Background: an optimization exercise with open tools, aiming at a short achievable clock period and few clock cycles. Do not read the settings as production practice. Only simulation tests tie the RTL to the original design; equivalence was not proved. The series may have gaps, and a smaller design here may also do less where the tests do not look.

File: constraint.sdc
create_clock -name core_clock -period 9.0 [get_ports {clk}]
set_input_delay 1.8000 -clock core_clock [delete_from_list [all_inputs] [get_ports {clk}]]
set_output_delay 1.8000 -clock core_clock [all_outputs]
set_load 0.01 [all_outputs]
File: config.mk
export PLATFORM = sky130hd
export DESIGN_NAME = Multi_CPU
export DESIGN_NICKNAME = Multi_CPU
export VERILOG_FILES = /design/flow/design.v
export SDC_FILE = /design/flow/constraint.sdc
export NUM_CORES = 4
export LEC_CHECK = 0
export CAP_MARGIN = 20
export CORE_MARGIN = 2
export CORE_UTILIZATION = 40
export PLACE_DENSITY = 0.6
export SLEW_MARGIN = 20
File: design.v
`timescale 1ns / 1ps
module Ext_32(
	imm_16, SorZ, imm_32
    );
input wire [15:0] imm_16;
input wire SorZ;  
output reg [31:0] imm_32;
always @* begin
	case (SorZ)
		1'b0: begin  
			imm_32 <= {{16'd0}, {imm_16}};
		end
		1'b1: begin  
			imm_32 <= {{16{imm_16[15]}}, {imm_16}};
		end
	endcase
end
endmodule
`timescale 1ns / 1ps
module REG_32(
	input wire clk, rst, EN,
	input wire [31:0] D,
	output reg [31:0] Q
    );
always @ (posedge clk) begin
	if (rst) begin
		Q <= 32'h00000000;
	end
	else if (EN) begin
		Q <= D;
	end
end
endmodule
module alu(	input wire [31:0] A, B,
			input wire [2:0] ALU_operation,
			output reg [31:0] res,
			output wire zero, overflow,
			output reg C
		);
wire sign_xor;
parameter one = 32'h00000001, zero_0 = 32'h00000000;
assign zero = (res == zero_0)? 1'b1 : 1'b0;
assign sign_xor = A[31] ^ B[31];
assign overflow = (~sign_xor) & (A[31] ^ res[31]); 
always @(A, B, ALU_operation) begin
	C = 1'b0;
	case (ALU_operation)
		3'b000: res = A & B;
		3'b001: res = A | B;
		3'b010: {C, res} = A + B ;
		3'b011: res = A ^ B;
		3'b100: res = ~(A | B);
		3'b101: res = A >> B[10:6];
		3'b110: begin res = A - B; C = (A < B)? 1'b1 : 1'b0; end
		3'b111: res = (A < B) ? one : zero_0;
		default: res = {32{1'bx}};
	endcase
end
endmodule
`timescale 1ns / 1ps
module regs(
	input wire clk, rst, WE,
	input wire [4:0] R_addr_A, R_addr_B, W_addr,
	input wire [31:0] W_data,
	output wire [31:0] rdata_A, rdata_B
    );
reg [31:0] R_array [31:0];
integer i;
assign rdata_A = R_array[R_addr_A];
assign rdata_B = R_array[R_addr_B];
always @ (posedge clk) begin
	if (rst) begin
		for (i = 0; i < 32; i = i+1) begin
			R_array[i] <= 32'h00000000;
		end
	end
	else if (WE) begin
		R_array[W_addr] <= W_data;
	end
end
endmodule
`timescale 1ns / 1ps
module ctrl(	input  clk,
				input  reset,
				input  [31:0] Inst_in,
				input  zero,
				input  overflow,
				input  MIO_ready,
				output reg MemRead,
				output reg MemWrite,
				output reg[2:0]ALU_operation,
				output [4:0]state_out,				
				output reg IorD,
				output reg IRWrite,
				output reg [1:0]RegDst,
				output reg RegWrite,
				output reg [1:0]MemtoReg,
				output reg ALUSrcA,
				output reg [1:0]ALUSrcB,
				output reg [1:0]PCSource,
				output reg PCWrite,
				output reg [1:0] Branch
				);
parameter ST_IF = 5'd0;  
parameter ST_ID = 5'd1;  
parameter ST_ERR = 5'd31;  
parameter ST_JP = 5'd2;  
parameter ST_JAL_WB = 5'd10;  
parameter ST_JAL_CPL = 5'd11;  
parameter ST_BEQ = 5'd3;  
parameter ST_BNE = 5'd12;  
parameter ST_R_EXE = 5'd4;  
parameter ST_R_CPL = 5'd5;  
parameter ST_R_JR = 5'd13;  
parameter ST_R_JALR = 5'd14;  
parameter ST_R_SRL = 5'd18;  
parameter ST_I_EXE = 5'd15;  
parameter ST_I_CPL = 5'd16;  
parameter ST_LUI = 5'd17;  
parameter ST_M_ADDR = 5'd6;  
parameter ST_M_SW_ACS = 5'd7;  
parameter ST_M_LW_ACS = 5'd8;  
parameter ST_M_LW_WB = 5'd9;  
parameter ALU_AND = 3'b000;
parameter ALU_OR = 3'b001;
parameter ALU_ADD = 3'b010;
parameter ALU_XOR = 3'b011;
parameter ALU_NOR = 3'b100;
parameter ALU_SRL = 3'b101;
parameter ALU_SUB = 3'b110;
parameter ALU_SLT = 3'b111;
parameter JUMP_INS_OPCD = 6'b000010;
parameter BEQ_INS_OPCD = 6'b000100;
parameter BNQ_INS_OPCD = 6'b001001;  
parameter LW_INS_OPCD = 6'b100011;
parameter SW_INS_OPCD = 6'b101011;
parameter R_TYPE_OPCD = 6'b000000;
parameter JAL_INS_OPCD = 6'b000011;
parameter ADDI_INS_OPCD = 6'b001000;  
parameter ANDI_INS_OPCD = 6'b001100;  
parameter ORI_INS_OPCD = 6'b001101;  
parameter XORI_INS_OPCD = 6'b001110;  
parameter SLTI_INS_OPCD = 6'b001010;  
parameter LUI_INS_OPCD = 6'b001111;  
parameter AND_INS_FUNC = 6'b100100;  
parameter OR_INS_FUNC = 6'b100101;  
parameter ADD_INS_FUNC = 6'b100000;  
parameter XOR_INS_FUNC = 6'b100110;  
parameter NOR_INS_FUNC = 6'b100111;  
parameter SUB_INS_FUNC = 6'b100010;  
parameter SLT_INS_FUNC = 6'b101010;  
parameter SRL_INS_FUNC = 6'b000010;  
parameter JR_INS_FUNC = 6'b001000;  
parameter JALR_INS_FUNC = 6'b001001;  
reg [4:0] State;
assign state_out = State;
always @(posedge clk) begin
	if (reset == 1'b1) begin
		State <= ST_IF;
	end
	else begin
		case (State)
			ST_IF: begin
				if (MIO_ready == 1'b1) begin
					State <= ST_ID;
				end
				else begin
					State <= ST_IF;
				end
			end
			ST_LUI: begin
				State <= ST_IF;
			end
			ST_ID: begin  
				case (Inst_in[31:26])
					LUI_INS_OPCD: begin
						State <= ST_LUI;
					end
					ANDI_INS_OPCD: begin
						State <= ST_I_EXE;
					end
					ADDI_INS_OPCD: begin
						State <= ST_I_EXE;
					end
					ORI_INS_OPCD: begin
						State <= ST_I_EXE;
					end
					XORI_INS_OPCD: begin
						State <= ST_I_EXE;
					end
					SLTI_INS_OPCD: begin
						State <= ST_I_EXE;
					end
					R_TYPE_OPCD: begin
						State <= ST_R_EXE;
					end
					JUMP_INS_OPCD: begin
						State <= ST_JP;
					end
					JAL_INS_OPCD: begin
						State <= ST_JAL_WB;
					end
					BEQ_INS_OPCD: begin
						State <= ST_BEQ;
					end
					BNQ_INS_OPCD: begin
						State <= ST_BNE;
					end
					SW_INS_OPCD: begin
						State <= ST_M_ADDR;
					end
					LW_INS_OPCD: begin
						State <= ST_M_ADDR;
					end
				endcase
			end
			ST_JP: begin
				State <= ST_IF;
			end
			ST_JAL_WB: begin
				State <= ST_JAL_CPL;
			end
			ST_JAL_CPL: begin
				State <= ST_IF;
			end
			ST_BEQ: begin
				State <= ST_IF;
			end
			ST_BNE: begin
				State <= ST_IF;
			end
			ST_I_EXE: begin
				State <= ST_I_CPL;
			end
			ST_I_CPL: begin
				State <= ST_IF;
			end
			ST_R_EXE: begin
				if (Inst_in[5:0] == JR_INS_FUNC)
					State <= ST_R_JR;
				else if (Inst_in[5:0] == JALR_INS_FUNC)
					State <= ST_R_JALR;
				else
					State <= ST_R_CPL;
			end
			ST_R_JR: begin
				State <= ST_IF;
			end
			ST_R_JALR: begin
				State <= ST_IF;
			end
			ST_R_CPL: begin
				State <= ST_IF;
			end
			ST_M_ADDR: begin
				if (Inst_in[31:26] == SW_INS_OPCD) begin
					State <= ST_M_SW_ACS;
				end
				else begin  
					State <= ST_M_LW_ACS;
				end
			end
			ST_M_SW_ACS: begin
				State <= ST_IF;
			end
			ST_M_LW_ACS: begin
				State <= ST_M_LW_WB;
			end
			ST_M_LW_WB: begin
				State <= ST_IF;
			end
			default: State <= ST_ERR;
		endcase
	end
end
always @* begin
	ALU_operation <= ALU_ADD;  
	if (State == ST_BEQ || State == ST_BNE) begin
		ALU_operation <= ALU_SUB;
	end
	else if (State == ST_R_EXE) begin
		case (Inst_in[5:0])  
			AND_INS_FUNC: begin
				ALU_operation <= ALU_AND;
			end
			ADD_INS_FUNC: begin
				ALU_operation <= ALU_ADD;
			end
			SUB_INS_FUNC: begin
				ALU_operation <= ALU_SUB;
			end
			OR_INS_FUNC: begin
				ALU_operation <= ALU_OR;
			end
			SLT_INS_FUNC: begin
				ALU_operation <= ALU_SLT;
			end
			NOR_INS_FUNC: begin
				ALU_operation <= ALU_NOR;
			end
		endcase
	end
	else if (State == ST_I_EXE) begin
		case (Inst_in[31:26])
			ADDI_INS_OPCD: begin
				ALU_operation <= ALU_ADD;	
			end
			ANDI_INS_OPCD: begin
				ALU_operation <= ALU_AND;
			end
			ORI_INS_OPCD: begin
				ALU_operation <= ALU_OR;
			end
			XORI_INS_OPCD: begin
				ALU_operation <= ALU_XOR;
			end
			SLTI_INS_OPCD: begin  
				ALU_operation <= ALU_SLT;
			end
		endcase
	end
end
always @* begin
	RegDst <= 2'b00;
	if (State == ST_R_CPL)
		RegDst <= 2'b01;
	else if (State == ST_JAL_WB || State == ST_R_JALR)
		RegDst <= 2'b10;
end
always @* begin
	MemtoReg <= 2'b00;
	if (State == ST_M_LW_WB)
		MemtoReg <= 2'b01;
	else if (State == ST_JAL_WB || State == ST_R_JALR)
		MemtoReg <= 2'b11;
	else if (State == ST_LUI) 
		MemtoReg <= 2'b10;
end
always @* begin
	ALUSrcB <= 2'b00;
	if (State == ST_IF)
		ALUSrcB <= 2'b01;
	else if (State == ST_ID)  
		ALUSrcB <= 2'b11;
	else if (State == ST_M_ADDR || State == ST_I_EXE)  
		ALUSrcB <= 2'b10;
end
always @* begin
	PCSource <= 2'b00;
	if (State == ST_BEQ || State == ST_BNE)
		PCSource <= 2'b01;
	else if (State == ST_JP || State == ST_JAL_CPL)
		PCSource <= 2'b10;
	else if (State == ST_R_JR || State == ST_R_JALR)
		PCSource <= 2'b11;
end
always @* begin
	MemRead <= (State == ST_IF) || (State == ST_M_LW_ACS);
	MemWrite <= (State == ST_M_SW_ACS);
	IorD <= (State == ST_M_LW_ACS) || (State == ST_M_SW_ACS);
	IRWrite <= (State == ST_IF);
	RegWrite <= (State == ST_R_CPL) || (State == ST_M_LW_WB) || (State == ST_JAL_WB) || (State == ST_R_JALR) || (State == ST_LUI) || (State == ST_I_CPL);
	PCWrite <= (State == ST_IF) || (State == ST_JP) || (State == ST_JAL_CPL) || (State == ST_R_JR) || (State == ST_R_JALR);  
	ALUSrcA <= (State == ST_R_EXE) || (State == ST_M_ADDR) || (State == ST_BEQ) || (State == ST_BNE) || (State == ST_I_EXE);
	Branch[0] <= (State == ST_BEQ);
	Branch[1] <= (State == ST_BNE);
end
endmodule
`timescale 1ns / 1ps
module M_datapath(	   input clk,
					   input reset,
					   input MIO_ready,		 
					   input IorD,
					   input IRWrite,
					   input[1:0] RegDst,
					   input RegWrite,
					   input[1:0]MemtoReg,
					   input ALUSrcA,
					   input[1:0]ALUSrcB,
					   input[1:0]PCSource,
					   input PCWrite,
					   input [1:0] Branch,
					   input[2:0]ALU_operation,
					   input[31:0]data2CPU,
					   output[31:0]PC_Current,  
					   output[31:0]Inst,  
					   output[31:0]data_out,  
					   output[31:0]M_addr,  
					   output zero,
					   output overflow
					  );	
wire [31:0] 
	alu_O_result,
	rf_O_A, rf_O_B,
	alu_reg_O,
	IR_O,
	DR_O,
	ext_O, ext_O_sl2,
	lui,
	jump_addr;
wire [4:0]
	rf_I_addrA, rf_I_addrB;
wire 
	alu_O_zero, alu_O_overflow, alu_O_carry;
reg 
	_PCWrite;
reg [4:0]
	rf_I_addrW;
reg [31:0]
	alu_I_opA, alu_I_opB, rf_I_data, PC_I;
assign rf_I_addrA = Inst[25:21];  
assign rf_I_addrB = Inst[20:16];  
assign ext_O_sl2 = {ext_O[29:0], 2'b00};
assign lui = {Inst[15:0], 16'h0000};
assign jump_addr = {PC_Current[31:28], Inst[25:0], 2'b00};
assign zero = alu_O_zero;
assign Inst = IR_O; 
assign overflow = alu_O_overflow;
assign data_out = rf_O_B;
assign M_addr = (IorD == 1'b0)? PC_Current : alu_reg_O;
REG_32
IR(	
	.clk(clk), .rst(reset), .EN(IRWrite), 
	.D(data2CPU), 
	.Q(IR_O)
	);
REG_32
DR(	
	.clk(clk), .rst(reset), .EN(1'b1),
	.D(data2CPU), 
	.Q(DR_O)
	);
REG_32
ALUOut(	
	.clk(clk), .rst(reset), .EN(1'b1),
	.D(alu_O_result),
	.Q(alu_reg_O)
	);
REG_32 
PC(	
	.clk(clk), .rst(reset), .EN(_PCWrite),
	.D(PC_I), 
	.Q(PC_Current)
	);
alu
alu_unit(
	.ALU_operation(ALU_operation),
	.A(alu_I_opA), .B(alu_I_opB), 
	.res(alu_O_result), .zero(alu_O_zero), .overflow(alu_O_overflow), .C(alu_O_carry)
	);
regs
register_file(
	.clk(clk), .rst(reset), .WE(RegWrite),
	.R_addr_A(rf_I_addrA), .R_addr_B(rf_I_addrB), .W_addr(rf_I_addrW), .W_data(rf_I_data),
	.rdata_A(rf_O_A), .rdata_B(rf_O_B)
	);
Ext_32
ext(
	.imm_16(Inst[15:0]), .SorZ(1'b1),
	.imm_32(ext_O)
		);
always @* begin
	if (MIO_ready == 1'b0) begin
		_PCWrite <= 1'b0;
	end
	else if (PCWrite == 1'b1) begin
		_PCWrite <= 1'b1;
	end
	else begin
		_PCWrite <= (Branch[0] && alu_O_zero) || (Branch[1] && (!alu_O_zero));  
	end
end
always @* begin
	case (PCSource)
		2'b00: begin
			PC_I <= alu_O_result;
		end
		2'b01: begin
			PC_I <= alu_reg_O;
		end
		2'b10: begin
			PC_I <= jump_addr;
		end
		2'b11: begin
			PC_I <= alu_reg_O;
		end
	endcase
end
always @* begin
	case (ALUSrcA) 
		1'b0: begin
			alu_I_opA <= PC_Current;
		end
		1'b1: begin
			alu_I_opA <= rf_O_A;
		end
	endcase
end
always @* begin
	case (ALUSrcB) 
		2'b00: begin
			alu_I_opB <= rf_O_B;
		end
		2'b01: begin
			alu_I_opB <= 32'd4;
		end
		2'b10: begin
			alu_I_opB <= ext_O;
		end
		2'b11: begin
			alu_I_opB <= ext_O_sl2;
		end
	endcase
end
always @* begin
	case (RegDst)
		2'b00: begin  
			rf_I_addrW <= Inst[20:16];
		end
		2'b01: begin  
			rf_I_addrW <= Inst[15:11];
		end
		2'b10: begin  
			rf_I_addrW <= 5'b11111;
		end
		2'b11: begin  
			rf_I_addrW <= 5'd0;
		end
	endcase
end
always @* begin 
	case(MemtoReg)
		2'b00: begin  
			rf_I_data <= alu_reg_O;
		end
		2'b01: begin  
			rf_I_data <= DR_O;
		end
		2'b10: begin  
			rf_I_data <= lui; 
		end
		2'b11: begin  
			rf_I_data <= PC_Current;
		end
	endcase
end
endmodule
`timescale 1ns / 1ps
module Multi_CPU(
	input wire clk, reset,
	input wire [31:0] Data_in, 
	output wire mem_w,
	output wire [31:0] Data_out, Addr_out
    );
wire MIO_ready = 1'b1;
wire [31:0] PC_out, inst_out;
wire [4:0] state;
wire zero, overflow, MemRead, MemWrite, IorD, IRWrite, RegWrite, ALUSrcA, PCWrite;
wire [1:0] RegDst, MemtoReg, ALUSrcB, PCSource, Branch;
wire [2:0] ALU_operation;
assign mem_w = MemWrite & (~MemRead);
ctrl
ctrl_multi_cycle(.clk(clk), .reset(reset), .zero(zero), .overflow(overflow), .MIO_ready(MIO_ready), .Inst_in(inst_out),
				.MemRead(MemRead), .MemWrite(MemWrite), .IorD(IorD), .IRWrite(IRWrite), .RegWrite(RegWrite), .ALUSrcA(ALUSrcA),
				.PCWrite(PCWrite), .Branch(Branch), .RegDst(RegDst), .MemtoReg(MemtoReg), .ALUSrcB(ALUSrcB), .PCSource(PCSource),
				.ALU_operation(ALU_operation), .state_out(state));
M_datapath
M_datapath_multi_cycle(.clk(clk), .reset(reset), .MIO_ready(MIO_ready), .IorD(IorD), .IRWrite(IRWrite), .RegWrite(RegWrite), .ALUSrcA(ALUSrcA),
				.PCWrite(PCWrite), .Branch(Branch), .RegDst(RegDst), .MemtoReg(MemtoReg) , .ALUSrcB(ALUSrcB), .PCSource(PCSource),
				.ALU_operation(ALU_operation), .data2CPU(Data_in),
				.zero(zero), .overflow(overflow), .PC_Current(PC_out), .Inst(inst_out), .data_out(Data_out) , .M_addr(Addr_out)) ;
endmodule
File: run.sh
#!/bin/bash
# synth_recipe.tcl (not shown) runs the flow's synth.tcl, then flattens the netlist and writes it again
# the make line also repeats each setting of config.mk as NAME=value (left out here)
make -C /OpenROAD-flow-scripts/flow DESIGN_CONFIG=/design/flow/config.mk WORK_HOME=/design/flow/orfs CLKGATE_MAP_FILE= SYNTH_SCRIPT=/design/flow/synth_recipe.tcl finish
Fig. 1: run 1, metal 1
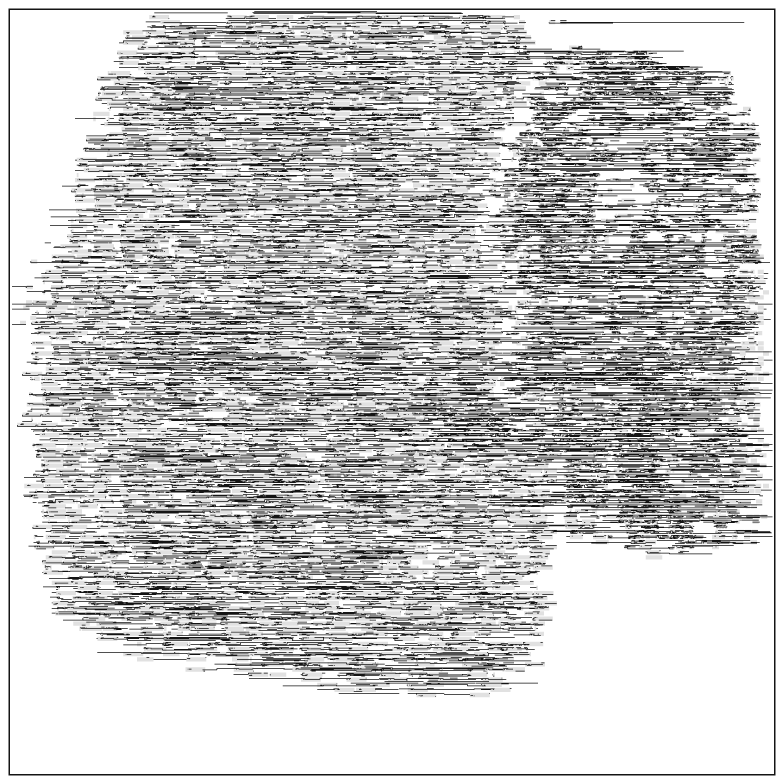
nets with wire on the layer = 4,957
wire length on this layer = 96.2 mm
main direction = horizontal
share of all routed wire = 36%
via count: 48,300
GRT met1 Usage: 0.422

Fig. 2: run 1, signal wires on met2
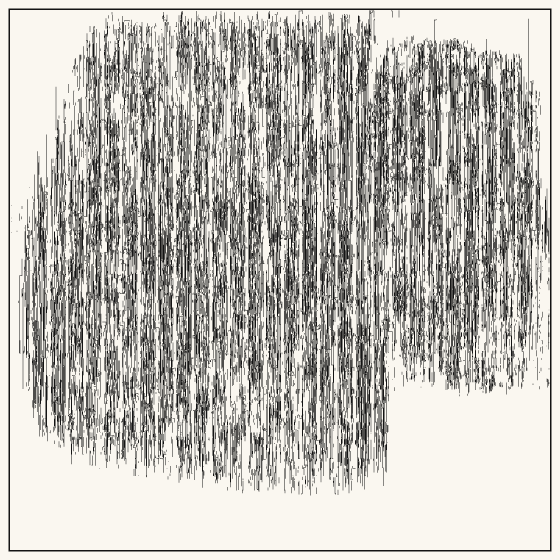
nets with wire on the layer = 4,394
share of all routed wire = 44%
wire length on this layer = 116 mm
longest straight run = 136 µm
main direction = vertical
final wirelength: 264 mm
M2 GR Usage: 0.466

Fig. 3: run 1, signal wires on met3
Bar = 100 µm.
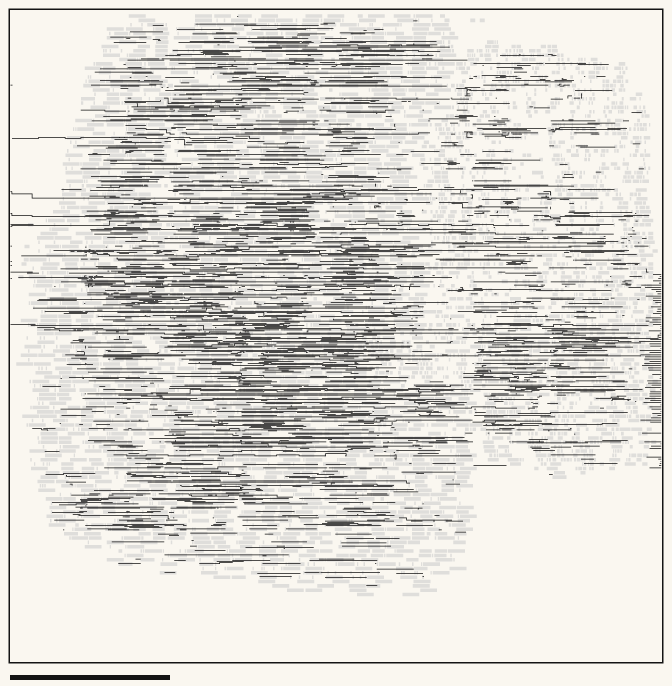
share of all routed wire = 15%
nets with wire on the layer = 732
M3 GR Usage: 0.104

Fig. 4: run 1, the metal 4 layer
Bar = 100 µm.
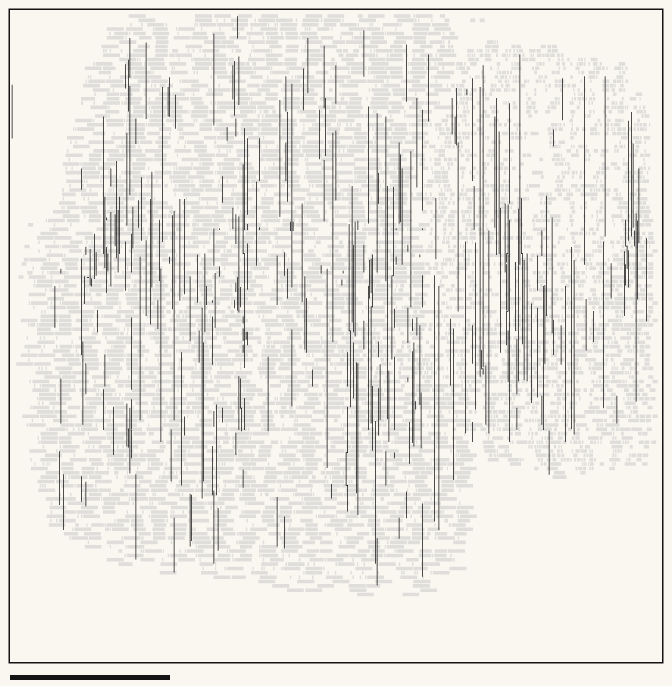
share of all routed wire = 4.8%
main direction = vertical
nets with wire on the layer = 181
longest straight run = 188 µm
wire length on this layer = 12,800 µm

-- run 1: critical path: stages (launching register included) --
cell and delay, ns:
dfxtp_1 0.76, nor4bb_1 0.21, o21a_1 0.34, nor3_2 0.93
buf_4 0.36, nor2_1 0.07, a21oi_1 0.29, ha_1 0.23
inv_1 0.06, fa_1 0.51, a21oi_1 0.33, o22ai_1 0.26
a2111oi_0 0.66, xnor2_1 0.19, o32ai_1 0.09, o32ai_1 0.76
nand2_1 0.13, or4_1 0.59, nor4_2 0.29, buf_4 0.16
and4_1 0.24, o31ai_1 0.08, o21bai_4 0.23, buf_12 0.21
mux2_1 0.31
-- run 1: path summary, 6_finish.rpt --
| kind | startpoint | to | depth (start not counted) |
|---|---|---|---|
| worst min-delay path | M_datapath_multi_cycle.IR.Q[16] | flop | 2 |
| worst max-delay path | ctrl_multi_cycle.State[3] | M_datapath_multi_cycle.PC.Q[11] | 24 |
| worst min register to register | M_datapath_multi_cycle.IR.Q[16] | flop | 2 |
| worst max register to register | ctrl_multi_cycle.State[3] | M_datapath_multi_cycle.PC.Q[11] | 24 |
-- run 1: stage by stage --
stage | setup slack [ns] | cells | hold WS [ns]
floorplan | 1.84 | 5072 | 0.450
global placement | 0.466 | 7074 | 0.480
global route | 0.169 | 7303 | 0.542
finish | 0.533 | 7308 | 0.498
CTS | 0.605 | 7303 | 0.501
detailed placement | 0.675 | 7074 | 0.483
-- run 1: placed cells by master (no fill, tap or decap), types with 16 or more instances in the layout --
cell type	instances
edfxtp_1	1024
or3_1	16
ha_1	100
o211ai_1	20
buf_4	202
nand2b_1	17
a21oi_1	155
a31oi_1	17
nand2_2	21
a21o_1	46
inv_1	119
nor2b_1	88
clkbuf_16	133
dfxtp_1	133
nor3_1	40
nand2b_2	31
a222oi_1	32
o31ai_1	17
mux2_2	51
clkbuf_1	28
nor2_1	1211
a211oi_1	26
a22o_1	16
mux4_2	640
mux2_4	20
o21a_1	16
a221oi_1	29
nand2_1	204
clkinv_1	28
clkdlybuf4s50_1	97
a22oi_1	23
buf_12	20
o21ai_0	87
mux2i_1	50
nand3_1	33
-- run 1: routing by layer --
layer	wire, µm	vias up	global-route usage
li1	-	19200	-
met1	96200	24700	0.422
met3	38600	659	0.104
met4	12800	20	0.129
met2	116000	3727	0.466
met5	368	-	0
==> metrics.yaml, run 1 <==
status: "complete, no violations"
final.fill_count: 14600
yosys-top-cells-count: "1,213 x nor2_1, 1,024 x edfxtp_1, 640 x mux4_2, 406 x clkbuf_1, 236 x nand2_1"
stdcell_area_um2: 73500
worst_slew_pin_slew_ns: 1.14
nNetsFinal: 5168
crit_path_end_kind: "flop"
dominant-cell-class: "registers"
drt-pass1-iter-count: 7
postCtsHoldBufs: 0
synth_top_area_frac: 0.472
track_usage: 0.313
cts_buffers: 131
period_share: 0.941
async_flop_share: 0
synthTopCellsByArea: "edfxtp_1 47%, mux4_2 22%, nor2_1 7.0%"
buffers: 320
inv_count: 121
netlist_instances: 5072
n_clock_buffer: 167
slew_viol_final: 0
max_slew_margin: 0.237
seq_cell_count: 1167
rrSetupSlack_ns: 0.53
synth-edff-count: 1024
Testbench counts for the RTL of run 1, summed over its fixed seeds: cycles 92,945.
## Run 2: files that changed since run 1, shown whole
==> design.v <==
`timescale 1ns / 1ps
module Multi_CPU(
	input wire clk, reset,
	input wire [31:0] Data_in,
	output wire mem_w,
	output wire [31:0] Data_out, Addr_out
    );
reg        w_mem;         
reg        w_st;          
reg        w_ld;          
reg        w_we;          
reg [4:0]  w_dst;
reg [31:0] w_res;         
reg [31:0] w_sd;          
reg [31:0] f_pc;
reg        d_v;
reg [31:0] d_ir, d_pc;
reg        e_v;
reg [31:0] e_x, e_y, e_z, e_pc4, e_alt;
reg [4:0]  e_dst;
reg        e_we, e_ld, e_st, e_br, e_bne, e_pred, e_jr;
reg        e_add, e_sub, e_and, e_or, e_nor, e_xor, e_slt, e_passy, e_link;
assign Addr_out = w_mem ? w_res : f_pc;
assign mem_w    = w_st;
assign Data_out = w_sd;
reg [31:0] rf [0:31];
reg [31:0] rf_v;
wire [31:0] w_wd = w_ld ? Data_in : w_res;
always @(posedge clk)
	if (w_we) rf[w_dst] <= w_wd;
always @(posedge clk)
	if (reset) rf_v <= 32'd0;
	else if (w_we) rf_v[w_dst] <= 1'b1;
wire [31:0] e_sum = e_x + e_y;
wire [32:0] e_dif = {1'b0, e_x} - {1'b0, e_y};
wire        e_lt  = e_dif[32];
wire [31:0] e_res = ({32{e_add}}   & e_sum)
                  | ({32{e_sub}}   & e_dif[31:0])
                  | ({32{e_and}}   & (e_x & e_y))
                  | ({32{e_or}}    & (e_x | e_y))
                  | ({32{e_nor}}   & ~(e_x | e_y))
                  | ({32{e_xor}}   & (e_x ^ e_y))
                  | ({32{e_slt}}   & {31'd0, e_lt})
                  | ({32{e_passy}} & e_y)
                  | ({32{e_link}}  & e_pc4);
wire e_eq    = (e_x == e_y);
wire e_taken = e_bne ? ~e_eq : e_eq;
wire e_redir = e_v & (e_jr | (e_br & (e_taken ^ e_pred)));
wire [31:0] e_tgt = e_jr ? e_sum : e_alt;
wire [5:0] d_op = d_ir[31:26];
wire [5:0] d_fn = d_ir[5:0];
wire [4:0] d_rs = d_ir[25:21];
wire [4:0] d_rt = d_ir[20:16];
wire [4:0] d_rd = d_ir[15:11];
wire d_R     = (d_op == 6'h00);
wire d_radd  = d_R & (d_fn == 6'h20);
wire d_rsub  = d_R & (d_fn == 6'h22);
wire d_rand  = d_R & (d_fn == 6'h24);
wire d_ror   = d_R & (d_fn == 6'h25);
wire d_rnor  = d_R & (d_fn == 6'h27);
wire d_rslt  = d_R & (d_fn == 6'h2a);
wire d_jr    = d_R & (d_fn == 6'h08);
wire d_jalr  = d_R & (d_fn == 6'h09);
wire d_ralu  = d_radd | d_rsub | d_rand | d_ror | d_rnor | d_rslt;
wire d_addi  = (d_op == 6'h08);
wire d_andi  = (d_op == 6'h0c);
wire d_ori   = (d_op == 6'h0d);
wire d_xori  = (d_op == 6'h0e);
wire d_slti  = (d_op == 6'h0a);
wire d_lui   = (d_op == 6'h0f);
wire d_lw    = (d_op == 6'h23);
wire d_sw    = (d_op == 6'h2b);
wire d_beq   = (d_op == 6'h04);
wire d_bne   = (d_op == 6'h09);
wire d_j     = (d_op == 6'h02);
wire d_jal   = (d_op == 6'h03);
wire d_ialu  = d_addi | d_andi | d_ori | d_xori | d_slti;
wire d_br    = d_beq | d_bne;
wire d_use_rs = d_ralu | d_jr | d_jalr | d_ialu | d_lw | d_sw | d_br;
wire d_use_rt = d_ralu | d_jr | d_jalr | d_sw | d_br;
wire d_we     = d_ralu | d_jalr | d_ialu | d_lui | d_lw | d_jal;
wire [4:0] d_dst = (d_jal | d_jalr) ? 5'd31 : d_ralu ? d_rd : d_rt;
wire [31:0] d_sext = {{16{d_ir[15]}}, d_ir[15:0]};
wire [31:0] d_pc4  = d_pc + 32'd4;
wire [31:0] d_bt   = d_pc4 + {d_sext[29:0], 2'b00};
wire [31:0] d_jt   = {d_pc4[31:28], d_ir[25:0], 2'b00};
wire        d_pred = d_br & d_ir[15];              
function [31:0] rd_fwd(input [4:0] r);
	if (e_v & e_we & ~e_ld & (e_dst == r)) rd_fwd = e_res;
	else if (w_we & (w_dst == r))          rd_fwd = w_wd;
	else                                   rd_fwd = rf_v[r] ? rf[r] : 32'd0;
endfunction
wire [31:0] d_rsv = rd_fwd(d_rs);
wire [31:0] d_rtv = rd_fwd(d_rt);
wire d_stall = d_v & e_v & e_ld &
               ((d_use_rs & (e_dst == d_rs)) | (d_use_rt & (e_dst == d_rt)));
wire d_adv   = d_v & ~d_stall;
wire d_redir = d_adv & ~e_redir & (d_j | d_jal | d_pred);
wire [31:0] d_tgt = d_br ? d_bt : d_jt;
wire f_fetch = ~w_mem & (~d_v | d_adv);
always @(posedge clk) begin
	if (reset) begin
		f_pc <= 32'd0;
		d_v  <= 1'b0;
	end else begin
		if (e_redir)      f_pc <= e_tgt;
		else if (d_redir) f_pc <= d_tgt;
		else if (f_fetch) f_pc <= f_pc + 32'd4;
		if (e_redir | d_redir) d_v <= 1'b0;
		else if (f_fetch)      d_v <= 1'b1;
		else if (d_adv)        d_v <= 1'b0;
	end
	if (f_fetch) begin
		d_ir <= Data_in;
		d_pc <= f_pc;
	end
end
always @(posedge clk) begin
	if (reset) e_v <= 1'b0;
	else       e_v <= d_adv & ~e_redir;
	e_x    <= d_rsv;
	e_y    <= d_lui ? {d_ir[15:0], 16'h0000} : (d_ialu | d_lw | d_sw) ? d_sext : d_rtv;
	e_z    <= d_rtv;
	e_pc4  <= d_pc4;
	e_alt  <= d_pred ? d_pc4 : d_bt;
	e_dst  <= d_dst;
	e_we   <= d_we;
	e_ld   <= d_lw;
	e_st   <= d_sw;
	e_br   <= d_br;
	e_bne  <= d_bne;
	e_pred <= d_pred;
	e_jr   <= d_jr | d_jalr;
	e_add  <= d_radd | d_addi | d_lw | d_sw;
	e_sub  <= d_rsub;
	e_and  <= d_rand | d_andi;
	e_or   <= d_ror | d_ori;
	e_nor  <= d_rnor;
	e_xor  <= d_xori;
	e_slt  <= d_rslt | d_slti;
	e_passy<= d_lui;
	e_link <= d_jal | d_jalr;
end
always @(posedge clk) begin
	if (reset) begin
		w_mem <= 1'b0;
		w_st  <= 1'b0;
		w_we  <= 1'b0;
	end else begin
		w_mem <= e_v & (e_ld | e_st);
		w_st  <= e_v & e_st;
		w_we  <= e_v & e_we;
	end
	w_ld  <= e_ld;
	w_dst <= e_dst;
	w_res <= e_res;
	w_sd  <= e_z;
end
endmodule
==> config.mk <==
export PLATFORM = sky130hd
export DESIGN_NAME = Multi_CPU
export DESIGN_NICKNAME = Multi_CPU
export VERILOG_FILES = /design/flow/design.v
export SDC_FILE = /design/flow/constraint.sdc
export NUM_CORES = 4
export LEC_CHECK = 0
export ABC_CLOCK_PERIOD_IN_PS = 2500
export CAP_MARGIN = 20
export CORE_MARGIN = 2
export CORE_UTILIZATION = 40
export PLACE_DENSITY = 0.6
export SETUP_SLACK_MARGIN = 5
export SLEW_MARGIN = 20
Fig. 5: run 2, finished layout with every layer on
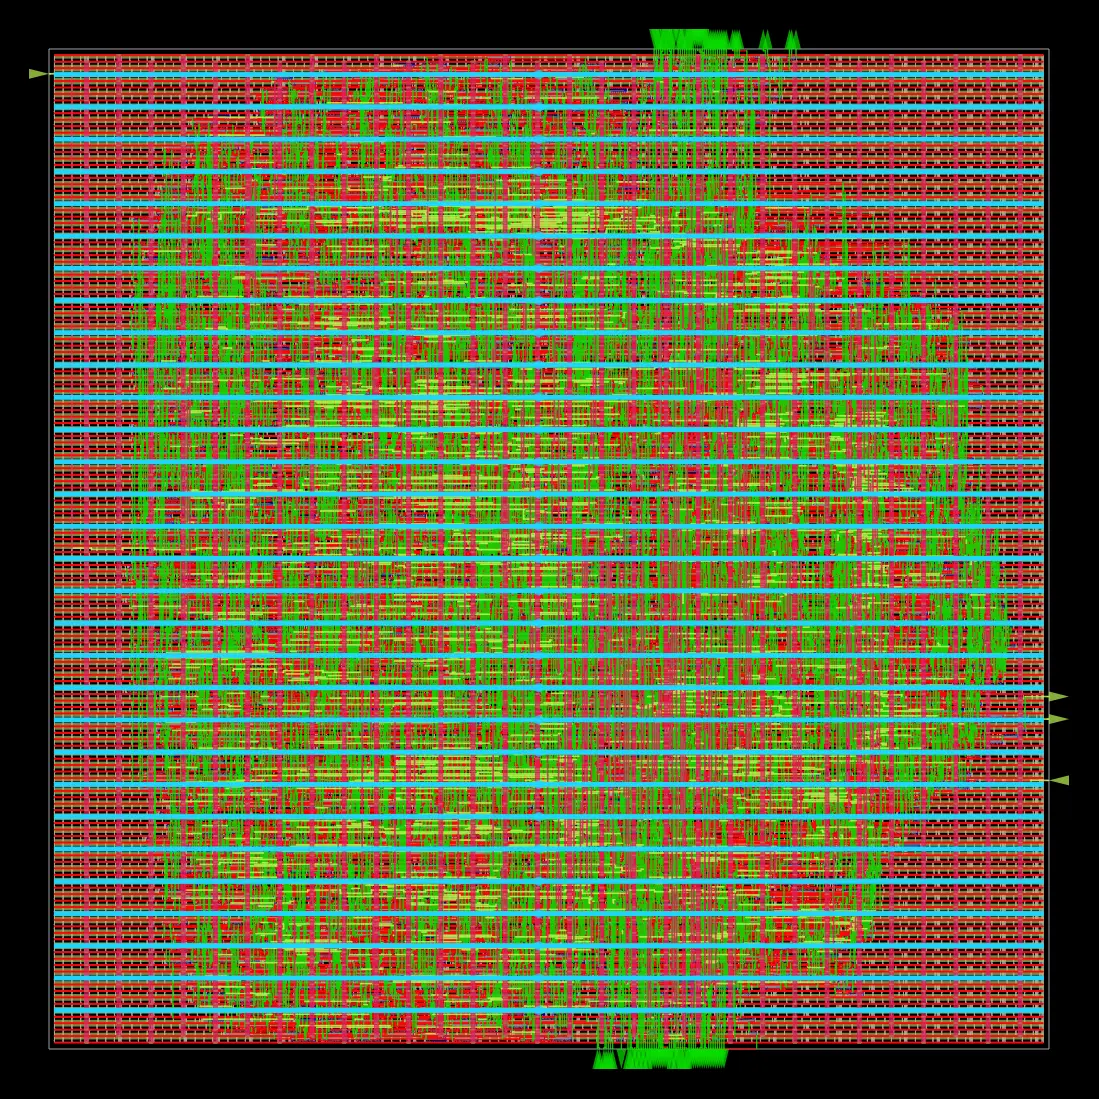
Finished Layout Cells: 7,125
fin area: 80,300 µm²

==> run 2 against run 1 <==
Compared with the run above: area after synthesis rose by 7.0%; worst setup slack improved by 4.3 ns; register-to-register slack improved by 4.3 ns; still clean on timing, DRC and antenna; critical endpoint is now f_pc[30]; largest cell class unchanged; clock skew fell by 0.019 ns; synthesized cell count fell by 10%; critical path depth fell by 7; sequential share of layout area rose by 3.1 points.
==> metrics.yaml, run 2 <==
synthTopCellsByArea: "edfxtp_1 47%, mux4_2 21%, dfxtp_1 9.4%"
worst_slew_pin_slew_ns: 1.04  # -0.101 ns
max_slew_margin: 0.308  # +0.0713
finalSetupViolCount: 0
final_cell_mix: "1,088 x edfxtp_1, 660 x mux4_2, 315 x dfxtp_1"
layout_commonest_cell: "edfxtp_1"
top_layer_used: "met4"
period_share: 0.465  # -0.476
synth_top_area_frac: 0.469  # -0.00315
min_delay_path_depth: 0  # -2
cp_num_cells: 17  # -29%
grt_pass1_vias: 44100
crit_path_cell_trace: "ha_2 -> and4_4 -> nor3b_4 -> nand3_4 -> buf_4 -> xnor2_4 -> ha_4 -> nor3_1 -> nor2_1 -> a32oi_2 -> o21ai_4 -> a31o_4 -> o311a_1 -> a311oi_2 -> nor3_1 -> nor4b_1 -> nor3_1"
top_usage_layer: "met2"
r2r_end: "f_pc[30]"
path_common_cell: "nor3_1"
met1_length_mm: 89.8  # -6.6%
rrSetupSlack_ns: 4.82  # +4.28 ns
worstRegToRegCells: 17  # -29%
cts_buffers: 150  # +15%
r2r-start: "d_pc[2]"
crit_slowest_cell: "edfxtp_1"
dieWidth_um: 422
crit_start: "d_pc[2]"
grt_max_degree: 109
netlist_instances: 4547  # -10%
synth-edff-count: 1088  # +6.3%
status: "complete, no violations"
hold_path_class: "reg2reg"
track_usage: 0.259  # -0.0547
crit_buf_inv: 1  # -3
grtUsageMet2: 0.419  # -0.0472
endpoint: "f_pc[30]"
slew_viol_final: 0  # unchanged
postCtsHoldBufs: 0  # unchanged
route.met3.wl_mm: 19.7  # -49%
yosys-top-cells-count: "1,088 x edfxtp_1, 660 x mux4_2, 328 x dfxtp_1, 245 x nor2_1, 220 x nand2_1"
drt-pass1-iter-count: 6  # -1
timing.critical_path.max_delay_family: "simple AND/OR/NAND/NOR gates"
crit_path_end_kind: "flop"
nNetsFinal: 4855  # -6.1%
met2_wirelength_mm: 113  # -2.7%
drt-initial-drc-count: 5803
Testbench counts for the RTL of run 2, summed over its fixed seeds: cycles 33,904.
Fig. 6: run 2, signal wires on met3
Bar = 100 µm.
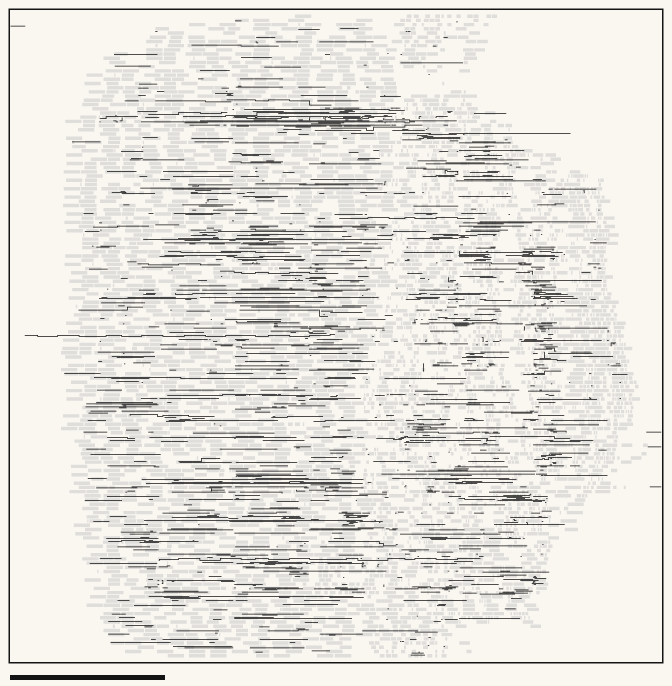
main direction = horizontal
nets with wire on the layer = 580
longest straight run = 170 µm
wire length on this layer = 19,700 µm
share of all routed wire = 8.4%
M3 GR Usage: 0.0519
via count: 44,800
final wirelength: 235 mm

[run 2: changes by cell type after synthesis, sizes merged, moves of 45 or more]
cell    before   now
nor2b       88    13
edfxtp    1024  1088
clkbuf     406   208
nor2      1214   245
dfxtp      143   328
nand3       33    80
o22ai        7    59
xnor2       13    83
inv        120   182
ha         100   145
mux2i       50   139
[run 2: logic make-up after synthesis]
| family | share of synthesized area |
|---|---|
| muxes | 0.244 |
| xor gates and xnor gates | 0.0161 |
| adders and majority gates | 0.0269 |
| AOI/OAI and AO/OA | 0.0723 |
| DFF | 0.563 |
| and+or+nand+nor | 0.0511 |
| buffers and inverters | 0.0273 |
[run 2: worst min path at each step]
| stage | from | end | slack, ns |
|---|---|---|---|
| 6_report | e_z[11] | w_sd[11] | 0.32 |
| 5_1_grt | e_z[1] | w_sd[1] | 0.33 |
| 4_1_cts | e_z[11] | w_sd[11] | 0.32 |
| 3_5_place_dp | e_z[11] | w_sd[11] | 0.31 |
| 3_3_place_gp | e_z[30] | w_sd[30] | 0.31 |
| 2_1_floorplan | e_z[0] | w_sd[0] | 0.31 |
[run 2: stage by stage]
| step | hold slack [ns] | utilization | setup slack (ns) | std cells |
|---|---|---|---|---|
| after CTS | 0.321 | 0.458 | 4.81 | 7083 |
| after floorplan | 0.310 | - | 5.04 | 4547 |
| after global routing | 0.328 | 0.463 | 4.78 | 7121 |
| after global placement | 0.312 | 0.424 | 4.17 | 6757 |
| final | 0.321 | 0.463 | 4.82 | 7125 |
| after detailed placement | 0.312 | 0.424 | 4.09 | 6757 |
[run 2: timing repair]
item | 4_1_cts | 5_1_grt
cloned | 5 | 1
endpoints found under the setup margin | 168 | 79
pin swaps | 39 | 38
buffers inserted | 46 | 37
gates resized for setup | 199 | 138
[run 2: cell type report]
class	instances	area (µm²)
clock buffers	185	4000
multi-input cells	2638	30000
diodes	4	10.0
inverters	183	687
repair buffers	284	2660
well taps	2325	2910
clock inverters	90	726
flip-flops and latches	1416	39300
fillers	15000	93100
--- run 3 (changed files replaced; the others as in run 2) ---
==> design.v <==
`timescale 1ns / 1ps
module Multi_CPU(
	input wire clk, reset,
	input wire [31:0] Data_in,
	output wire mem_w,
	output wire [31:0] Data_out, Addr_out
    );
localparam HB = 6;               
localparam HN = 1 << HB;
reg        w_mem;         
reg        w_st;          
reg        w_ld;          
reg        w_we;          
reg [4:0]  w_dst;
reg [31:0] w_res;         
reg [31:0] w_sd;          
reg [31:0] a_q;           
reg [31:0] f_pc;
reg        d_v;
reg [31:0] d_ir, d_pc, d_pc4, d_bt;
reg        d_pred;                
reg [31:0] d_rs_oh, d_rt_oh;      
reg        e_v;
reg [31:0] e_x, e_y, e_z, e_pc, e_pc4, e_bt;
reg        e_bx, e_by, e_bz;      
reg [4:0]  e_dst;
reg        e_we, e_ld, e_st, e_br, e_bne, e_pred, e_jr;
reg        e_add, e_sub, e_and, e_or, e_nor, e_xor, e_slt, e_passy, e_link;
reg          bh_v [0:HN-1];
reg [1:0]    bh_c [0:HN-1];
assign Addr_out = a_q;
assign mem_w    = w_st;
assign Data_out = w_sd;
reg [31:0] rf [0:31];
reg [31:0] rf_v;
wire [31:0] w_wd = w_ld ? Data_in : w_res;
always @(posedge clk)
	if (w_we) rf[w_dst] <= w_wd;
always @(posedge clk)
	if (reset) rf_v <= 32'd0;
	else if (w_we) rf_v[w_dst] <= 1'b1;
wire smc_e = w_st & e_v & (w_res[31:2] == e_pc[31:2]);
wire smc_d = w_st & d_v & (w_res[31:2] == d_pc[31:2]);
wire        e_go  = e_v & ~smc_e;
wire [31:0] xv = e_bx ? w_res : e_x;
wire [31:0] yv = e_by ? w_res : e_y;
wire [31:0] zv = e_bz ? w_res : e_z;
wire [31:0] e_sum = xv + yv;
wire [32:0] e_dif = {1'b0, xv} - {1'b0, yv};
wire        e_lt  = e_dif[32];
wire [31:0] e_res = ({32{e_add}}   & e_sum)
                  | ({32{e_sub}}   & e_dif[31:0])
                  | ({32{e_and}}   & (xv & yv))
                  | ({32{e_or}}    & (xv | yv))
                  | ({32{e_nor}}   & ~(xv | yv))
                  | ({32{e_xor}}   & (xv ^ yv))
                  | ({32{e_slt}}   & {31'd0, e_lt})
                  | ({32{e_passy}} & yv)
                  | ({32{e_link}}  & e_pc4);
wire e_eq    = (xv == yv);
wire e_taken = e_bne ? ~e_eq : e_eq;
wire e_redir = e_go & (e_jr | (e_br & (e_taken ^ e_pred)));
wire [31:0] e_tgt = e_jr ? e_sum : e_pred ? e_pc4 : e_bt;
wire e_mem   = e_go & (e_ld | e_st);
wire [HB-1:0] e_hidx = e_pc[HB+1:2];
wire [1:0] e_hc = bh_c[e_hidx];
wire [1:0] e_nc = ~bh_v[e_hidx] ? (e_taken ? 2'b10 : 2'b01) :
                  e_taken ? ((e_hc == 2'b11) ? 2'b11 : e_hc + 2'd1)
                          : ((e_hc == 2'b00) ? 2'b00 : e_hc - 2'd1);
integer k;
always @(posedge clk) begin
	if (reset) begin
		for (k = 0; k < HN; k = k + 1) bh_v[k] <= 1'b0;
	end else if (e_go & e_br) begin
		bh_v[e_hidx] <= 1'b1;
	end
	if (e_go & e_br) bh_c[e_hidx] <= e_nc;
end
wire [5:0] d_op = d_ir[31:26];
wire [5:0] d_fn = d_ir[5:0];
wire [4:0] d_rs = d_ir[25:21];
wire [4:0] d_rt = d_ir[20:16];
wire [4:0] d_rd = d_ir[15:11];
wire d_R     = (d_op == 6'h00);
wire d_radd  = d_R & (d_fn == 6'h20);
wire d_rsub  = d_R & (d_fn == 6'h22);
wire d_rand  = d_R & (d_fn == 6'h24);
wire d_ror   = d_R & (d_fn == 6'h25);
wire d_rnor  = d_R & (d_fn == 6'h27);
wire d_rslt  = d_R & (d_fn == 6'h2a);
wire d_jr    = d_R & (d_fn == 6'h08);
wire d_jalr  = d_R & (d_fn == 6'h09);
wire d_ralu  = d_radd | d_rsub | d_rand | d_ror | d_rnor | d_rslt;
wire d_addi  = (d_op == 6'h08);
wire d_andi  = (d_op == 6'h0c);
wire d_ori   = (d_op == 6'h0d);
wire d_xori  = (d_op == 6'h0e);
wire d_slti  = (d_op == 6'h0a);
wire d_lui   = (d_op == 6'h0f);
wire d_lw    = (d_op == 6'h23);
wire d_sw    = (d_op == 6'h2b);
wire d_beq   = (d_op == 6'h04);
wire d_bne   = (d_op == 6'h09);
wire d_jal   = (d_op == 6'h03);
wire d_ialu  = d_addi | d_andi | d_ori | d_xori | d_slti;
wire d_br    = d_beq | d_bne;
wire d_use_rs = d_ralu | d_jr | d_jalr | d_ialu | d_lw | d_sw | d_br;
wire d_use_rt = d_ralu | d_jr | d_jalr | d_sw | d_br;
wire d_yimm   = d_ialu | d_lw | d_sw | d_lui;
wire d_we     = d_ralu | d_jalr | d_ialu | d_lui | d_lw | d_jal;
wire [4:0] d_dst = (d_jal | d_jalr) ? 5'd31 : d_ralu ? d_rd : d_rt;
wire [31:0] d_imm = d_lui ? {d_ir[15:0], 16'h0000} : {{16{d_ir[15]}}, d_ir[15:0]};
reg [31:0] d_rf_rs, d_rf_rt;
integer r;
always @* begin
	d_rf_rs = 32'd0;
	d_rf_rt = 32'd0;
	for (r = 0; r < 32; r = r + 1) begin
		d_rf_rs = d_rf_rs | ({32{d_rs_oh[r] & rf_v[r]}} & rf[r]);
		d_rf_rt = d_rf_rt | ({32{d_rt_oh[r] & rf_v[r]}} & rf[r]);
	end
end
wire [31:0] d_rsv = (w_we & (w_dst == d_rs)) ? w_wd : d_rf_rs;
wire [31:0] d_rtv = (w_we & (w_dst == d_rt)) ? w_wd : d_rf_rt;
wire e_fw   = e_v & e_we & ~e_ld;
wire d_bx   = e_fw & (e_dst == d_rs);
wire d_bt_r = e_fw & (e_dst == d_rt);
wire d_stall = d_v & e_v & e_ld &
               ((d_use_rs & (e_dst == d_rs)) | (d_use_rt & (e_dst == d_rt)));
wire d_adv   = d_v & ~d_stall & ~smc_d;
wire [31:0] f_pc4 = f_pc + 32'd4;
wire [5:0]  f_op  = Data_in[31:26];
wire        f_j   = (f_op == 6'h02) | (f_op == 6'h03);
wire        f_br  = (f_op == 6'h04) | (f_op == 6'h09);
wire [HB-1:0] f_hidx = f_pc[HB+1:2];
wire        f_dir = bh_v[f_hidx] ? bh_c[f_hidx][1] : Data_in[15];
wire        f_tk  = f_j | (f_br & f_dir);
wire [16:0] f_blo  = {1'b0, f_pc4[17:2]} + {1'b0, Data_in[15:0]};
wire [13:0] f_phi  = f_pc4[31:18];
wire [13:0] f_bhi  = (Data_in[15] == f_blo[16]) ? f_phi :
                     Data_in[15] ? f_phi - 14'd1 : f_phi + 14'd1;
wire [31:0] f_bt   = {f_bhi, f_blo[15:0], 2'b00};
wire [31:0] f_jt   = {f_pc4[31:28], Data_in[25:0], 2'b00};
wire [31:0] f_next = f_tk ? (f_br ? f_bt : f_jt) : f_pc4;
wire f_fetch = ~w_mem & (~d_v | d_adv);
reg [31:0] f_pc_n;
always @* begin
	if (smc_e)        f_pc_n = e_pc;
	else if (e_redir) f_pc_n = e_tgt;
	else if (smc_d)   f_pc_n = d_pc;
	else if (f_fetch) f_pc_n = f_next;
	else              f_pc_n = f_pc;
end
always @(posedge clk) begin
	if (reset) begin
		f_pc <= 32'd0;
		a_q  <= 32'd0;
		d_v  <= 1'b0;
	end else begin
		f_pc <= f_pc_n;
		a_q  <= e_mem ? e_sum : f_pc_n;
		if (smc_e | e_redir | smc_d) d_v <= 1'b0;
		else if (f_fetch)            d_v <= 1'b1;
		else if (d_adv)              d_v <= 1'b0;
	end
	if (f_fetch) begin
		d_ir    <= Data_in;
		d_pc    <= f_pc;
		d_pc4   <= f_pc4;
		d_bt    <= f_bt;
		d_pred  <= f_tk;
		d_rs_oh <= 32'd1 << Data_in[25:21];
		d_rt_oh <= 32'd1 << Data_in[20:16];
	end
end
always @(posedge clk) begin
	if (reset) e_v <= 1'b0;
	else       e_v <= d_adv & ~e_redir & ~smc_e;
	e_x    <= d_rsv;
	e_y    <= d_yimm ? d_imm : d_rtv;
	e_z    <= d_rtv;
	e_bx   <= d_bx;
	e_by   <= d_bt_r & ~d_yimm;
	e_bz   <= d_bt_r;
	e_pc   <= d_pc;
	e_pc4  <= d_pc4;
	e_bt   <= d_bt;
	e_dst  <= d_dst;
	e_we   <= d_we;
	e_ld   <= d_lw;
	e_st   <= d_sw;
	e_br   <= d_br;
	e_bne  <= d_bne;
	e_pred <= d_pred;
	e_jr   <= d_jr | d_jalr;
	e_add  <= d_radd | d_addi | d_lw | d_sw;
	e_sub  <= d_rsub;
	e_and  <= d_rand | d_andi;
	e_or   <= d_ror | d_ori;
	e_nor  <= d_rnor;
	e_xor  <= d_xori;
	e_slt  <= d_rslt | d_slti;
	e_passy<= d_lui;
	e_link <= d_jal | d_jalr;
end
always @(posedge clk) begin
	if (reset) begin
		w_mem <= 1'b0;
		w_st  <= 1'b0;
		w_we  <= 1'b0;
	end else begin
		w_mem <= e_mem;
		w_st  <= e_go & e_st;
		w_we  <= e_go & e_we;
	end
	w_ld  <= e_ld;
	w_dst <= e_dst;
	w_res <= e_res;
	w_sd  <= zv;
end
endmodule
Fig. 7: run 3, the metal 4 layer
Bar = 100 µm.
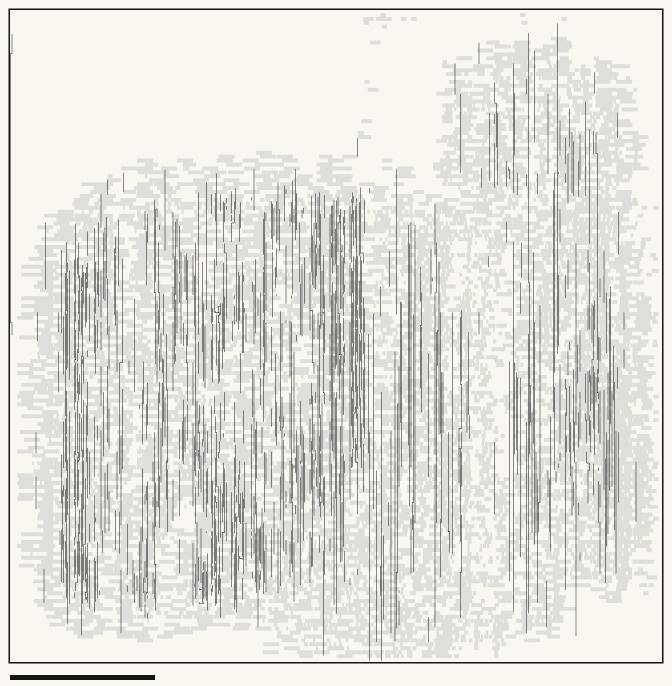
longest straight run = 256 µm
share of all routed wire = 8.3%
wire length on this layer = 31.1 mm
main direction = vertical
final wirelength: 377 mm
via count: 67,700

==> run 3 against run 2 <==
Compared with the run above: non-clock buffer count increased by 235; sequential cell count increased by 372; utilization grew 1.6 points; synthesized cell count is 40% higher; area after synthesis grew 15%; global-route usage increased by 9.5 points; worst setup slack got worse by 0.090 ns; register-to-register slack got worse by 0.09 ns; hold slack better by 0.013 ns; critical path depth grew 1; critical endpoint is now a_q[31].
==> metrics.yaml, run 3 <==
layout_commonest_cell: "edfxtp_1"
cp_num_cells: 18  # +1
r2r-start: "f_pc[7]"
crit_path_cell_trace: "nand3_2 -> nor3_4 -> buf_4 -> nor4b_4 -> buf_4 -> nand2_1 -> xnor2_2 -> ha_1 -> and4_1 -> and2_1 -> a32oi_2 -> a31o_1 -> or3_4 -> a211oi_2 -> xnor2_1 -> a21o_1 -> a311oi_2 -> a22o_1"
grt_max_degree: 82  # -25%
hold_end: "e_bt[23]"
synthTopCellsByArea: "edfxtp_1 50%, dfxtp_1 11%, a22oi_1 4.2%"
crit_slowest_cell: "dfxtp_4"
holdCritStartpoint: "d_bt[23]"
r2r_end: "a_q[31]"
crit_path_end_kind: "flop"
final.fill_count: 17400  # +16%
cts_buffers: 186  # +24%
track_usage: 0.353  # +0.0947
final_cell_mix: "1,341 x edfxtp_1, 442 x a22oi_1, 413 x dfxtp_1"
worstRegToRegCells: 18  # +1
period_share: 0.475  # +0.00996
postCtsSetupBuffers: 133  # +190%
hold_path_class: "reg2reg"
yosys-top-cells-count: "1,341 x edfxtp_1, 447 x dfxtp_1, 442 x a22oi_1, 404 x clkbuf_1, 403 x nor2_1"
postCtsHoldBufs: 0  # unchanged
path_common_cell: "buf_4"
status: "complete, no violations"
finalSetupViolCount: 0  # unchanged
worst_slew_pin_slew_ns: 1.36  # +0.327 ns
crit_buf_inv: 2  # +1
Testbench counts for the RTL of run 3, summed over its fixed seeds: cycles 31,088.
Fig. 8: run 3, signal wires on met3
Bar = 100 µm.
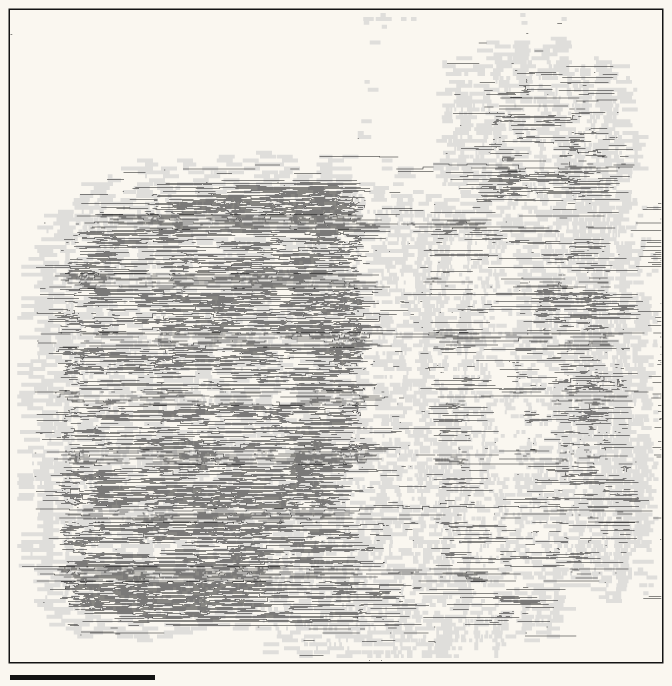
nets with wire on the layer = 1,314
wire length on this layer = 61.0 mm
main direction = horizontal
longest straight run = 219 µm
share of all routed wire = 16%
M3 GR Usage: 0.152

run 3: cell count changes after synthesis, sizes merged, moves of 159 or more:
cell | previous run | this run
mux4 | 660 | 20
a221oi | 21 | 356
nor2 | 245 | 404
clkbuf | 208 | 404
a22o | 19 | 342
a22oi | 59 | 442
nand4 | 17 | 237
edfxtp | 1088 | 1341
run 3: logic make-up (layout without fill, tap and decap cells):
logic type / count (synthesis) / in the layout / synth area share
AOI/OAI and AO/OA: 1951 / 1953 / 0.186
DFF: 1788 / 1788 / 0.616
and+or+nand+nor: 1363 / 1364 / 0.0867
buffers and inverters: 662 / 1034 / 0.0323
muxes: 271 / 271 / 0.0385
xor gates and xnor gates: 176 / 176 / 0.0195
adders and majority gates: 134 / 134 / 0.0213
other: 0 / 17 / 0
run 3: through the flow:
stage,setup slack (ns),hold slack [ns],std cells,instance area [µm²]
finish,4.73,0.335,9393,95300
global route,4.63,0.340,9380,95300
CTS,4.84,0.336,9281,93600
detailed placement,3.18,0.327,8785,84200
global placement,3.16,0.323,8785,84200
floorplan,4.52,0.323,6345,80100
run 3: worst max path at each step:
stage                      startpoint  endpoint
after floorplan            Data_in[0]   a_q[21]
after global placement    Data_in[29]   f_pc[2]
after detailed placement   Data_in[0]   a_q[31]
after CTS                     f_pc[3]   a_q[31]
after global routing          f_pc[8]   a_q[31]
final                         f_pc[7]   a_q[31]
run 3: area by class of cell:
class                           count  area (µm²)  share of cell area
Multi-Input combinational cell   3898       30900               0.324
Timing Repair Buffer              519        4760              0.0499
Antenna cell                       17        42.5            0.000446
Inverter                          166         682             0.00715
Timing Repair inverter              2        17.5            0.000184
Clock inverter                    114        1360              0.0143
Sequential cell                  1788       49300               0.517
Clock buffer                      233        4970              0.0522
Tap cell                         2656        3320              0.0349
run 3: layer usage:
layer	track usage	vias up	wire length [µm]
li1	-	25700	-
met1	0.438	32900	130000
met2	0.504	7072	154000
met3	0.152	1929	61000
met4	0.220	28	31100
met5	0.0133	-	780
## Run 4: files that changed since run 3, shown whole
removed: run.sh
==> design.v <==
`timescale 1ns / 1ps
module ks_add #(parameter W = 32) (
	input  wire [W-1:0] a, b,
	input  wire         cin,
	output wire [W-1:0] s,
	output wire         cout
	);
wire [W-1:0] p = a ^ b;
wire [W-1:0] g = (a & b) | {{(W-1){1'b0}}, p[0] & cin};
reg  [W-1:0] G, P;
integer d, i;
always @* begin
	G = g;
	P = p;
	for (d = 1; d < W; d = d * 2)
		for (i = W - 1; i >= d; i = i - 1) begin
			G[i] = G[i] | (P[i] & G[i-d]);
			P[i] = P[i] & P[i-d];
		end
end
assign s    = p ^ {G[W-2:0], cin};
assign cout = G[W-1];
endmodule
`timescale 1ns / 1ps
module Multi_CPU(
	input wire clk, reset,
	input wire [31:0] Data_in,
	output wire mem_w,
	output wire [31:0] Data_out, Addr_out
    );
reg        w_mem;         
reg        w_st;          
reg        w_ld;          
reg        w_we;          
reg [4:0]  w_dst;
reg [31:0] w_res;         
reg [31:0] w_sd;          
reg [31:0] a_q;           
reg [31:0] f_pc;
reg        d_v;
reg [31:0] d_ir, d_pc, d_pc4;
reg        d_pred;                
reg [31:0] d_rs_oh, d_rt_oh;      
reg        e_v;
reg [31:0] e_x, e_y, e_z, e_pc, e_pc4, e_bt;
reg        e_bx, e_by, e_bz;      
reg [4:0]  e_dst;
reg        e_we, e_ld, e_st, e_br, e_bne, e_pred, e_jr, e_ret;
reg        e_add, e_sub, e_and, e_or, e_nor, e_xor, e_slt, e_passy, e_link;
assign Addr_out = a_q;
assign mem_w    = w_st;
assign Data_out = w_sd;
reg [31:0] rf [0:31];
reg [31:0] rf_v;
wire [31:0] w_wd = w_ld ? Data_in : w_res;
always @(posedge clk)
	if (w_we) rf[w_dst] <= w_wd;
always @(posedge clk)
	if (reset) rf_v <= 32'd0;
	else if (w_we) rf_v[w_dst] <= 1'b1;
wire smc_e = w_st & e_v & (a_q[31:2] == e_pc[31:2]);
wire smc_d = w_st & d_v & (a_q[31:2] == d_pc[31:2]);
wire        e_go  = e_v & ~smc_e;
wire [31:0] xv = e_bx ? w_res : e_x;
wire [31:0] yv = e_by ? w_res : e_y;
wire [31:0] zv = e_bz ? w_res : e_z;
wire [31:0] e_sum, e_dsum;
wire        e_cs, e_cd;
ks_add #(32) add_sum (.a(xv), .b(yv),  .cin(1'b0), .s(e_sum),  .cout(e_cs));
ks_add #(32) add_dif (.a(xv), .b(~yv), .cin(1'b1), .s(e_dsum), .cout(e_cd));
wire [32:0] e_dif = {~e_cd, e_dsum};
wire        e_lt  = ~e_cd;            
wire [31:0] e_res = ({32{e_add}}   & e_sum)
                  | ({32{e_sub}}   & e_dif[31:0])
                  | ({32{e_and}}   & (xv & yv))
                  | ({32{e_or}}    & (xv | yv))
                  | ({32{e_nor}}   & ~(xv | yv))
                  | ({32{e_xor}}   & (xv ^ yv))
                  | ({32{e_slt}}   & {31'd0, e_lt})
                  | ({32{e_passy}} & yv)
                  | ({32{e_link}}  & e_pc4);
wire [31:0] e_ad = e_x + e_y;
wire e_eq_xy = (e_x == e_y);
wire e_eq_wy = (w_res == e_y);
wire e_eq_xw = (e_x == w_res);
wire e_eq    = e_bx ? (e_by | e_eq_wy) : (e_by ? e_eq_xw : e_eq_xy);
wire e_taken = e_bne ? ~e_eq : e_eq;
wire [31:0] e_kc = {(e_x[30:0] & e_y[30:0]) | ((e_x[30:0] | e_y[30:0]) & ~e_bt[30:0]), 1'b0};
wire        e_jok = &(~(e_x ^ e_y ^ e_bt ^ e_kc));
wire e_redir = e_go & (e_jr & ~(e_pred & e_jok) | (e_br & (e_taken ^ e_pred)));
wire [31:0] e_tgt = e_jr ? e_ad : e_pred ? e_pc4 : e_bt;
wire e_mem   = e_go & (e_ld | e_st);
reg          u_v, u_tk, u_xv;
reg [31:2]   u_pc, u_xt;
always @(posedge clk) begin
	if (reset) begin
		u_v  <= 1'b0;
		u_xv <= 1'b0;
	end else begin
		u_v  <= e_go & e_br;
		u_xv <= e_go & e_jr & ~e_ret;
	end
	u_tk <= e_taken;
	u_pc <= e_pc[31:2];
	u_xt <= e_ad[31:2];
end
wire [5:0] d_op = d_ir[31:26];
wire [5:0] d_fn = d_ir[5:0];
wire [4:0] d_rs = d_ir[25:21];
wire [4:0] d_rt = d_ir[20:16];
wire [4:0] d_rd = d_ir[15:11];
wire d_R     = (d_op == 6'h00);
wire d_radd  = d_R & (d_fn == 6'h20);
wire d_rsub  = d_R & (d_fn == 6'h22);
wire d_rand  = d_R & (d_fn == 6'h24);
wire d_ror   = d_R & (d_fn == 6'h25);
wire d_rnor  = d_R & (d_fn == 6'h27);
wire d_rslt  = d_R & (d_fn == 6'h2a);
wire d_jr    = d_R & (d_fn == 6'h08);
wire d_jalr  = d_R & (d_fn == 6'h09);
wire d_ralu  = d_radd | d_rsub | d_rand | d_ror | d_rnor | d_rslt;
wire d_addi  = (d_op == 6'h08);
wire d_andi  = (d_op == 6'h0c);
wire d_ori   = (d_op == 6'h0d);
wire d_xori  = (d_op == 6'h0e);
wire d_slti  = (d_op == 6'h0a);
wire d_lui   = (d_op == 6'h0f);
wire d_lw    = (d_op == 6'h23);
wire d_sw    = (d_op == 6'h2b);
wire d_beq   = (d_op == 6'h04);
wire d_bne   = (d_op == 6'h09);
wire d_jal   = (d_op == 6'h03);
wire d_ialu  = d_addi | d_andi | d_ori | d_xori | d_slti;
wire d_br    = d_beq | d_bne;
wire d_ret   = d_jr & (d_rs == 5'd31);
wire d_use_rs = d_ralu | d_jr | d_jalr | d_ialu | d_lw | d_sw | d_br;
wire d_use_rt = d_ralu | d_jr | d_jalr | d_sw | d_br;
wire d_yimm   = d_ialu | d_lw | d_sw | d_lui;
wire d_we     = d_ralu | d_jalr | d_ialu | d_lui | d_lw | d_jal;
wire [4:0] d_dst = (d_jal | d_jalr) ? 5'd31 : d_ralu ? d_rd : d_rt;
wire [31:0] d_imm = d_lui ? {d_ir[15:0], 16'h0000} : {{16{d_ir[15]}}, d_ir[15:0]};
wire [31:0] d_bt  = d_pc4 + {{14{d_ir[15]}}, d_ir[15:0], 2'b00};
wire [31:0] d_jt  = {d_pc4[31:28], d_ir[25:0], 2'b00};
wire [31:0] d_tgt = d_ic | d_ret ? d_tt : d_br ? d_bt : d_jt;
wire d_guess = (d_rs == d_rt) ? d_beq : (d_bne | d_ir[15]);
wire d_gtk   = d_br & ~d_ic & d_guess;
wire d_tk    = d_pred | d_gtk;
reg [31:0] d_rf_rs, d_rf_rt;
integer r;
always @* begin
	d_rf_rs = 32'd0;
	d_rf_rt = 32'd0;
	for (r = 0; r < 32; r = r + 1) begin
		d_rf_rs = d_rf_rs | ({32{d_rs_oh[r] & rf_v[r]}} & rf[r]);
		d_rf_rt = d_rf_rt | ({32{d_rt_oh[r] & rf_v[r]}} & rf[r]);
	end
end
wire [31:0] d_rsv = (w_we & (w_dst == d_rs)) ? w_wd : d_rf_rs;
wire [31:0] d_rtv = (w_we & (w_dst == d_rt)) ? w_wd : d_rf_rt;
wire e_fw   = e_v & e_we & ~e_ld;
wire d_bx   = e_fw & (e_dst == d_rs);
wire d_bt_r = e_fw & (e_dst == d_rt);
wire d_stall = d_v & e_v & e_ld &
               ((d_use_rs & (e_dst == d_rs)) | (d_use_rt & (e_dst == d_rt)))
             | d_v & e_fw & ((d_lw | d_sw | d_jr | d_jalr) & (e_dst == d_rs) |
                             (d_jr | d_jalr) & (e_dst == d_rt));
wire d_adv   = d_v & ~d_stall & ~smc_d;
wire d_redir = d_adv & d_gtk;
localparam CE = 16;
reg          ic_v  [0:CE-1];
reg [31:2]   ic_tag[0:CE-1];
reg [31:0]   ic_w  [0:CE-1];
reg [31:2]   ic_tt [0:CE-1];
reg          ic_j  [0:CE-1];
reg          ic_b  [0:CE-1];
reg          ic_r  [0:CE-1];     
reg          ic_x  [0:CE-1];     
reg [1:0]    ic_c  [0:CE-1];     
reg [3:0]    ic_ptr;
reg          d_mf;               
reg [31:0]   d_tt;               
reg          d_ic;               
reg [CE-1:0] ic_m;
reg [31:0]   ic_ws;
reg [31:2]   ic_tts;
reg          ic_js, ic_bs, ic_ds, ic_rs, ic_xs;
integer q;
always @* begin
	ic_ws = 32'd0; ic_tts = 30'd0; ic_js = 1'b0; ic_bs = 1'b0; ic_ds = 1'b0; ic_rs = 1'b0; ic_xs = 1'b0;
	for (q = 0; q < CE; q = q + 1) begin
		ic_m[q] = ic_v[q] & (ic_tag[q] == f_pc[31:2]);
		ic_ws  = ic_ws  | ({32{ic_m[q]}} & ic_w[q]);
		ic_tts = ic_tts | ({30{ic_m[q]}} & ic_tt[q]);
		ic_js  = ic_js  | (ic_m[q] & ic_j[q]);
		ic_bs  = ic_bs  | (ic_m[q] & ic_b[q]);
		ic_ds  = ic_ds  | (ic_m[q] & ic_c[q][1]);
		ic_rs  = ic_rs  | (ic_m[q] & ic_r[q]);
		ic_xs  = ic_xs  | (ic_m[q] & ic_x[q]);
	end
end
wire ic_any = |ic_m;
wire ic_hit = ic_any & ~(w_st & (a_q[31:2] == f_pc[31:2]));
wire d_fill = d_mf & ~w_st;
always @(posedge clk) begin
	if (reset) begin
		for (q = 0; q < CE; q = q + 1) ic_v[q] <= 1'b0;
		ic_ptr <= 4'd0;
	end else begin
		for (q = 0; q < CE; q = q + 1)
			if (w_st & (ic_tag[q] == a_q[31:2])) ic_v[q] <= 1'b0;
			else if (d_fill & (ic_ptr == q))        ic_v[q] <= 1'b1;
		if (d_fill) ic_ptr <= ic_ptr + 4'd1;
	end
	for (q = 0; q < CE; q = q + 1)
		if (d_fill & (ic_ptr == q))
			ic_x[q] <= 1'b0;
		else if (u_xv & (ic_tag[q] == u_pc)) begin
			ic_x[q]  <= 1'b1;
			ic_tt[q] <= u_xt;
		end
	for (q = 0; q < CE; q = q + 1)
		if (d_fill & (ic_ptr == q))
			ic_c[q] <= d_guess ? 2'b10 : 2'b01;
		else if (u_v & (ic_tag[q] == u_pc))
			ic_c[q] <= u_tk ? ((ic_c[q] == 2'b11) ? 2'b11 : ic_c[q] + 2'd1)
			                : ((ic_c[q] == 2'b00) ? 2'b00 : ic_c[q] - 2'd1);
	for (q = 0; q < CE; q = q + 1)
		if (d_fill & (ic_ptr == q))
			ic_tt[q] <= d_tgt[31:2];
	if (d_fill) begin
		ic_tag[ic_ptr] <= d_pc[31:2];
		ic_w[ic_ptr]   <= d_ir;
		ic_j[ic_ptr]   <= d_op == 6'h02 | d_op == 6'h03;
		ic_b[ic_ptr]   <= d_br;
		ic_r[ic_ptr]   <= d_ret;
	end
end
reg [31:0] ra_q;
always @(posedge clk)
	if (reset)                             ra_q <= 32'd0;
	else if (d_adv & (d_jal | d_jalr))     ra_q <= d_pc4;
wire [29:0] f_pcw = f_pc[31:2];
wire [31:0] f_pc4 = {f_pcw + 30'd1, 2'b00};
wire [5:0]  f_op   = Data_in[31:26];
wire        f_j    = (f_op == 6'h02) | (f_op == 6'h03);
wire        f_ret  = (f_op == 6'h00) & (Data_in[5:0] == 6'h08) & (Data_in[25:21] == 5'd31);
wire [3:0]  f_jhi  = f_pcw[29:26] + {3'd0, &f_pcw[25:0]};
wire [31:0] f_next_d = f_j ? {f_jhi, Data_in[25:0], 2'b00} : f_ret ? ra_q : f_pc4;
wire        f_tk_c   = ic_js | ic_xs | ic_rs | (ic_bs & ic_ds);
wire [31:0] f_next_c = ic_rs ? ra_q : f_tk_c ? {ic_tts, 2'b00} : f_pc4;
wire f_fetch = (~w_mem | ic_hit) & (~d_v | d_adv);
wire        redir_any = smc_e | e_redir | smc_d | d_redir;
wire [31:0] tgt_any   = smc_e ? e_pc : e_redir ? e_tgt : smc_d ? d_pc : d_tgt;
wire [31:0] f_other   = redir_any ? tgt_any : f_pc;
wire        sel_d     = f_fetch & ~redir_any & ~ic_any;
wire        sel_c     = f_fetch & ~redir_any & ic_any;
wire [31:0] f_other_c = sel_c ? f_next_c : f_other;
wire [31:0] f_pc_n    = sel_d ? f_next_d : f_other_c;
wire [31:0] a_q_n     = (sel_d & ~e_mem) ? f_next_d : e_mem ? e_ad : f_other_c;
wire [31:0] f_iw = w_mem ? ic_ws : Data_in;
always @(posedge clk) begin
	if (reset) begin
		f_pc <= 32'd0;
		a_q  <= 32'd0;
		d_v  <= 1'b0;
		d_mf <= 1'b0;
	end else begin
		f_pc <= f_pc_n;
		a_q  <= a_q_n;
		if (redir_any)               d_v <= 1'b0;
		else if (f_fetch)            d_v <= 1'b1;
		else if (d_adv)              d_v <= 1'b0;
		d_mf <= f_fetch & ~w_mem & ~ic_any;
	end
	if (~d_v | d_adv) begin
		d_ir    <= f_iw;
		d_pc    <= f_pc;
		d_pc4   <= f_pc4;
		d_ic    <= ic_any;
		d_tt    <= ic_any & ~ic_rs | ~ic_any & ~f_ret ? {ic_tts, 2'b00} : ra_q;
		d_pred  <= ic_any ? f_tk_c : f_j | f_ret;
		d_rs_oh <= 32'd1 << f_iw[25:21];
		d_rt_oh <= 32'd1 << f_iw[20:16];
	end
end
always @(posedge clk) begin
	if (reset) e_v <= 1'b0;
	else       e_v <= d_adv & ~e_redir & ~smc_e;
	e_x    <= d_rsv;
	e_y    <= d_yimm ? d_imm : d_rtv;
	e_z    <= d_rtv;
	e_bx   <= d_bx;
	e_by   <= d_bt_r & ~d_yimm;
	e_bz   <= d_bt_r;
	e_pc   <= d_pc;
	e_pc4  <= d_pc4;
	e_bt   <= d_tgt;
	e_dst  <= d_dst;
	e_we   <= d_we;
	e_ld   <= d_lw;
	e_st   <= d_sw;
	e_br   <= d_br;
	e_bne  <= d_bne;
	e_pred <= d_tk;
	e_jr   <= d_jr | d_jalr;
	e_ret  <= d_ret;
	e_add  <= d_radd | d_addi;
	e_sub  <= d_rsub;
	e_and  <= d_rand | d_andi;
	e_or   <= d_ror | d_ori;
	e_nor  <= d_rnor;
	e_xor  <= d_xori;
	e_slt  <= d_rslt | d_slti;
	e_passy<= d_lui;
	e_link <= d_jal | d_jalr;
end
always @(posedge clk) begin
	if (reset) begin
		w_mem <= 1'b0;
		w_st  <= 1'b0;
		w_we  <= 1'b0;
	end else begin
		w_mem <= e_mem;
		w_st  <= e_go & e_st;
		w_we  <= e_go & e_we;
	end
	w_ld  <= e_ld;
	w_dst <= e_dst;
	w_res <= e_res;
	w_sd  <= zv;
end
endmodule
==> flow/run.sh <==
#!/bin/bash
# Layout by the standard flow (standard.sh, synthesis unchanged).  The
# one change: the port buffers that buffer_ports inserts are
# sky130_fd_sc_hd__buf_4 cells instead of the delay-type buffers it picks by
# default.  Every input and output port still gets its own buffer.
set -o pipefail
bash standard.sh "BUFFER_PORTS_ARGS=-buffer_cell sky130_fd_sc_hd__buf_4" finish > standard.log 2>&1
==> standard.sh <==
#!/bin/bash
# synth_recipe.tcl (not shown) runs the flow's synth.tcl, then flattens the netlist and writes it again
# the make line also repeats each setting of config.mk as NAME=value (left out here)
make -C /OpenROAD-flow-scripts/flow DESIGN_CONFIG=/design/flow/config.mk WORK_HOME=/design/flow/orfs CLKGATE_MAP_FILE= SYNTH_SCRIPT=/design/flow/synth_recipe.tcl "${@:-finish}"
Fig. 9: run 4, the metal 4 layer
Bar = 200 µm.
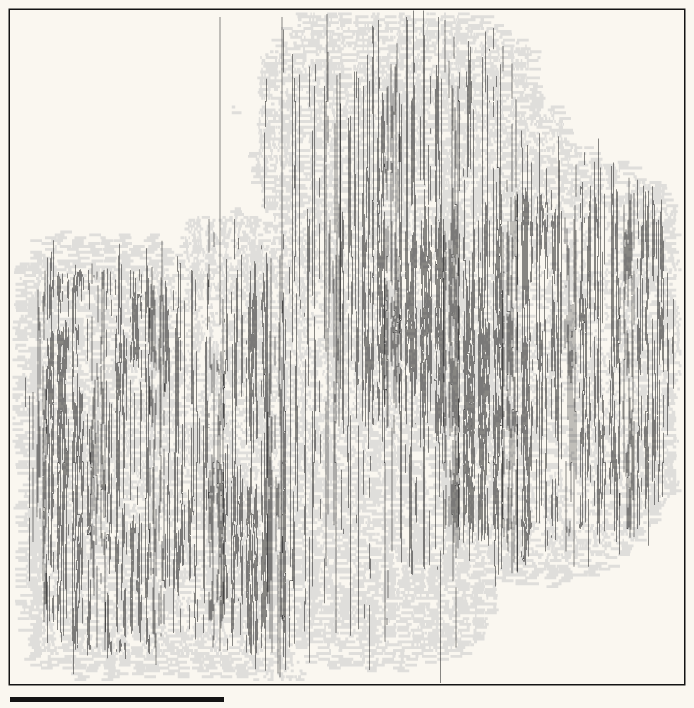
longest straight run = 365 µm
share of all routed wire = 11%
nets with wire on the layer = 851
wire length on this layer = 88.7 mm
main direction = vertical
via count: 133,000
final wirelength: 809 mm

==> run 4 against run 3 <==
Compared with the run above: global-route usage up 3.9 points; sequential cell count up 1492; critical endpoint is now w_res[31]; area after synthesis up 97%; non-clock buffer count up 557; maximum frequency down 1.6%; wire length up 110%.
==> metrics.yaml, run 4 <==
worst_slew_pin_slew_ns: 1.35  # -0.0172 ns
maxCapViolations: 0
route.detailed.drc: 0
top_layer_used: "met5"
synthTopCellsByArea: "edfxtp_1 53%, xnor2_1 7.1%, dfxtp_1 6.6%"
synth_seq_area_share: 0.594
gp_congestion: 1.05
drt-initial-drc-count: 26900
synth.avg_cell_area_um2: 12.0
grt_first_pass_wirelength_mm: 1070
final_cell_mix: "2,766 x edfxtp_1, 1,223 x xnor2_1, 967 x nand2_1"
grt_max_degree: 100  # +22%
placed_area_um2: 165000  # +96%
min_delay_path_depth: 0
htree_levels: 5
antenna_found_initial: 79
yosys-top-cells-count: "2,766 x edfxtp_1, 1,277 x xnor2_1, 992 x nand2_1, 774 x clkbuf_1, 691 x a22oi_1"
core.rowCount: 230
regMostFlops: "rf"
cts_buffers: 353  # +90%
status: "complete, no violations"
crit_slowest_cell: "a2111oi_4"
route.met3.wl_mm: 128  # +110%
layout_commonest_cell: "edfxtp_1"
final.fill_count: 34500  # +99%
worstRegToRegCells: 19  # +1
hold_ws_ns: 0.396  # +0.0619 ns
r2r-start: "e_bx"
holdCritStartpoint: "e_pc[27]"
track_usage: 0.392  # +0.0385
cts_tree: "done"
finalSetupViolCount: 0  # unchanged
crit_path_cell_trace: "buf_12 -> clkinvlp_4 -> buf_6 -> buf_16 -> a21boi_4 -> inv_2 -> ha_4 -> o21ai_4 -> nand3_2 -> a2111oi_4 -> nor3_4 -> o211ai_1 -> a32oi_2 -> a221o_1 -> a211o_1 -> or4_1 -> nand3_1 -> a21oi_1 -> o311ai_1"
period_share: 0.482  # +0.00763
hold_path_class: "reg2reg"
crit_path_end_kind: "flop"
hold_end: "u_pc[27]"
met1_length_mm: 272  # +110%
largest_reg_flops: 1024
r2r_end: "w_res[31]"
Testbench counts for the RTL of run 4, summed over its fixed seeds: cycles 28,292.
Fig. 10: run 4, finished layout with every layer on
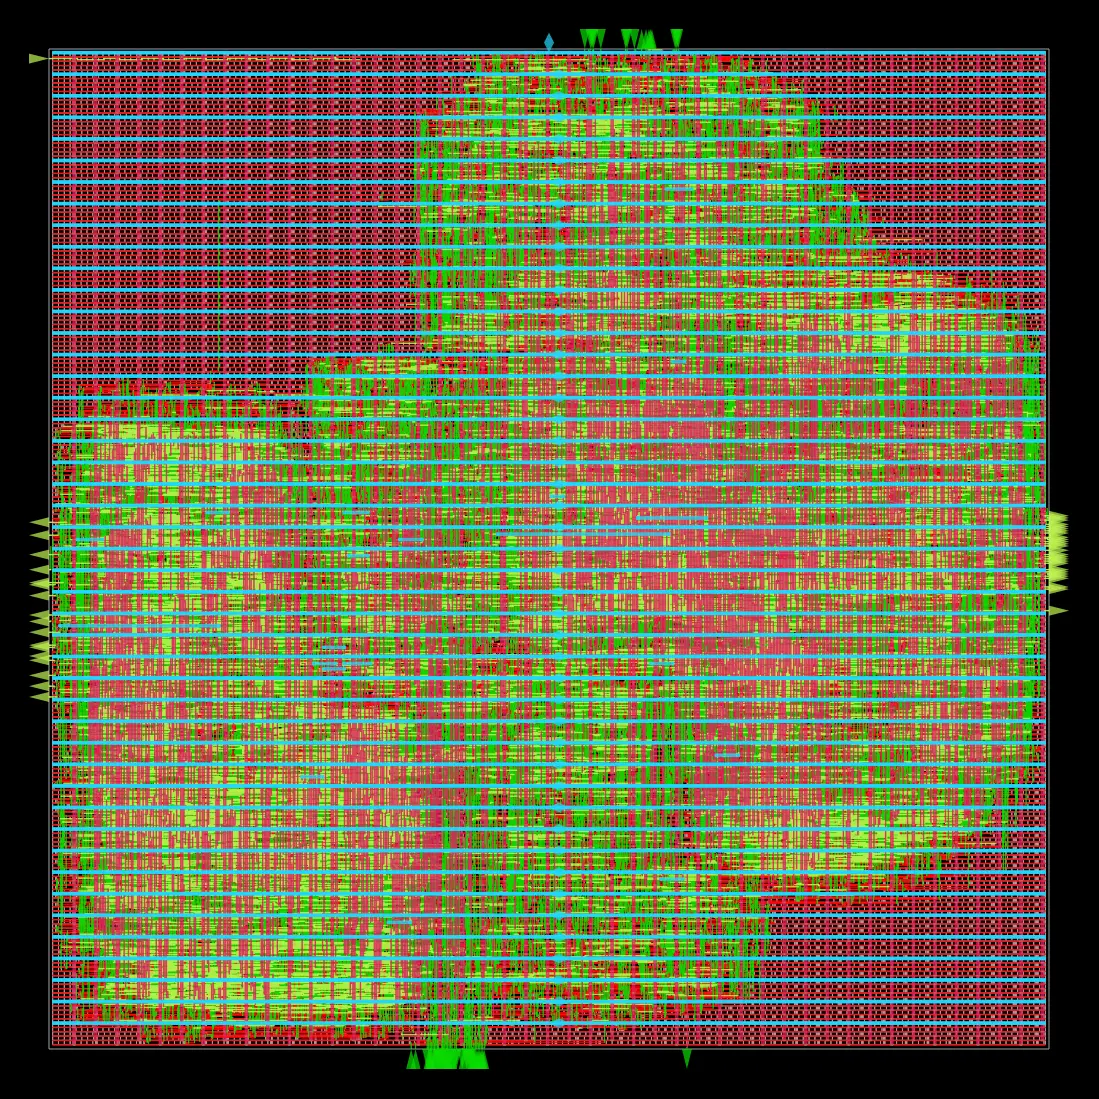
fin area: 187,000 µm²
Die X: 631 µm
die footprint: 398,000 µm²

run 4: what timing repair did:
action	CTS	global route
buffers inserted	350	132
hold buffers	0	0
gates cloned	34	7
gates resized for setup	653	460
pin swaps	143	163
endpoints found under the setup margin	887	510
run 4: worst max-delay path by stage:
stage / from / endpoint / slack (ns) / cells past startpoint
floorplan: d_ir[31] / a_q[30] / 2.86 / 14
global placement: f_pc[28] / a_q[12] / 2.85 / 16
detailed placement: f_pc[28] / a_q[12] / 2.84 / 16
CTS: e_bx / w_res[31] / 4.73 / 19
global route: e_bx / w_res[31] / 4.51 / 19
finish: e_bx / w_res[31] / 4.66 / 19
run 4: kinds of logic after synthesis:
kind of cell,count (synthesis),share of synthesized area
buf+inv,1378,0.0340
compound gates,3028,0.138
simple gates,3207,0.101
mux,203,0.0133
flops,3280,0.594
xor+xnor,1760,0.0981
fa+ha+maj,247,0.0210
run 4: per-layer routing:
metal / track usage / vias up
met5: 0.00616 / -
met4: 0.344 / 40
met3: 0.156 / 4044
met2: 0.540 / 13700
met1: 0.472 / 64600
li1: - / 50800
run 4: metrics by stage:
stage / worst slack [ns] / util / instances
after floorplan: 2.86 / - / 13100
after global placement: 2.85 / 0.421 / 17900
after detailed placement: 2.84 / 0.421 / 17900
after CTS: 4.73 / 0.469 / 18900
after global routing: 4.51 / 0.478 / 19100
final: 4.66 / 0.478 / 19100
run 4: cell type report:
cell class	count	area [µm²]	share of cell area
Antenna cell	96	240	0.00128
Clock buffer	468	9840	0.0526
Clock inverter	190	2010	0.0107
Inverter	356	1400	0.00745
Multi-Input combinational cell	8450	62600	0.335
Sequential cell	3280	93600	0.500
Tap cell	5220	6530	0.0349
Timing Repair Buffer	1076	11000	0.0585
run 4: critical path: cells and delay by family, from the launching register on:
kind	cells	cell delay, ns
AND/OR/NAND/NOR	4	0.71
adder cells (fa/ha/maj)	1	0.18
AO/OA/AOI/OAI	9	2.24
buffers and inverters	5	0.65
flip-flops	1	0.36
## Run 5: files that changed since run 4, shown whole
==> design.v <==
`timescale 1ns / 1ps
module ks_add #(parameter W = 32) (
	input  wire [W-1:0] a, b,
	input  wire         cin,
	output wire [W-1:0] s,
	output wire         cout
	);
wire [W-1:0] p = a ^ b;
wire [W-1:0] g = (a & b) | {{(W-1){1'b0}}, p[0] & cin};
reg  [W-1:0] G, P;
integer d, i;
always @* begin
	G = g;
	P = p;
	for (d = 1; d < W; d = d * 2)
		for (i = W - 1; i >= d; i = i - 1) begin
			G[i] = G[i] | (P[i] & G[i-d]);
			P[i] = P[i] & P[i-d];
		end
end
assign s    = p ^ {G[W-2:0], cin};
assign cout = G[W-1];
endmodule
`timescale 1ns / 1ps
module Multi_CPU(
	input wire clk, reset,
	input wire [31:0] Data_in,
	output wire mem_w,
	output wire [31:0] Data_out, Addr_out
    );
reg        w_mem;         
reg        w_st;          
reg        w_ld;          
reg        w_we;          
reg [4:0]  w_dst;
reg [31:0] w_res;         
reg [31:0] w_sd;          
reg [31:0] a_q;           
reg [31:0] f_pc;
reg        d_v;
reg [31:0] d_ir, d_pc, d_pc4;
reg        d_pred;                
reg [31:0] d_rs_oh, d_rt_oh;      
reg        e_v;
reg [31:0] e_x, e_y, e_z, e_pc, e_pc4, e_bt;
reg [4:0]  e_dst;
reg        e_we, e_ld, e_st, e_br, e_bne, e_pred, e_jr, e_ret;
reg        e_add, e_sub, e_and, e_or, e_nor, e_xor, e_slt, e_passy, e_link;
assign Addr_out = a_q;
assign mem_w    = w_st;
assign Data_out = w_sd;
reg [31:0] rf [0:31];
reg [31:0] rf_v;
wire [31:0] w_wd = w_ld ? Data_in : w_res;
always @(posedge clk)
	if (w_we) rf[w_dst] <= w_wd;
always @(posedge clk)
	if (reset) rf_v <= 32'd0;
	else if (w_we) rf_v[w_dst] <= 1'b1;
wire smc_e = w_st & e_v & (a_q[11:2] == e_pc[11:2]);
wire smc_d = w_st & d_v & (a_q[11:2] == d_pc[11:2]);
reg        w_jc;                  
reg [31:0] w_jt, w_jp;            
wire       w_redir = w_jc & (w_jt != w_jp);
wire        e_go  = e_v & ~smc_e & ~w_redir;
wire [31:0] xv = e_x;
wire [31:0] yv = e_y;
wire [31:0] zv = e_z;
wire [31:0] e_sum, e_dsum;
wire        e_cs, e_cd;
ks_add #(32) add_sum (.a(xv), .b(yv),  .cin(1'b0), .s(e_sum),  .cout(e_cs));
ks_add #(32) add_dif (.a(xv), .b(~yv), .cin(1'b1), .s(e_dsum), .cout(e_cd));
wire [32:0] e_dif = {~e_cd, e_dsum};
wire        e_lt  = ~e_cd;            
wire [31:0] e_res = ({32{e_add}}   & e_sum)
                  | ({32{e_sub}}   & e_dif[31:0])
                  | ({32{e_and}}   & (xv & yv))
                  | ({32{e_or}}    & (xv | yv))
                  | ({32{e_nor}}   & ~(xv | yv))
                  | ({32{e_xor}}   & (xv ^ yv))
                  | ({32{e_slt}}   & {31'd0, e_lt})
                  | ({32{e_passy}} & yv)
                  | ({32{e_link}}  & e_pc4);
wire [31:0] e_ad = e_x + e_y;
wire e_eq_xy = (e_x == e_y);
wire e_eq    = e_eq_xy;
wire e_taken = e_bne ? ~e_eq : e_eq;
wire e_redir = e_go & (e_jr & ~e_pred | (e_br & (e_taken ^ e_pred)));
wire [31:0] e_tgt = e_jr ? e_ad : e_pred ? e_pc4 : e_bt;
wire e_mem   = e_go & (e_ld | e_st);
reg          u_v, u_tk, u_xv;
reg [31:2]   u_pc, u_xt;
always @(posedge clk) begin
	if (reset) begin
		u_v  <= 1'b0;
		u_xv <= 1'b0;
	end else begin
		u_v  <= e_go & e_br;
		u_xv <= e_go & e_jr & ~e_ret;
	end
	u_tk <= e_taken;
	u_pc <= e_pc[31:2];
	u_xt <= e_ad[31:2];
end
wire [5:0] d_op = d_ir[31:26];
wire [5:0] d_fn = d_ir[5:0];
wire [4:0] d_rs = d_ir[25:21];
wire [4:0] d_rt = d_ir[20:16];
wire [4:0] d_rd = d_ir[15:11];
wire d_R     = (d_op == 6'h00);
wire d_radd  = d_R & (d_fn == 6'h20);
wire d_rsub  = d_R & (d_fn == 6'h22);
wire d_rand  = d_R & (d_fn == 6'h24);
wire d_ror   = d_R & (d_fn == 6'h25);
wire d_rnor  = d_R & (d_fn == 6'h27);
wire d_rslt  = d_R & (d_fn == 6'h2a);
wire d_jr    = d_R & (d_fn == 6'h08);
wire d_jalr  = d_R & (d_fn == 6'h09);
wire d_ralu  = d_radd | d_rsub | d_rand | d_ror | d_rnor | d_rslt;
wire d_addi  = (d_op == 6'h08);
wire d_andi  = (d_op == 6'h0c);
wire d_ori   = (d_op == 6'h0d);
wire d_xori  = (d_op == 6'h0e);
wire d_slti  = (d_op == 6'h0a);
wire d_lui   = (d_op == 6'h0f);
wire d_lw    = (d_op == 6'h23);
wire d_sw    = (d_op == 6'h2b);
wire d_beq   = (d_op == 6'h04);
wire d_bne   = (d_op == 6'h09);
wire d_jal   = (d_op == 6'h03);
wire d_ialu  = d_addi | d_andi | d_ori | d_xori | d_slti;
wire d_br    = d_beq | d_bne;
wire d_ret   = d_jr & (d_rs == 5'd31);
wire d_use_rs = d_ralu | d_jr | d_jalr | d_ialu | d_lw | d_sw | d_br;
wire d_use_rt = d_ralu | d_jr | d_jalr | d_sw | d_br;
wire d_yimm   = d_ialu | d_lw | d_sw | d_lui;
wire d_we     = d_ralu | d_jalr | d_ialu | d_lui | d_lw | d_jal;
wire [4:0] d_dst = (d_jal | d_jalr) ? 5'd31 : d_ralu ? d_rd : d_rt;
wire [31:0] d_imm = d_lui ? {d_ir[15:0], 16'h0000} : {{16{d_ir[15]}}, d_ir[15:0]};
wire [31:0] d_bt  = d_pc4 + {{14{d_ir[15]}}, d_ir[15:0], 2'b00};
wire [31:0] d_jt  = {d_pc4[31:28], d_ir[25:0], 2'b00};
wire [31:0] d_tgt = d_ic | d_ret ? d_tt : d_br ? d_bt : d_jt;
wire d_guess = (d_rs == d_rt) ? d_beq : (d_bne | d_ir[15]);
wire d_tk    = d_pred;
reg [31:0] d_rf_rs, d_rf_rt;
integer r;
always @* begin
	d_rf_rs = 32'd0;
	d_rf_rt = 32'd0;
	for (r = 0; r < 32; r = r + 1) begin
		d_rf_rs = d_rf_rs | ({32{d_rs_oh[r] & rf_v[r]}} & rf[r]);
		d_rf_rt = d_rf_rt | ({32{d_rt_oh[r] & rf_v[r]}} & rf[r]);
	end
end
wire [31:0] d_rsv = (w_we & (w_dst == d_rs)) ? w_wd : d_rf_rs;
wire [31:0] d_rtv = (w_we & (w_dst == d_rt)) ? w_wd : d_rf_rt;
wire e_fw   = e_v & e_we & ~e_ld;
wire d_fx   = e_fw & (e_dst == d_rs);
wire d_fy   = e_fw & (e_dst == d_rt);
wire d_stall = d_v & e_v & e_ld &
               ((d_use_rs & (e_dst == d_rs)) | (d_use_rt & (e_dst == d_rt)));
wire d_adv   = d_v & ~d_stall & ~smc_d;
localparam CE = 16;
reg          ic_v  [0:CE-1];
reg [13:2]   ic_tag[0:CE-1];     
reg [31:14]  ic_up;              
reg [31:0]   ic_w  [0:CE-1];
reg [31:2]   ic_tt [0:CE-1];
reg          ic_j  [0:CE-1];
reg          ic_b  [0:CE-1];
reg          ic_r  [0:CE-1];     
reg          ic_x  [0:CE-1];     
reg [1:0]    ic_c  [0:CE-1];     
reg [3:0]    ic_ptr;
reg          d_mf;               
reg [31:0]   d_tt;               
reg          d_ic;               
reg [CE-1:0] ic_m;
wire         f_upok = (ic_up == f_pc[31:14]);
wire         u_upok = (ic_up == u_pc[31:14]);
wire         d_upok = (ic_up == d_pc[31:14]);
reg [31:0]   ic_ws;
reg [31:2]   ic_tts;
reg          ic_js, ic_bs, ic_ds, ic_rs, ic_xs;
integer q;
always @* begin
	ic_ws = 32'd0; ic_tts = 30'd0; ic_js = 1'b0; ic_bs = 1'b0; ic_ds = 1'b0; ic_rs = 1'b0; ic_xs = 1'b0;
	for (q = 0; q < CE; q = q + 1) begin
		ic_m[q] = ic_v[q] & (ic_tag[q] == f_pc[13:2]) & f_upok;
		ic_ws  = ic_ws  | ({32{ic_m[q]}} & ic_w[q]);
		ic_tts = ic_tts | ({30{ic_m[q]}} & ic_tt[q]);
		ic_js  = ic_js  | (ic_m[q] & ic_j[q]);
		ic_bs  = ic_bs  | (ic_m[q] & ic_b[q]);
		ic_ds  = ic_ds  | (ic_m[q] & ic_c[q][1]);
		ic_rs  = ic_rs  | (ic_m[q] & ic_r[q]);
		ic_xs  = ic_xs  | (ic_m[q] & ic_x[q]);
	end
end
wire ic_any = |ic_m;
wire ic_hit = ic_any & ~(w_st & (a_q[11:2] == f_pc[11:2]));
wire d_fill = d_mf & ~w_st;
always @(posedge clk) begin
	if (reset) begin
		for (q = 0; q < CE; q = q + 1) ic_v[q] <= 1'b0;
		ic_ptr <= 4'd0;
	end else begin
		for (q = 0; q < CE; q = q + 1)
			if (d_fill & (ic_ptr == q))                      ic_v[q] <= 1'b1;
			else if (w_st & (ic_tag[q][11:2] == a_q[11:2]) |
			         d_fill & ~d_upok)                       ic_v[q] <= 1'b0;
		if (d_fill) ic_ptr <= ic_ptr + 4'd1;
	end
	for (q = 0; q < CE; q = q + 1)
		if (d_fill & (ic_ptr == q))
			ic_x[q] <= 1'b0;
		else if (u_xv & u_upok & (ic_tag[q] == u_pc[13:2])) begin
			ic_x[q]  <= 1'b1;
			ic_tt[q] <= u_xt;
		end
	for (q = 0; q < CE; q = q + 1)
		if (d_fill & (ic_ptr == q))
			ic_c[q] <= d_guess ? 2'b10 : 2'b01;
		else if (u_v & (ic_tag[q] == u_pc[13:2]))
			ic_c[q] <= u_tk ? ((ic_c[q] == 2'b11) ? 2'b11 : ic_c[q] + 2'd1)
			                : ((ic_c[q] == 2'b00) ? 2'b00 : ic_c[q] - 2'd1);
	for (q = 0; q < CE; q = q + 1)
		if (d_fill & (ic_ptr == q))
			ic_tt[q] <= d_tgt[31:2];
	if (d_fill) begin
		ic_tag[ic_ptr] <= d_pc[13:2];
		ic_up          <= d_pc[31:14];
		ic_w[ic_ptr]   <= d_ir;
		ic_j[ic_ptr]   <= d_op == 6'h02 | d_op == 6'h03;
		ic_b[ic_ptr]   <= d_br;
		ic_r[ic_ptr]   <= d_ret;
	end
end
reg [31:0] ra_q;
always @(posedge clk)
	if (reset)                             ra_q <= 32'd0;
	else if (d_adv & (d_jal | d_jalr))     ra_q <= d_pc4;
wire [29:0] f_pcw = f_pc[31:2];
wire [31:0] f_pc4 = {f_pcw + 30'd1, 2'b00};
wire [5:0]  f_op   = Data_in[31:26];
wire        f_j    = (f_op == 6'h02) | (f_op == 6'h03);
wire        f_ret  = (f_op == 6'h00) & (Data_in[5:0] == 6'h08) & (Data_in[25:21] == 5'd31);
wire [3:0]  f_jhi  = f_pcw[29:26] + {3'd0, &f_pcw[25:0]};
wire        f_br   = (f_op == 6'h04) | (f_op == 6'h09);
wire        f_guess = (Data_in[25:21] == Data_in[20:16]) ? (f_op == 6'h04)
                                                         : (f_op == 6'h09) | Data_in[15];
wire        f_short = (Data_in[15:7] == 9'h000) | (Data_in[15:7] == 9'h1ff);
wire        f_sbr  = f_br & f_guess & f_short;
wire [8:0]  f_slo  = {1'b0, f_pcw[7:0]} + {1'b0, Data_in[7:0]} + 9'd1;
wire [21:0] f_shi  = f_pcw[29:8];
wire [21:0] f_shp  = f_shi + 22'd1;
wire [21:0] f_shm  = f_shi - 22'd1;
wire [21:0] f_sbhi = (Data_in[15] == f_slo[8]) ? f_shi : Data_in[15] ? f_shm : f_shp;
wire [31:0] f_sbt  = {f_sbhi, f_slo[7:0], 2'b00};
wire [31:0] f_next_d = f_j ? {f_jhi, Data_in[25:0], 2'b00} : f_ret ? ra_q : f_sbr ? f_sbt : f_pc4;
wire        f_tk_c   = ic_js | ic_xs | ic_rs | (ic_bs & ic_ds);
wire [31:0] f_next_c = ic_rs ? ra_q : f_tk_c ? {ic_tts, 2'b00} : f_pc4;
wire f_fetch = (~w_mem | ic_hit) & (~d_v | d_adv);
wire        redir_x   = w_redir | smc_e | smc_d;
wire        redir_any = redir_x | e_redir;
wire [31:0] tgt_x     = w_redir ? w_jt : smc_e ? e_pc : d_pc;
wire [31:0] f_other   = redir_x ? tgt_x : f_pc;
wire        sel_d     = f_fetch & ~redir_x & ~ic_any;
wire        sel_c     = f_fetch & ~redir_x & ic_any;
wire [31:0] f_other_c = sel_c ? f_next_c : f_other;
wire [31:0] f_pc_x    = sel_d ? f_next_d : f_other_c;
wire [31:0] a_q_x     = (sel_d & ~e_mem) ? f_next_d : e_mem ? e_ad : f_other_c;
wire [31:0] f_pc_n    = e_redir ? e_tgt : f_pc_x;
wire [31:0] a_q_n     = e_redir ? e_tgt : a_q_x;
wire [31:0] f_iw = w_mem ? ic_ws : Data_in;
always @(posedge clk) begin
	if (reset) begin
		f_pc <= 32'd0;
		a_q  <= 32'd0;
		d_v  <= 1'b0;
		d_mf <= 1'b0;
	end else begin
		f_pc <= f_pc_n;
		a_q  <= a_q_n;
		if (redir_any)               d_v <= 1'b0;
		else if (f_fetch)            d_v <= 1'b1;
		else if (d_adv)              d_v <= 1'b0;
		d_mf <= f_fetch & ~w_mem & ~ic_any;
	end
	if (~d_v | d_adv) begin
		d_ir    <= f_iw;
		d_pc    <= f_pc;
		d_pc4   <= f_pc4;
		d_ic    <= ic_any;
		d_tt    <= ic_any & ~ic_rs | ~ic_any & ~f_ret ? {ic_tts, 2'b00} : ra_q;
		d_pred  <= ic_any ? f_tk_c : f_j | f_ret | f_sbr;
		d_rs_oh <= 32'd1 << f_iw[25:21];
		d_rt_oh <= 32'd1 << f_iw[20:16];
	end
end
always @(posedge clk) begin
	if (reset) e_v <= 1'b0;
	else       e_v <= d_adv & ~e_redir & ~smc_e & ~w_redir;
	e_x    <= d_fx ? e_res : d_rsv;
	e_y    <= (d_fy & ~d_yimm) ? e_res : d_yimm ? d_imm : d_rtv;
	e_z    <= d_fy ? e_res : d_rtv;
	e_pc   <= d_pc;
	e_pc4  <= d_pc4;
	e_bt   <= d_tgt;
	e_dst  <= d_dst;
	e_we   <= d_we;
	e_ld   <= d_lw;
	e_st   <= d_sw;
	e_br   <= d_br;
	e_bne  <= d_bne;
	e_pred <= d_tk;
	e_jr   <= d_jr | d_jalr;
	e_ret  <= d_ret;
	e_add  <= d_radd | d_addi;
	e_sub  <= d_rsub;
	e_and  <= d_rand | d_andi;
	e_or   <= d_ror | d_ori;
	e_nor  <= d_rnor;
	e_xor  <= d_xori;
	e_slt  <= d_rslt | d_slti;
	e_passy<= d_lui;
	e_link <= d_jal | d_jalr;
end
always @(posedge clk) begin
	if (reset) begin
		w_mem <= 1'b0;
		w_st  <= 1'b0;
		w_we  <= 1'b0;
		w_jc  <= 1'b0;
	end else begin
		w_mem <= e_mem;
		w_st  <= e_go & e_st;
		w_we  <= e_go & e_we;
		w_jc  <= e_go & e_jr & e_pred;
	end
	w_ld  <= e_ld;
	w_dst <= e_dst;
	w_res <= e_res;
	w_sd  <= zv;
	w_jt  <= e_ad;
	w_jp  <= e_bt;
end
endmodule
Fig. 11: run 5, the metal 4 layer
Bar = 200 µm.
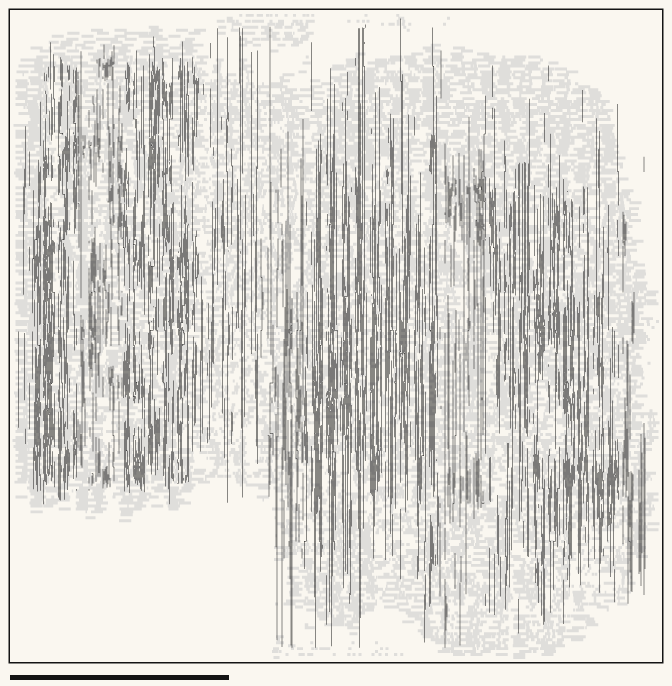
share of all routed wire = 10%
longest straight run = 276 µm
wire length on this layer = 75.0 mm
via count: 120,000
final wirelength: 727 mm

==> run 5 against run 4 <==
Compared with the run above: still clean; die area fell by 11%; via count fell by 9.8%; cell area fell by 12%; area after synthesis fell by 11%; sequential cell count fell by 240; utilization fell by 0.48 points; register-to-register slack improved by 0.14 ns; sequential share of layout area rose by 2.0 points.
==> metrics.yaml, run 5 <==
grt_first_pass_wirelength_mm: 958  # -10%
worst_slew_pin_slew_ns: 1.39  # +0.0397 ns
synth.avg_cell_area_um2: 12.1  # +1.2%
grt_max_degree: 143  # +43%
fin_ws_ns: 4.80  # +0.144 ns
layout_commonest_cell: "edfxtp_1"
largest_reg_flops: 1024  # unchanged
grtUsageMet2: 0.562  # +0.0224
maxCapViolations: 0  # unchanged
hold_path_class: "reg2reg"
hold_ws_ns: 0.320  # -0.0768 ns
crit_buf_inv: 1  # -4
dieArea_um2: 356000  # -11%
crit_path_cell_trace: "xnor2_1 -> nand4_1 -> o41ai_4 -> buf_12 -> nand3_2 -> or2_2 -> o21ai_0 -> a22oi_1"
regMostFlops: "rf"
placed_area_um2: 147000  # -11%
r2r_end: "a_q[21]"
cts_buffers: 333  # -5.7%
route.detailed.drc: 0  # unchanged
grt_util_met1: 0.463  # -0.00895
holdCritStartpoint: "e_bt[23]"
gp_congestion: 1.06  # +1.1%
postCtsHoldBufs: 0  # unchanged
drt-initial-drc-count: 24300  # -9.6%
finalSetupViolCount: 0  # unchanged
synthTopCellsByArea: "edfxtp_1 53%, dfxtp_1 7.8%, a22oi_1 5.5%"
hold_end: "w_jp[23]"
r2r-start: "u_xt[18]"
period_share: 0.466  # -0.0160
min_delay_path_depth: 0  # unchanged
status: "complete, no violations"
met3_usage: 0.160  # +0.00351
synth_seq_area_share: 0.611  # +0.0169
dp_slack_ns: 3.06  # +0.220 ns
synth-seq-cells: 3040
top_usage_layer: "met2"
antenna_found_initial: 73  # -7.6%
worstRegToRegCells: 8  # -11
dp.cells: 15700  # -12%
cts_tree: "done"
yosys-top-cells-count: "2,496 x edfxtp_1, 1,022 x a22oi_1, 884 x nand2_1, 745 x clkbuf_1, 651 x o21ai_0"
clkLatencyLatePin_ns: 1.01
timing.critical_path.max_delay_family: "compound AO/OA/AOI/OAI gates"
critPathKind: "reg2reg"
htree_levels: 5  # unchanged
final_cell_mix: "2,496 x edfxtp_1, 1,014 x a22oi_1, 873 x nand2_1"
Testbench counts for the RTL of run 5, summed over its fixed seeds: cycles 27,245.
Fig. 12: run 5, finished layout with every layer on
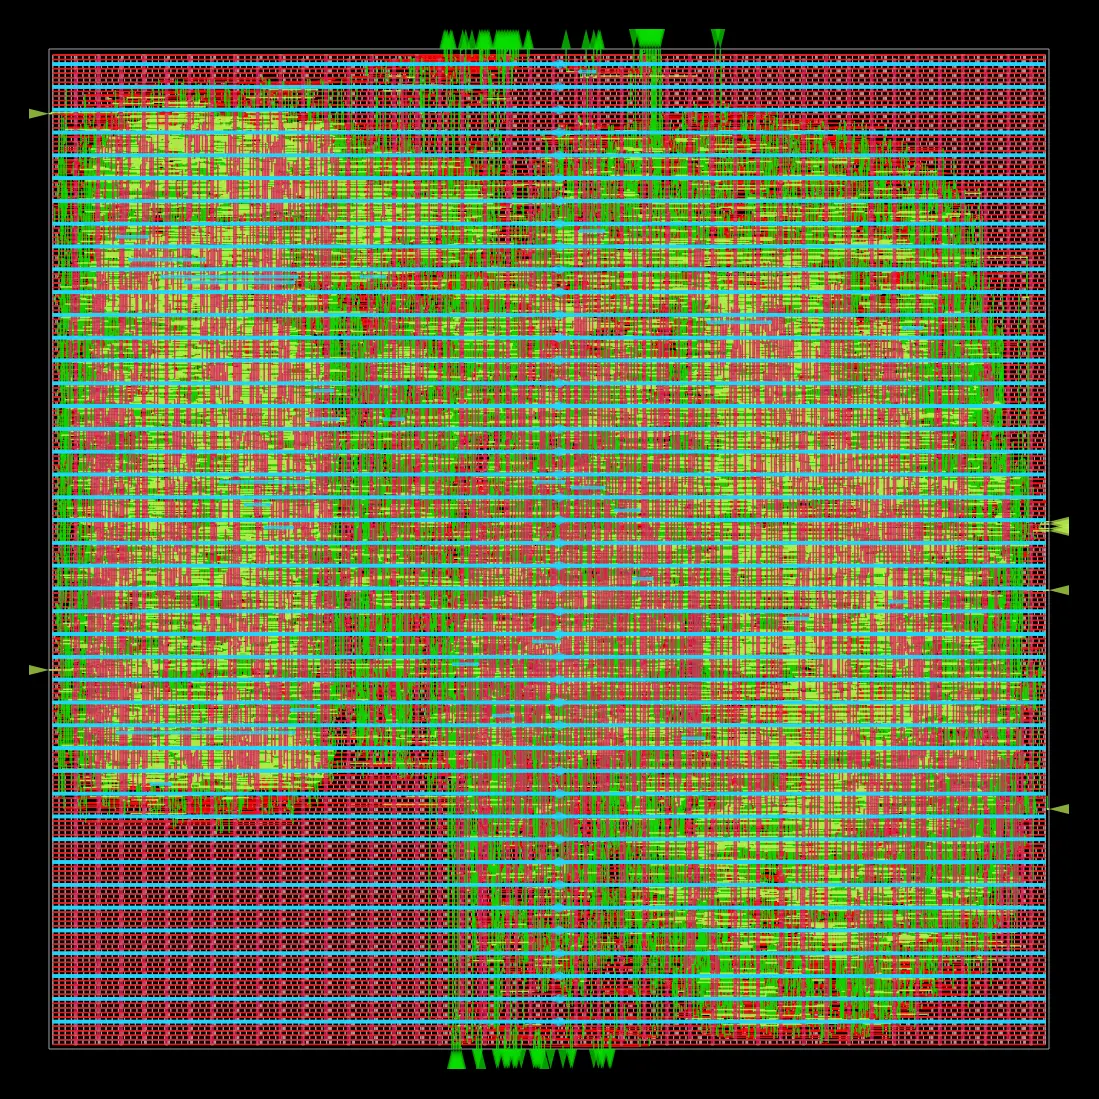
row count: 217
fin area: 165,000 µm²
Die X: 597 µm
final core occ: 0.473

-- run 5: changes by cell type after synthesis, sizes merged, moves of 108 or more --
cell    change
a222oi    -147
inv       -112
a22oi     +331
edfxtp    -270
nand2     -108
xnor2     -786
nand4     -252
xor2      -163
-- run 5: cells by family after synthesis --
| logic type | Yosys count | share of synthesized area |
|---|---|---|
| buffers and inverters | 1163 | 0.0337 |
| and+or+nand+nor | 2756 | 0.0977 |
| xor gates and xnor gates | 811 | 0.0511 |
| DFF | 3040 | 0.611 |
| AOI/OAI and AO/OA | 3361 | 0.170 |
| muxes | 265 | 0.0201 |
| adders and majority gates | 185 | 0.0165 |
-- run 5: layout make-up --
class                      instances  area (µm²)  area share
clock buffer                     435        9030      0.0546
tap                             4599        5750      0.0348
clock inverter                   179        1840      0.0111
inverter                         230         925     0.00559
multi-input combinational       7392       53700       0.325
antenna                           45         113    0.000681
timing repair buffer             828        7950      0.0480
sequential                      3040       86000       0.520
-- run 5: routing by layer --
| layer | vias up | wire (µm) |
|---|---|---|
| li1 | 45600 | - |
| met1 | 58300 | 238000 |
| met2 | 12200 | 298000 |
| met3 | 3840 | 116000 |
| met4 | 56 | 75000 |
| met5 | - | 669 |
-- run 5: timing repair --
| action | CTS | global route |
|---|---|---|
| cloned | 20 | 13 |
| endpoints found under the setup margin | 848 | 544 |
| setup buffers | 185 | 129 |
| pin swaps | 64 | 122 |
| gates resized for setup | 455 | 339 |
-- run 5: how the worst max path moves through the flow --
stage	start	slack, ns	cells past startpoint	endpoint
2_1_floorplan	Data_in[0]	4.77	15	f_pc[20]
3_3_place_gp	f_pc[9]	2.14	11	d_ir[15]
3_5_place_dp	f_pc[2]	3.06	12	d_rs_oh[30]
4_1_cts	e_y[0]	4.93	14	f_pc[30]
5_1_grt	f_pc[7]	4.82	16	f_pc[30]
6_report	u_xt[18]	4.80	8	a_q[21]
==> run 5 -> run 6 <==
--- a/design.v
+++ b/design.v
@@ -42,8 +42,11 @@
 reg        d_pred;                
 reg [31:0] d_rs_oh, d_rt_oh;      
+reg        d_mf;                  
+reg        d_ic;                  
+reg [31:0] d_tt;                  
 reg        e_v;
 reg [31:0] e_x, e_y, e_z, e_pc, e_pc4, e_bt;
 reg [4:0]  e_dst;
-reg        e_we, e_ld, e_st, e_br, e_bne, e_pred, e_jr, e_ret;
+reg        e_we, e_ld, e_st, e_br, e_bne, e_pred, e_jr;
 reg        e_add, e_sub, e_and, e_or, e_nor, e_xor, e_slt, e_passy, e_link;
 assign Addr_out = a_q;
@@ -64,42 +67,35 @@
 wire       w_redir = w_jc & (w_jt != w_jp);
 wire        e_go  = e_v & ~smc_e & ~w_redir;
-wire [31:0] xv = e_x;
-wire [31:0] yv = e_y;
-wire [31:0] zv = e_z;
 wire [31:0] e_sum, e_dsum;
 wire        e_cs, e_cd;
-ks_add #(32) add_sum (.a(xv), .b(yv),  .cin(1'b0), .s(e_sum),  .cout(e_cs));
-ks_add #(32) add_dif (.a(xv), .b(~yv), .cin(1'b1), .s(e_dsum), .cout(e_cd));
+ks_add #(32) add_sum (.a(e_x), .b(e_y),  .cin(1'b0), .s(e_sum),  .cout(e_cs));
+ks_add #(32) add_dif (.a(e_x), .b(~e_y), .cin(1'b1), .s(e_dsum), .cout(e_cd));
 wire [32:0] e_dif = {~e_cd, e_dsum};
 wire        e_lt  = ~e_cd;            
 wire [31:0] e_res = ({32{e_add}}   & e_sum)
                   | ({32{e_sub}}   & e_dif[31:0])
-                  | ({32{e_and}}   & (xv & yv))
-                  | ({32{e_or}}    & (xv | yv))
-                  | ({32{e_nor}}   & ~(xv | yv))
-                  | ({32{e_xor}}   & (xv ^ yv))
+                  | ({32{e_and}}   & (e_x & e_y))
+                  | ({32{e_or}}    & (e_x | e_y))
+                  | ({32{e_nor}}   & ~(e_x | e_y))
+                  | ({32{e_xor}}   & (e_x ^ e_y))
                   | ({32{e_slt}}   & {31'd0, e_lt})
-                  | ({32{e_passy}} & yv)
+                  | ({32{e_passy}} & e_y)
                   | ({32{e_link}}  & e_pc4);
 wire [31:0] e_ad = e_x + e_y;
-wire e_eq_xy = (e_x == e_y);
-wire e_eq    = e_eq_xy;
+wire e_eq    = (e_x == e_y);
 wire e_taken = e_bne ? ~e_eq : e_eq;
 wire e_redir = e_go & (e_jr & ~e_pred | (e_br & (e_taken ^ e_pred)));
 wire [31:0] e_tgt = e_jr ? e_ad : e_pred ? e_pc4 : e_bt;
 wire e_mem   = e_go & (e_ld | e_st);
-reg          u_v, u_tk, u_xv;
-reg [31:2]   u_pc, u_xt;
+reg          u_v, u_tk;
+reg [31:2]   u_pc;
 always @(posedge clk) begin
 	if (reset) begin
 		u_v  <= 1'b0;
-		u_xv <= 1'b0;
 	end else begin
 		u_v  <= e_go & e_br;
-		u_xv <= e_go & e_jr & ~e_ret;
 	end
 	u_tk <= e_taken;
 	u_pc <= e_pc[31:2];
-	u_xt <= e_ad[31:2];
 end
 wire [5:0] d_op = d_ir[31:26];
@@ -170,20 +166,15 @@
 reg          ic_b  [0:CE-1];
 reg          ic_r  [0:CE-1];     
-reg          ic_x  [0:CE-1];     
 reg [1:0]    ic_c  [0:CE-1];     
 reg [3:0]    ic_ptr;
-reg          d_mf;               
-reg [31:0]   d_tt;               
-reg          d_ic;               
 reg [CE-1:0] ic_m;
 wire         f_upok = (ic_up == f_pc[31:14]);
-wire         u_upok = (ic_up == u_pc[31:14]);
 wire         d_upok = (ic_up == d_pc[31:14]);
 reg [31:0]   ic_ws;
 reg [31:2]   ic_tts;
-reg          ic_js, ic_bs, ic_ds, ic_rs, ic_xs;
+reg          ic_js, ic_bs, ic_ds, ic_rs;
 integer q;
 always @* begin
-	ic_ws = 32'd0; ic_tts = 30'd0; ic_js = 1'b0; ic_bs = 1'b0; ic_ds = 1'b0; ic_rs = 1'b0; ic_xs = 1'b0;
+	ic_ws = 32'd0; ic_tts = 30'd0; ic_js = 1'b0; ic_bs = 1'b0; ic_ds = 1'b0; ic_rs = 1'b0;
 	for (q = 0; q < CE; q = q + 1) begin
 		ic_m[q] = ic_v[q] & (ic_tag[q] == f_pc[13:2]) & f_upok;
@@ -194,5 +185,4 @@
 		ic_ds  = ic_ds  | (ic_m[q] & ic_c[q][1]);
 		ic_rs  = ic_rs  | (ic_m[q] & ic_r[q]);
-		ic_xs  = ic_xs  | (ic_m[q] & ic_x[q]);
 	end
 end
@@ -213,11 +203,4 @@
 	for (q = 0; q < CE; q = q + 1)
 		if (d_fill & (ic_ptr == q))
-			ic_x[q] <= 1'b0;
-		else if (u_xv & u_upok & (ic_tag[q] == u_pc[13:2])) begin
-			ic_x[q]  <= 1'b1;
-			ic_tt[q] <= u_xt;
-		end
-	for (q = 0; q < CE; q = q + 1)
-		if (d_fill & (ic_ptr == q))
 			ic_c[q] <= d_guess ? 2'b10 : 2'b01;
 		else if (u_v & (ic_tag[q] == u_pc[13:2]))
@@ -258,5 +241,5 @@
 wire [31:0] f_sbt  = {f_sbhi, f_slo[7:0], 2'b00};
 wire [31:0] f_next_d = f_j ? {f_jhi, Data_in[25:0], 2'b00} : f_ret ? ra_q : f_sbr ? f_sbt : f_pc4;
-wire        f_tk_c   = ic_js | ic_xs | ic_rs | (ic_bs & ic_ds);
+wire        f_tk_c   = ic_js | ic_rs | (ic_bs & ic_ds);
 wire [31:0] f_next_c = ic_rs ? ra_q : f_tk_c ? {ic_tts, 2'b00} : f_pc4;
 wire f_fetch = (~w_mem | ic_hit) & (~d_v | d_adv);
@@ -315,5 +298,4 @@
 	e_pred <= d_tk;
 	e_jr   <= d_jr | d_jalr;
-	e_ret  <= d_ret;
 	e_add  <= d_radd | d_addi;
 	e_sub  <= d_rsub;
@@ -341,5 +323,5 @@
 	w_dst <= e_dst;
 	w_res <= e_res;
-	w_sd  <= zv;
+	w_sd  <= e_z;
 	w_jt  <= e_ad;
 	w_jp  <= e_bt;
Fig. 13: run 6, finished layout with every layer on
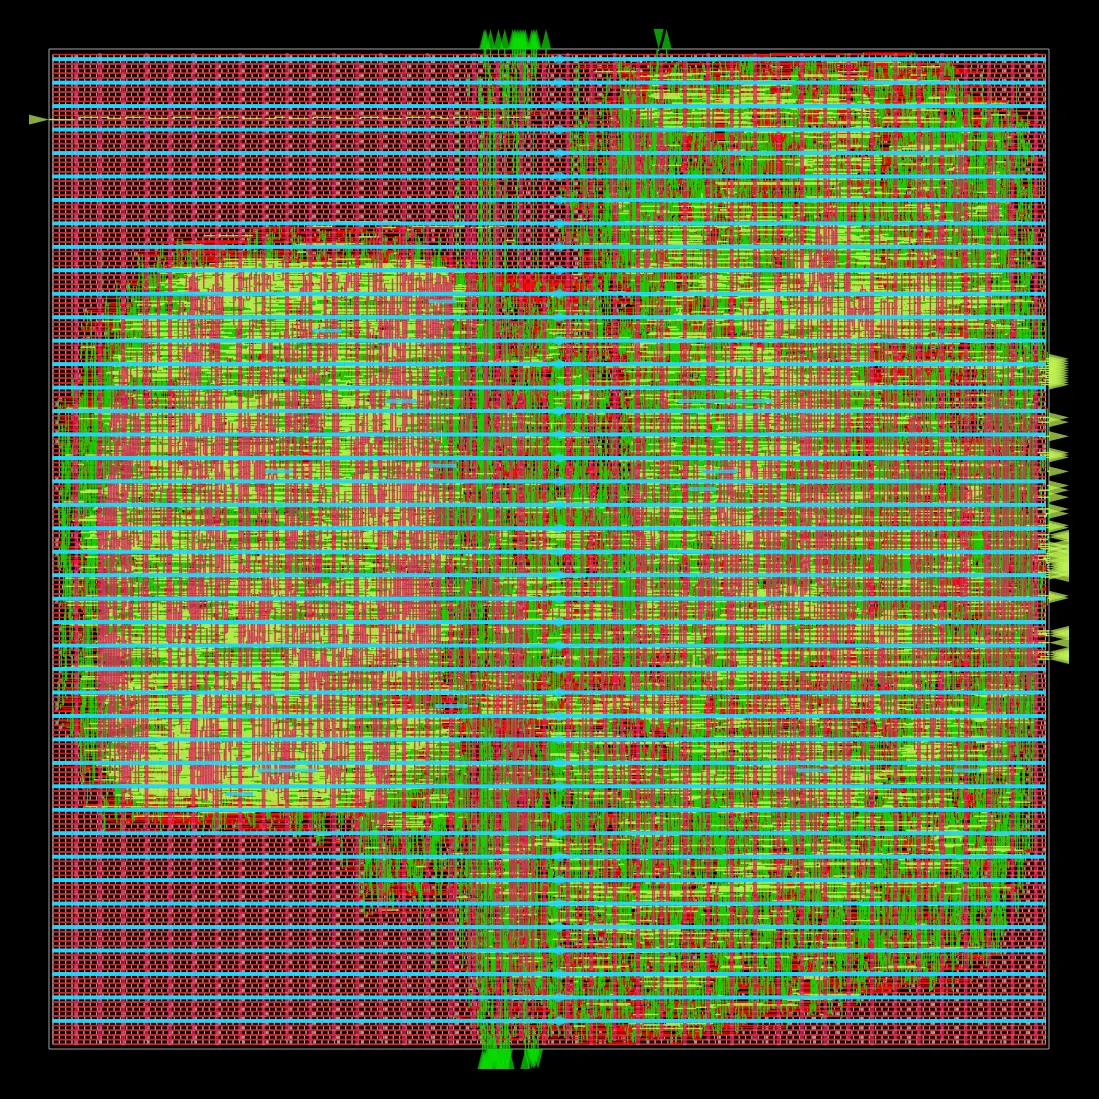
Die Y: 580 µm
Finished Layout Cells: 15,100
Ports: 99
row count: 211
fin area: 155,000 µm²

==> run 6 against run 5 <==
Compared with the run above: area after synthesis is 5.6% lower; worst setup slack lost 0.0091 ns; clock skew down 0.0029 ns; via count fell by 12%; clock-buffer cell count fell by 11; cell area decreased by 6.4%; register-to-register slack barely moved; synthesized cell count decreased by 13%; critical endpoint is now e_x[8].
==> metrics.yaml, run 6 <==
status: "complete, no violations"
grt_max_degree: 127  # -11%
final_cell_mix: "2,496 x edfxtp_1, 969 x a22oi_1, 542 x buf_4"
worst_slew_pin_slew_ns: 1.30  # -0.0915 ns
placed_area_um2: 139000  # -5.7%
synth-seq-cells: 3004  # -1.2%
yosys-top-cells-count: "2,496 x edfxtp_1, 969 x a22oi_1, 529 x xnor2_1, 526 x nor2_1, 508 x dfxtp_1"
synth-simple-area-share: 0.0895  # -0.00811
synth.area.mux_share: 0.00936  # -0.0107
maxCapViolations: 0  # unchanged
gp_congestion: 1.00  # -5.5%
grt_util_met1: 0.454  # -0.00855
layout_commonest_cell: "edfxtp_1"
met2_wirelength_mm: 259  # -13%
timing.critical_path.max_delay_family: "simple AND/OR/NAND/NOR gates"
finalSetupViolCount: 0  # unchanged
synth_seq_area_share: 0.642  # +0.0305
cts_tree: "done"
clkLatencyLatePin_ns: 1.02  # about the same
Testbench counts for the RTL of run 6, summed over its fixed seeds: cycles 27,245.
Fig. 14: run 6, signal wires on met2
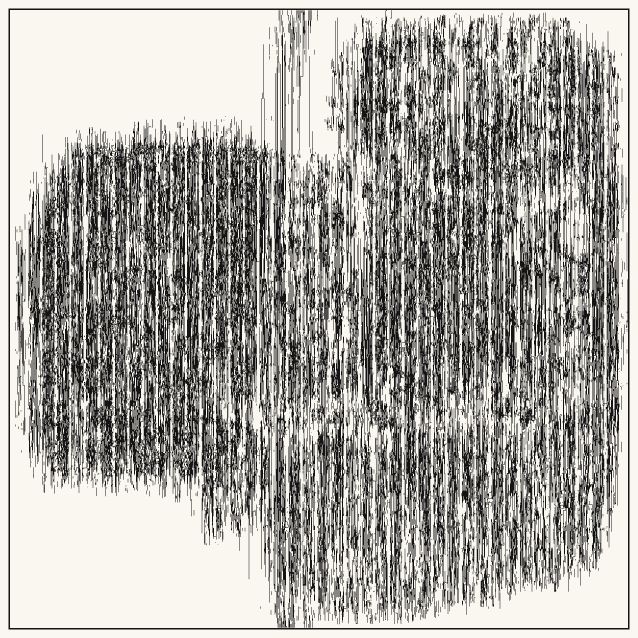
longest straight run = 207 µm
wire length on this layer = 259 mm
share of all routed wire = 41%
main direction = vertical
final wirelength: 630 mm
M2 GR Usage: 0.511
via count: 106,000

[run 6: cell count changes after synthesis, sizes merged, moves of 42 or more]
cell    previous run  this run
a22oi           1022       969
buf              186       228
clkbuf           747       484
mux2             134        40
mux2i            131        79
nand2            884       414
o21ai            673       258
xnor2            491       533
xor2             320       269
[run 6: through the flow]
step	hold slack (ns)	worst slack, ns	std cells
2_1_floorplan	0.310	2.77	10100
5_1_grt	0.252	4.77	15000
6_report	0.267	4.79	15100
4_1_cts	0.232	4.84	15000
3_3_place_gp	0.316	3.03	14200
3_5_place_dp	0.312	2.94	14200
[run 6: final cells by class]
type,count,area (µm²)
clock inverter,158,1680
antenna,29,72.6
tap,4366,5460
clock buffer,424,8920
timing repair buffer,696,6750
fill,28800,175000
sequential,3004,85200
multi-input combinational,6181,45900
inverter,206,837
[run 6: timing repair]
item	CTS	global route
pin swaps	56	74
endpoints found under the hold margin	0	0
buffers inserted	177	73
cloned	17	11
gates resized for setup	305	215
setup endpoints to repair	894	483
[run 6: final timing paths]
check / endpoint / from / slack [ns] / cells past startpoint
worst max-delay path: e_x[8] / d_ir[23] / 4.79 / 8
worst min-delay path: w_sd[26] / e_z[26] / 0.27 / 0
worst max register to register: e_x[8] / d_ir[23] / 4.79 / 8
worst min register to register: w_sd[26] / e_z[26] / 0.27 / 0

==> layout pictures side by side <==
Metal 1.
shot_01.png
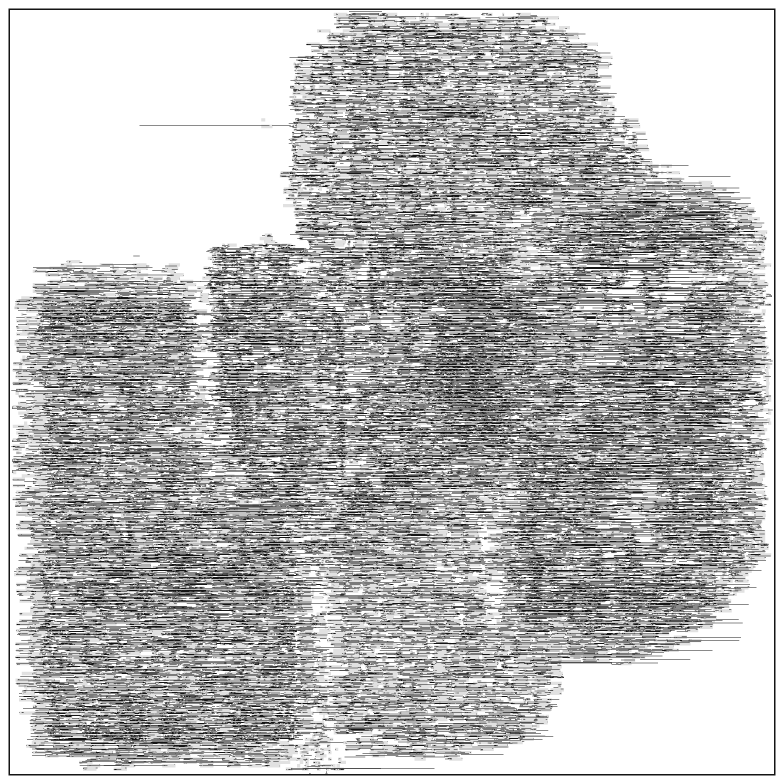
shot_02.png
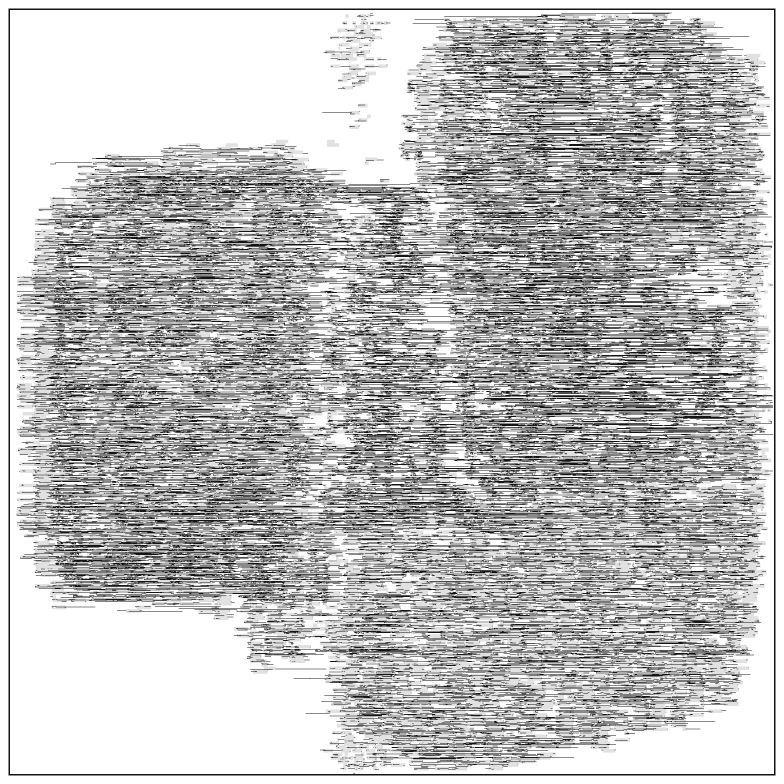
shot_03.png
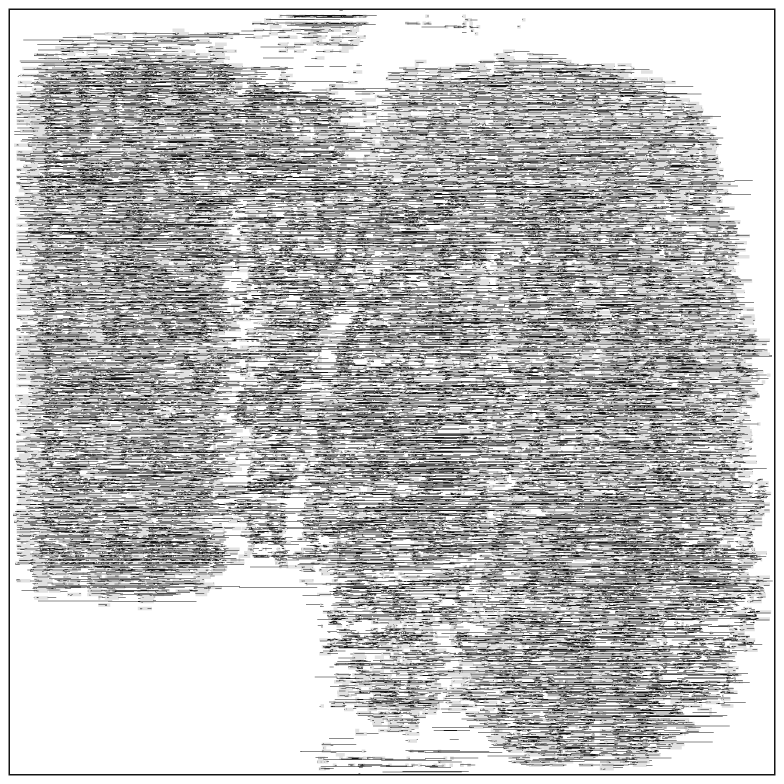
shot_04.png
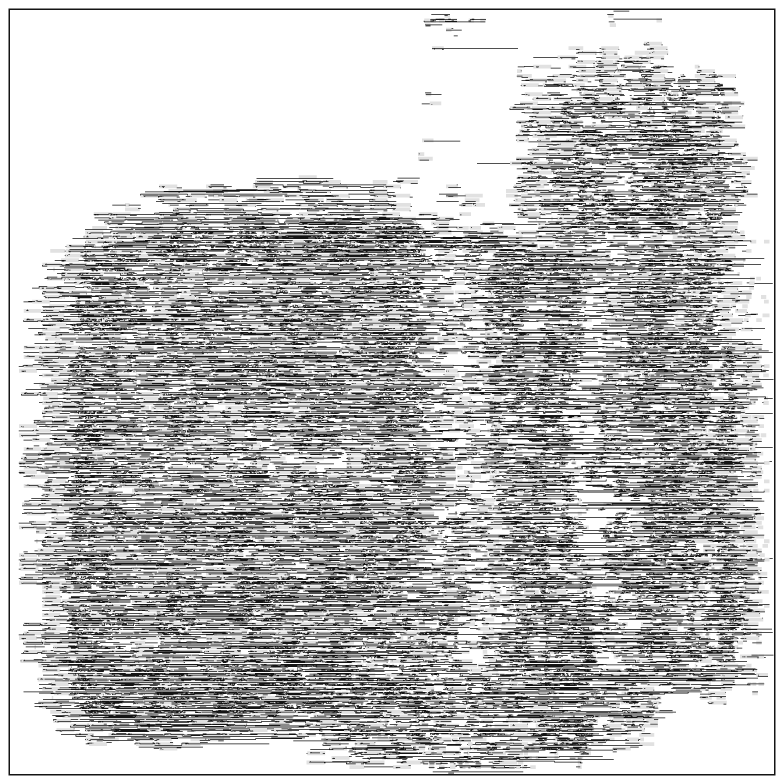
- shot_04.png = run 3
- shot_03.png = run 5
- shot_01.png = run 4
- shot_02.png = run 6

## port drivers added, routing unchanged
No port has a modelled driver above. Below, the same layouts with a new extraction and two added sets of constraints. Step 1 sets driving cells, clkbuf_16 on the clock port and buf_2 on the other inputs (assumed; they add their load-dependent delay and slew). Step 2, shift: input delay + t, output delay - t, t = (earliest + latest rising clock arrival at the registers) / 2. This alone moves slack from input paths to output paths. Slacks: ideal ports / drivers / drivers and shift; pairs: ideal ports / drivers.
run | t (ns) | slack for setup (ns) | worst data-port slew with drivers (ns)
run 1 | 0.865 | 0.533 / 0.533 / 0.533 | 0.04
run 2 | 0.895 | 4.818 / 4.818 / 4.693 | 0.05
run 3 | 0.950 | 4.729 / 4.729 / 3.950 | 0.14
run 4 | 1.129 | 4.660 / 4.660 / 3.701 | 0.15
run 5 | 1.103 | 4.803 / 4.803 / 3.842 | 0.29
run 6 | 1.085 | 4.794 / 4.769 / 3.684 | 0.23
After both steps setup and hold are still met in every run listed. The setup slack of run 6, which loses most, moves by -0.025 ns with the drivers and by -1.110 ns with both steps.
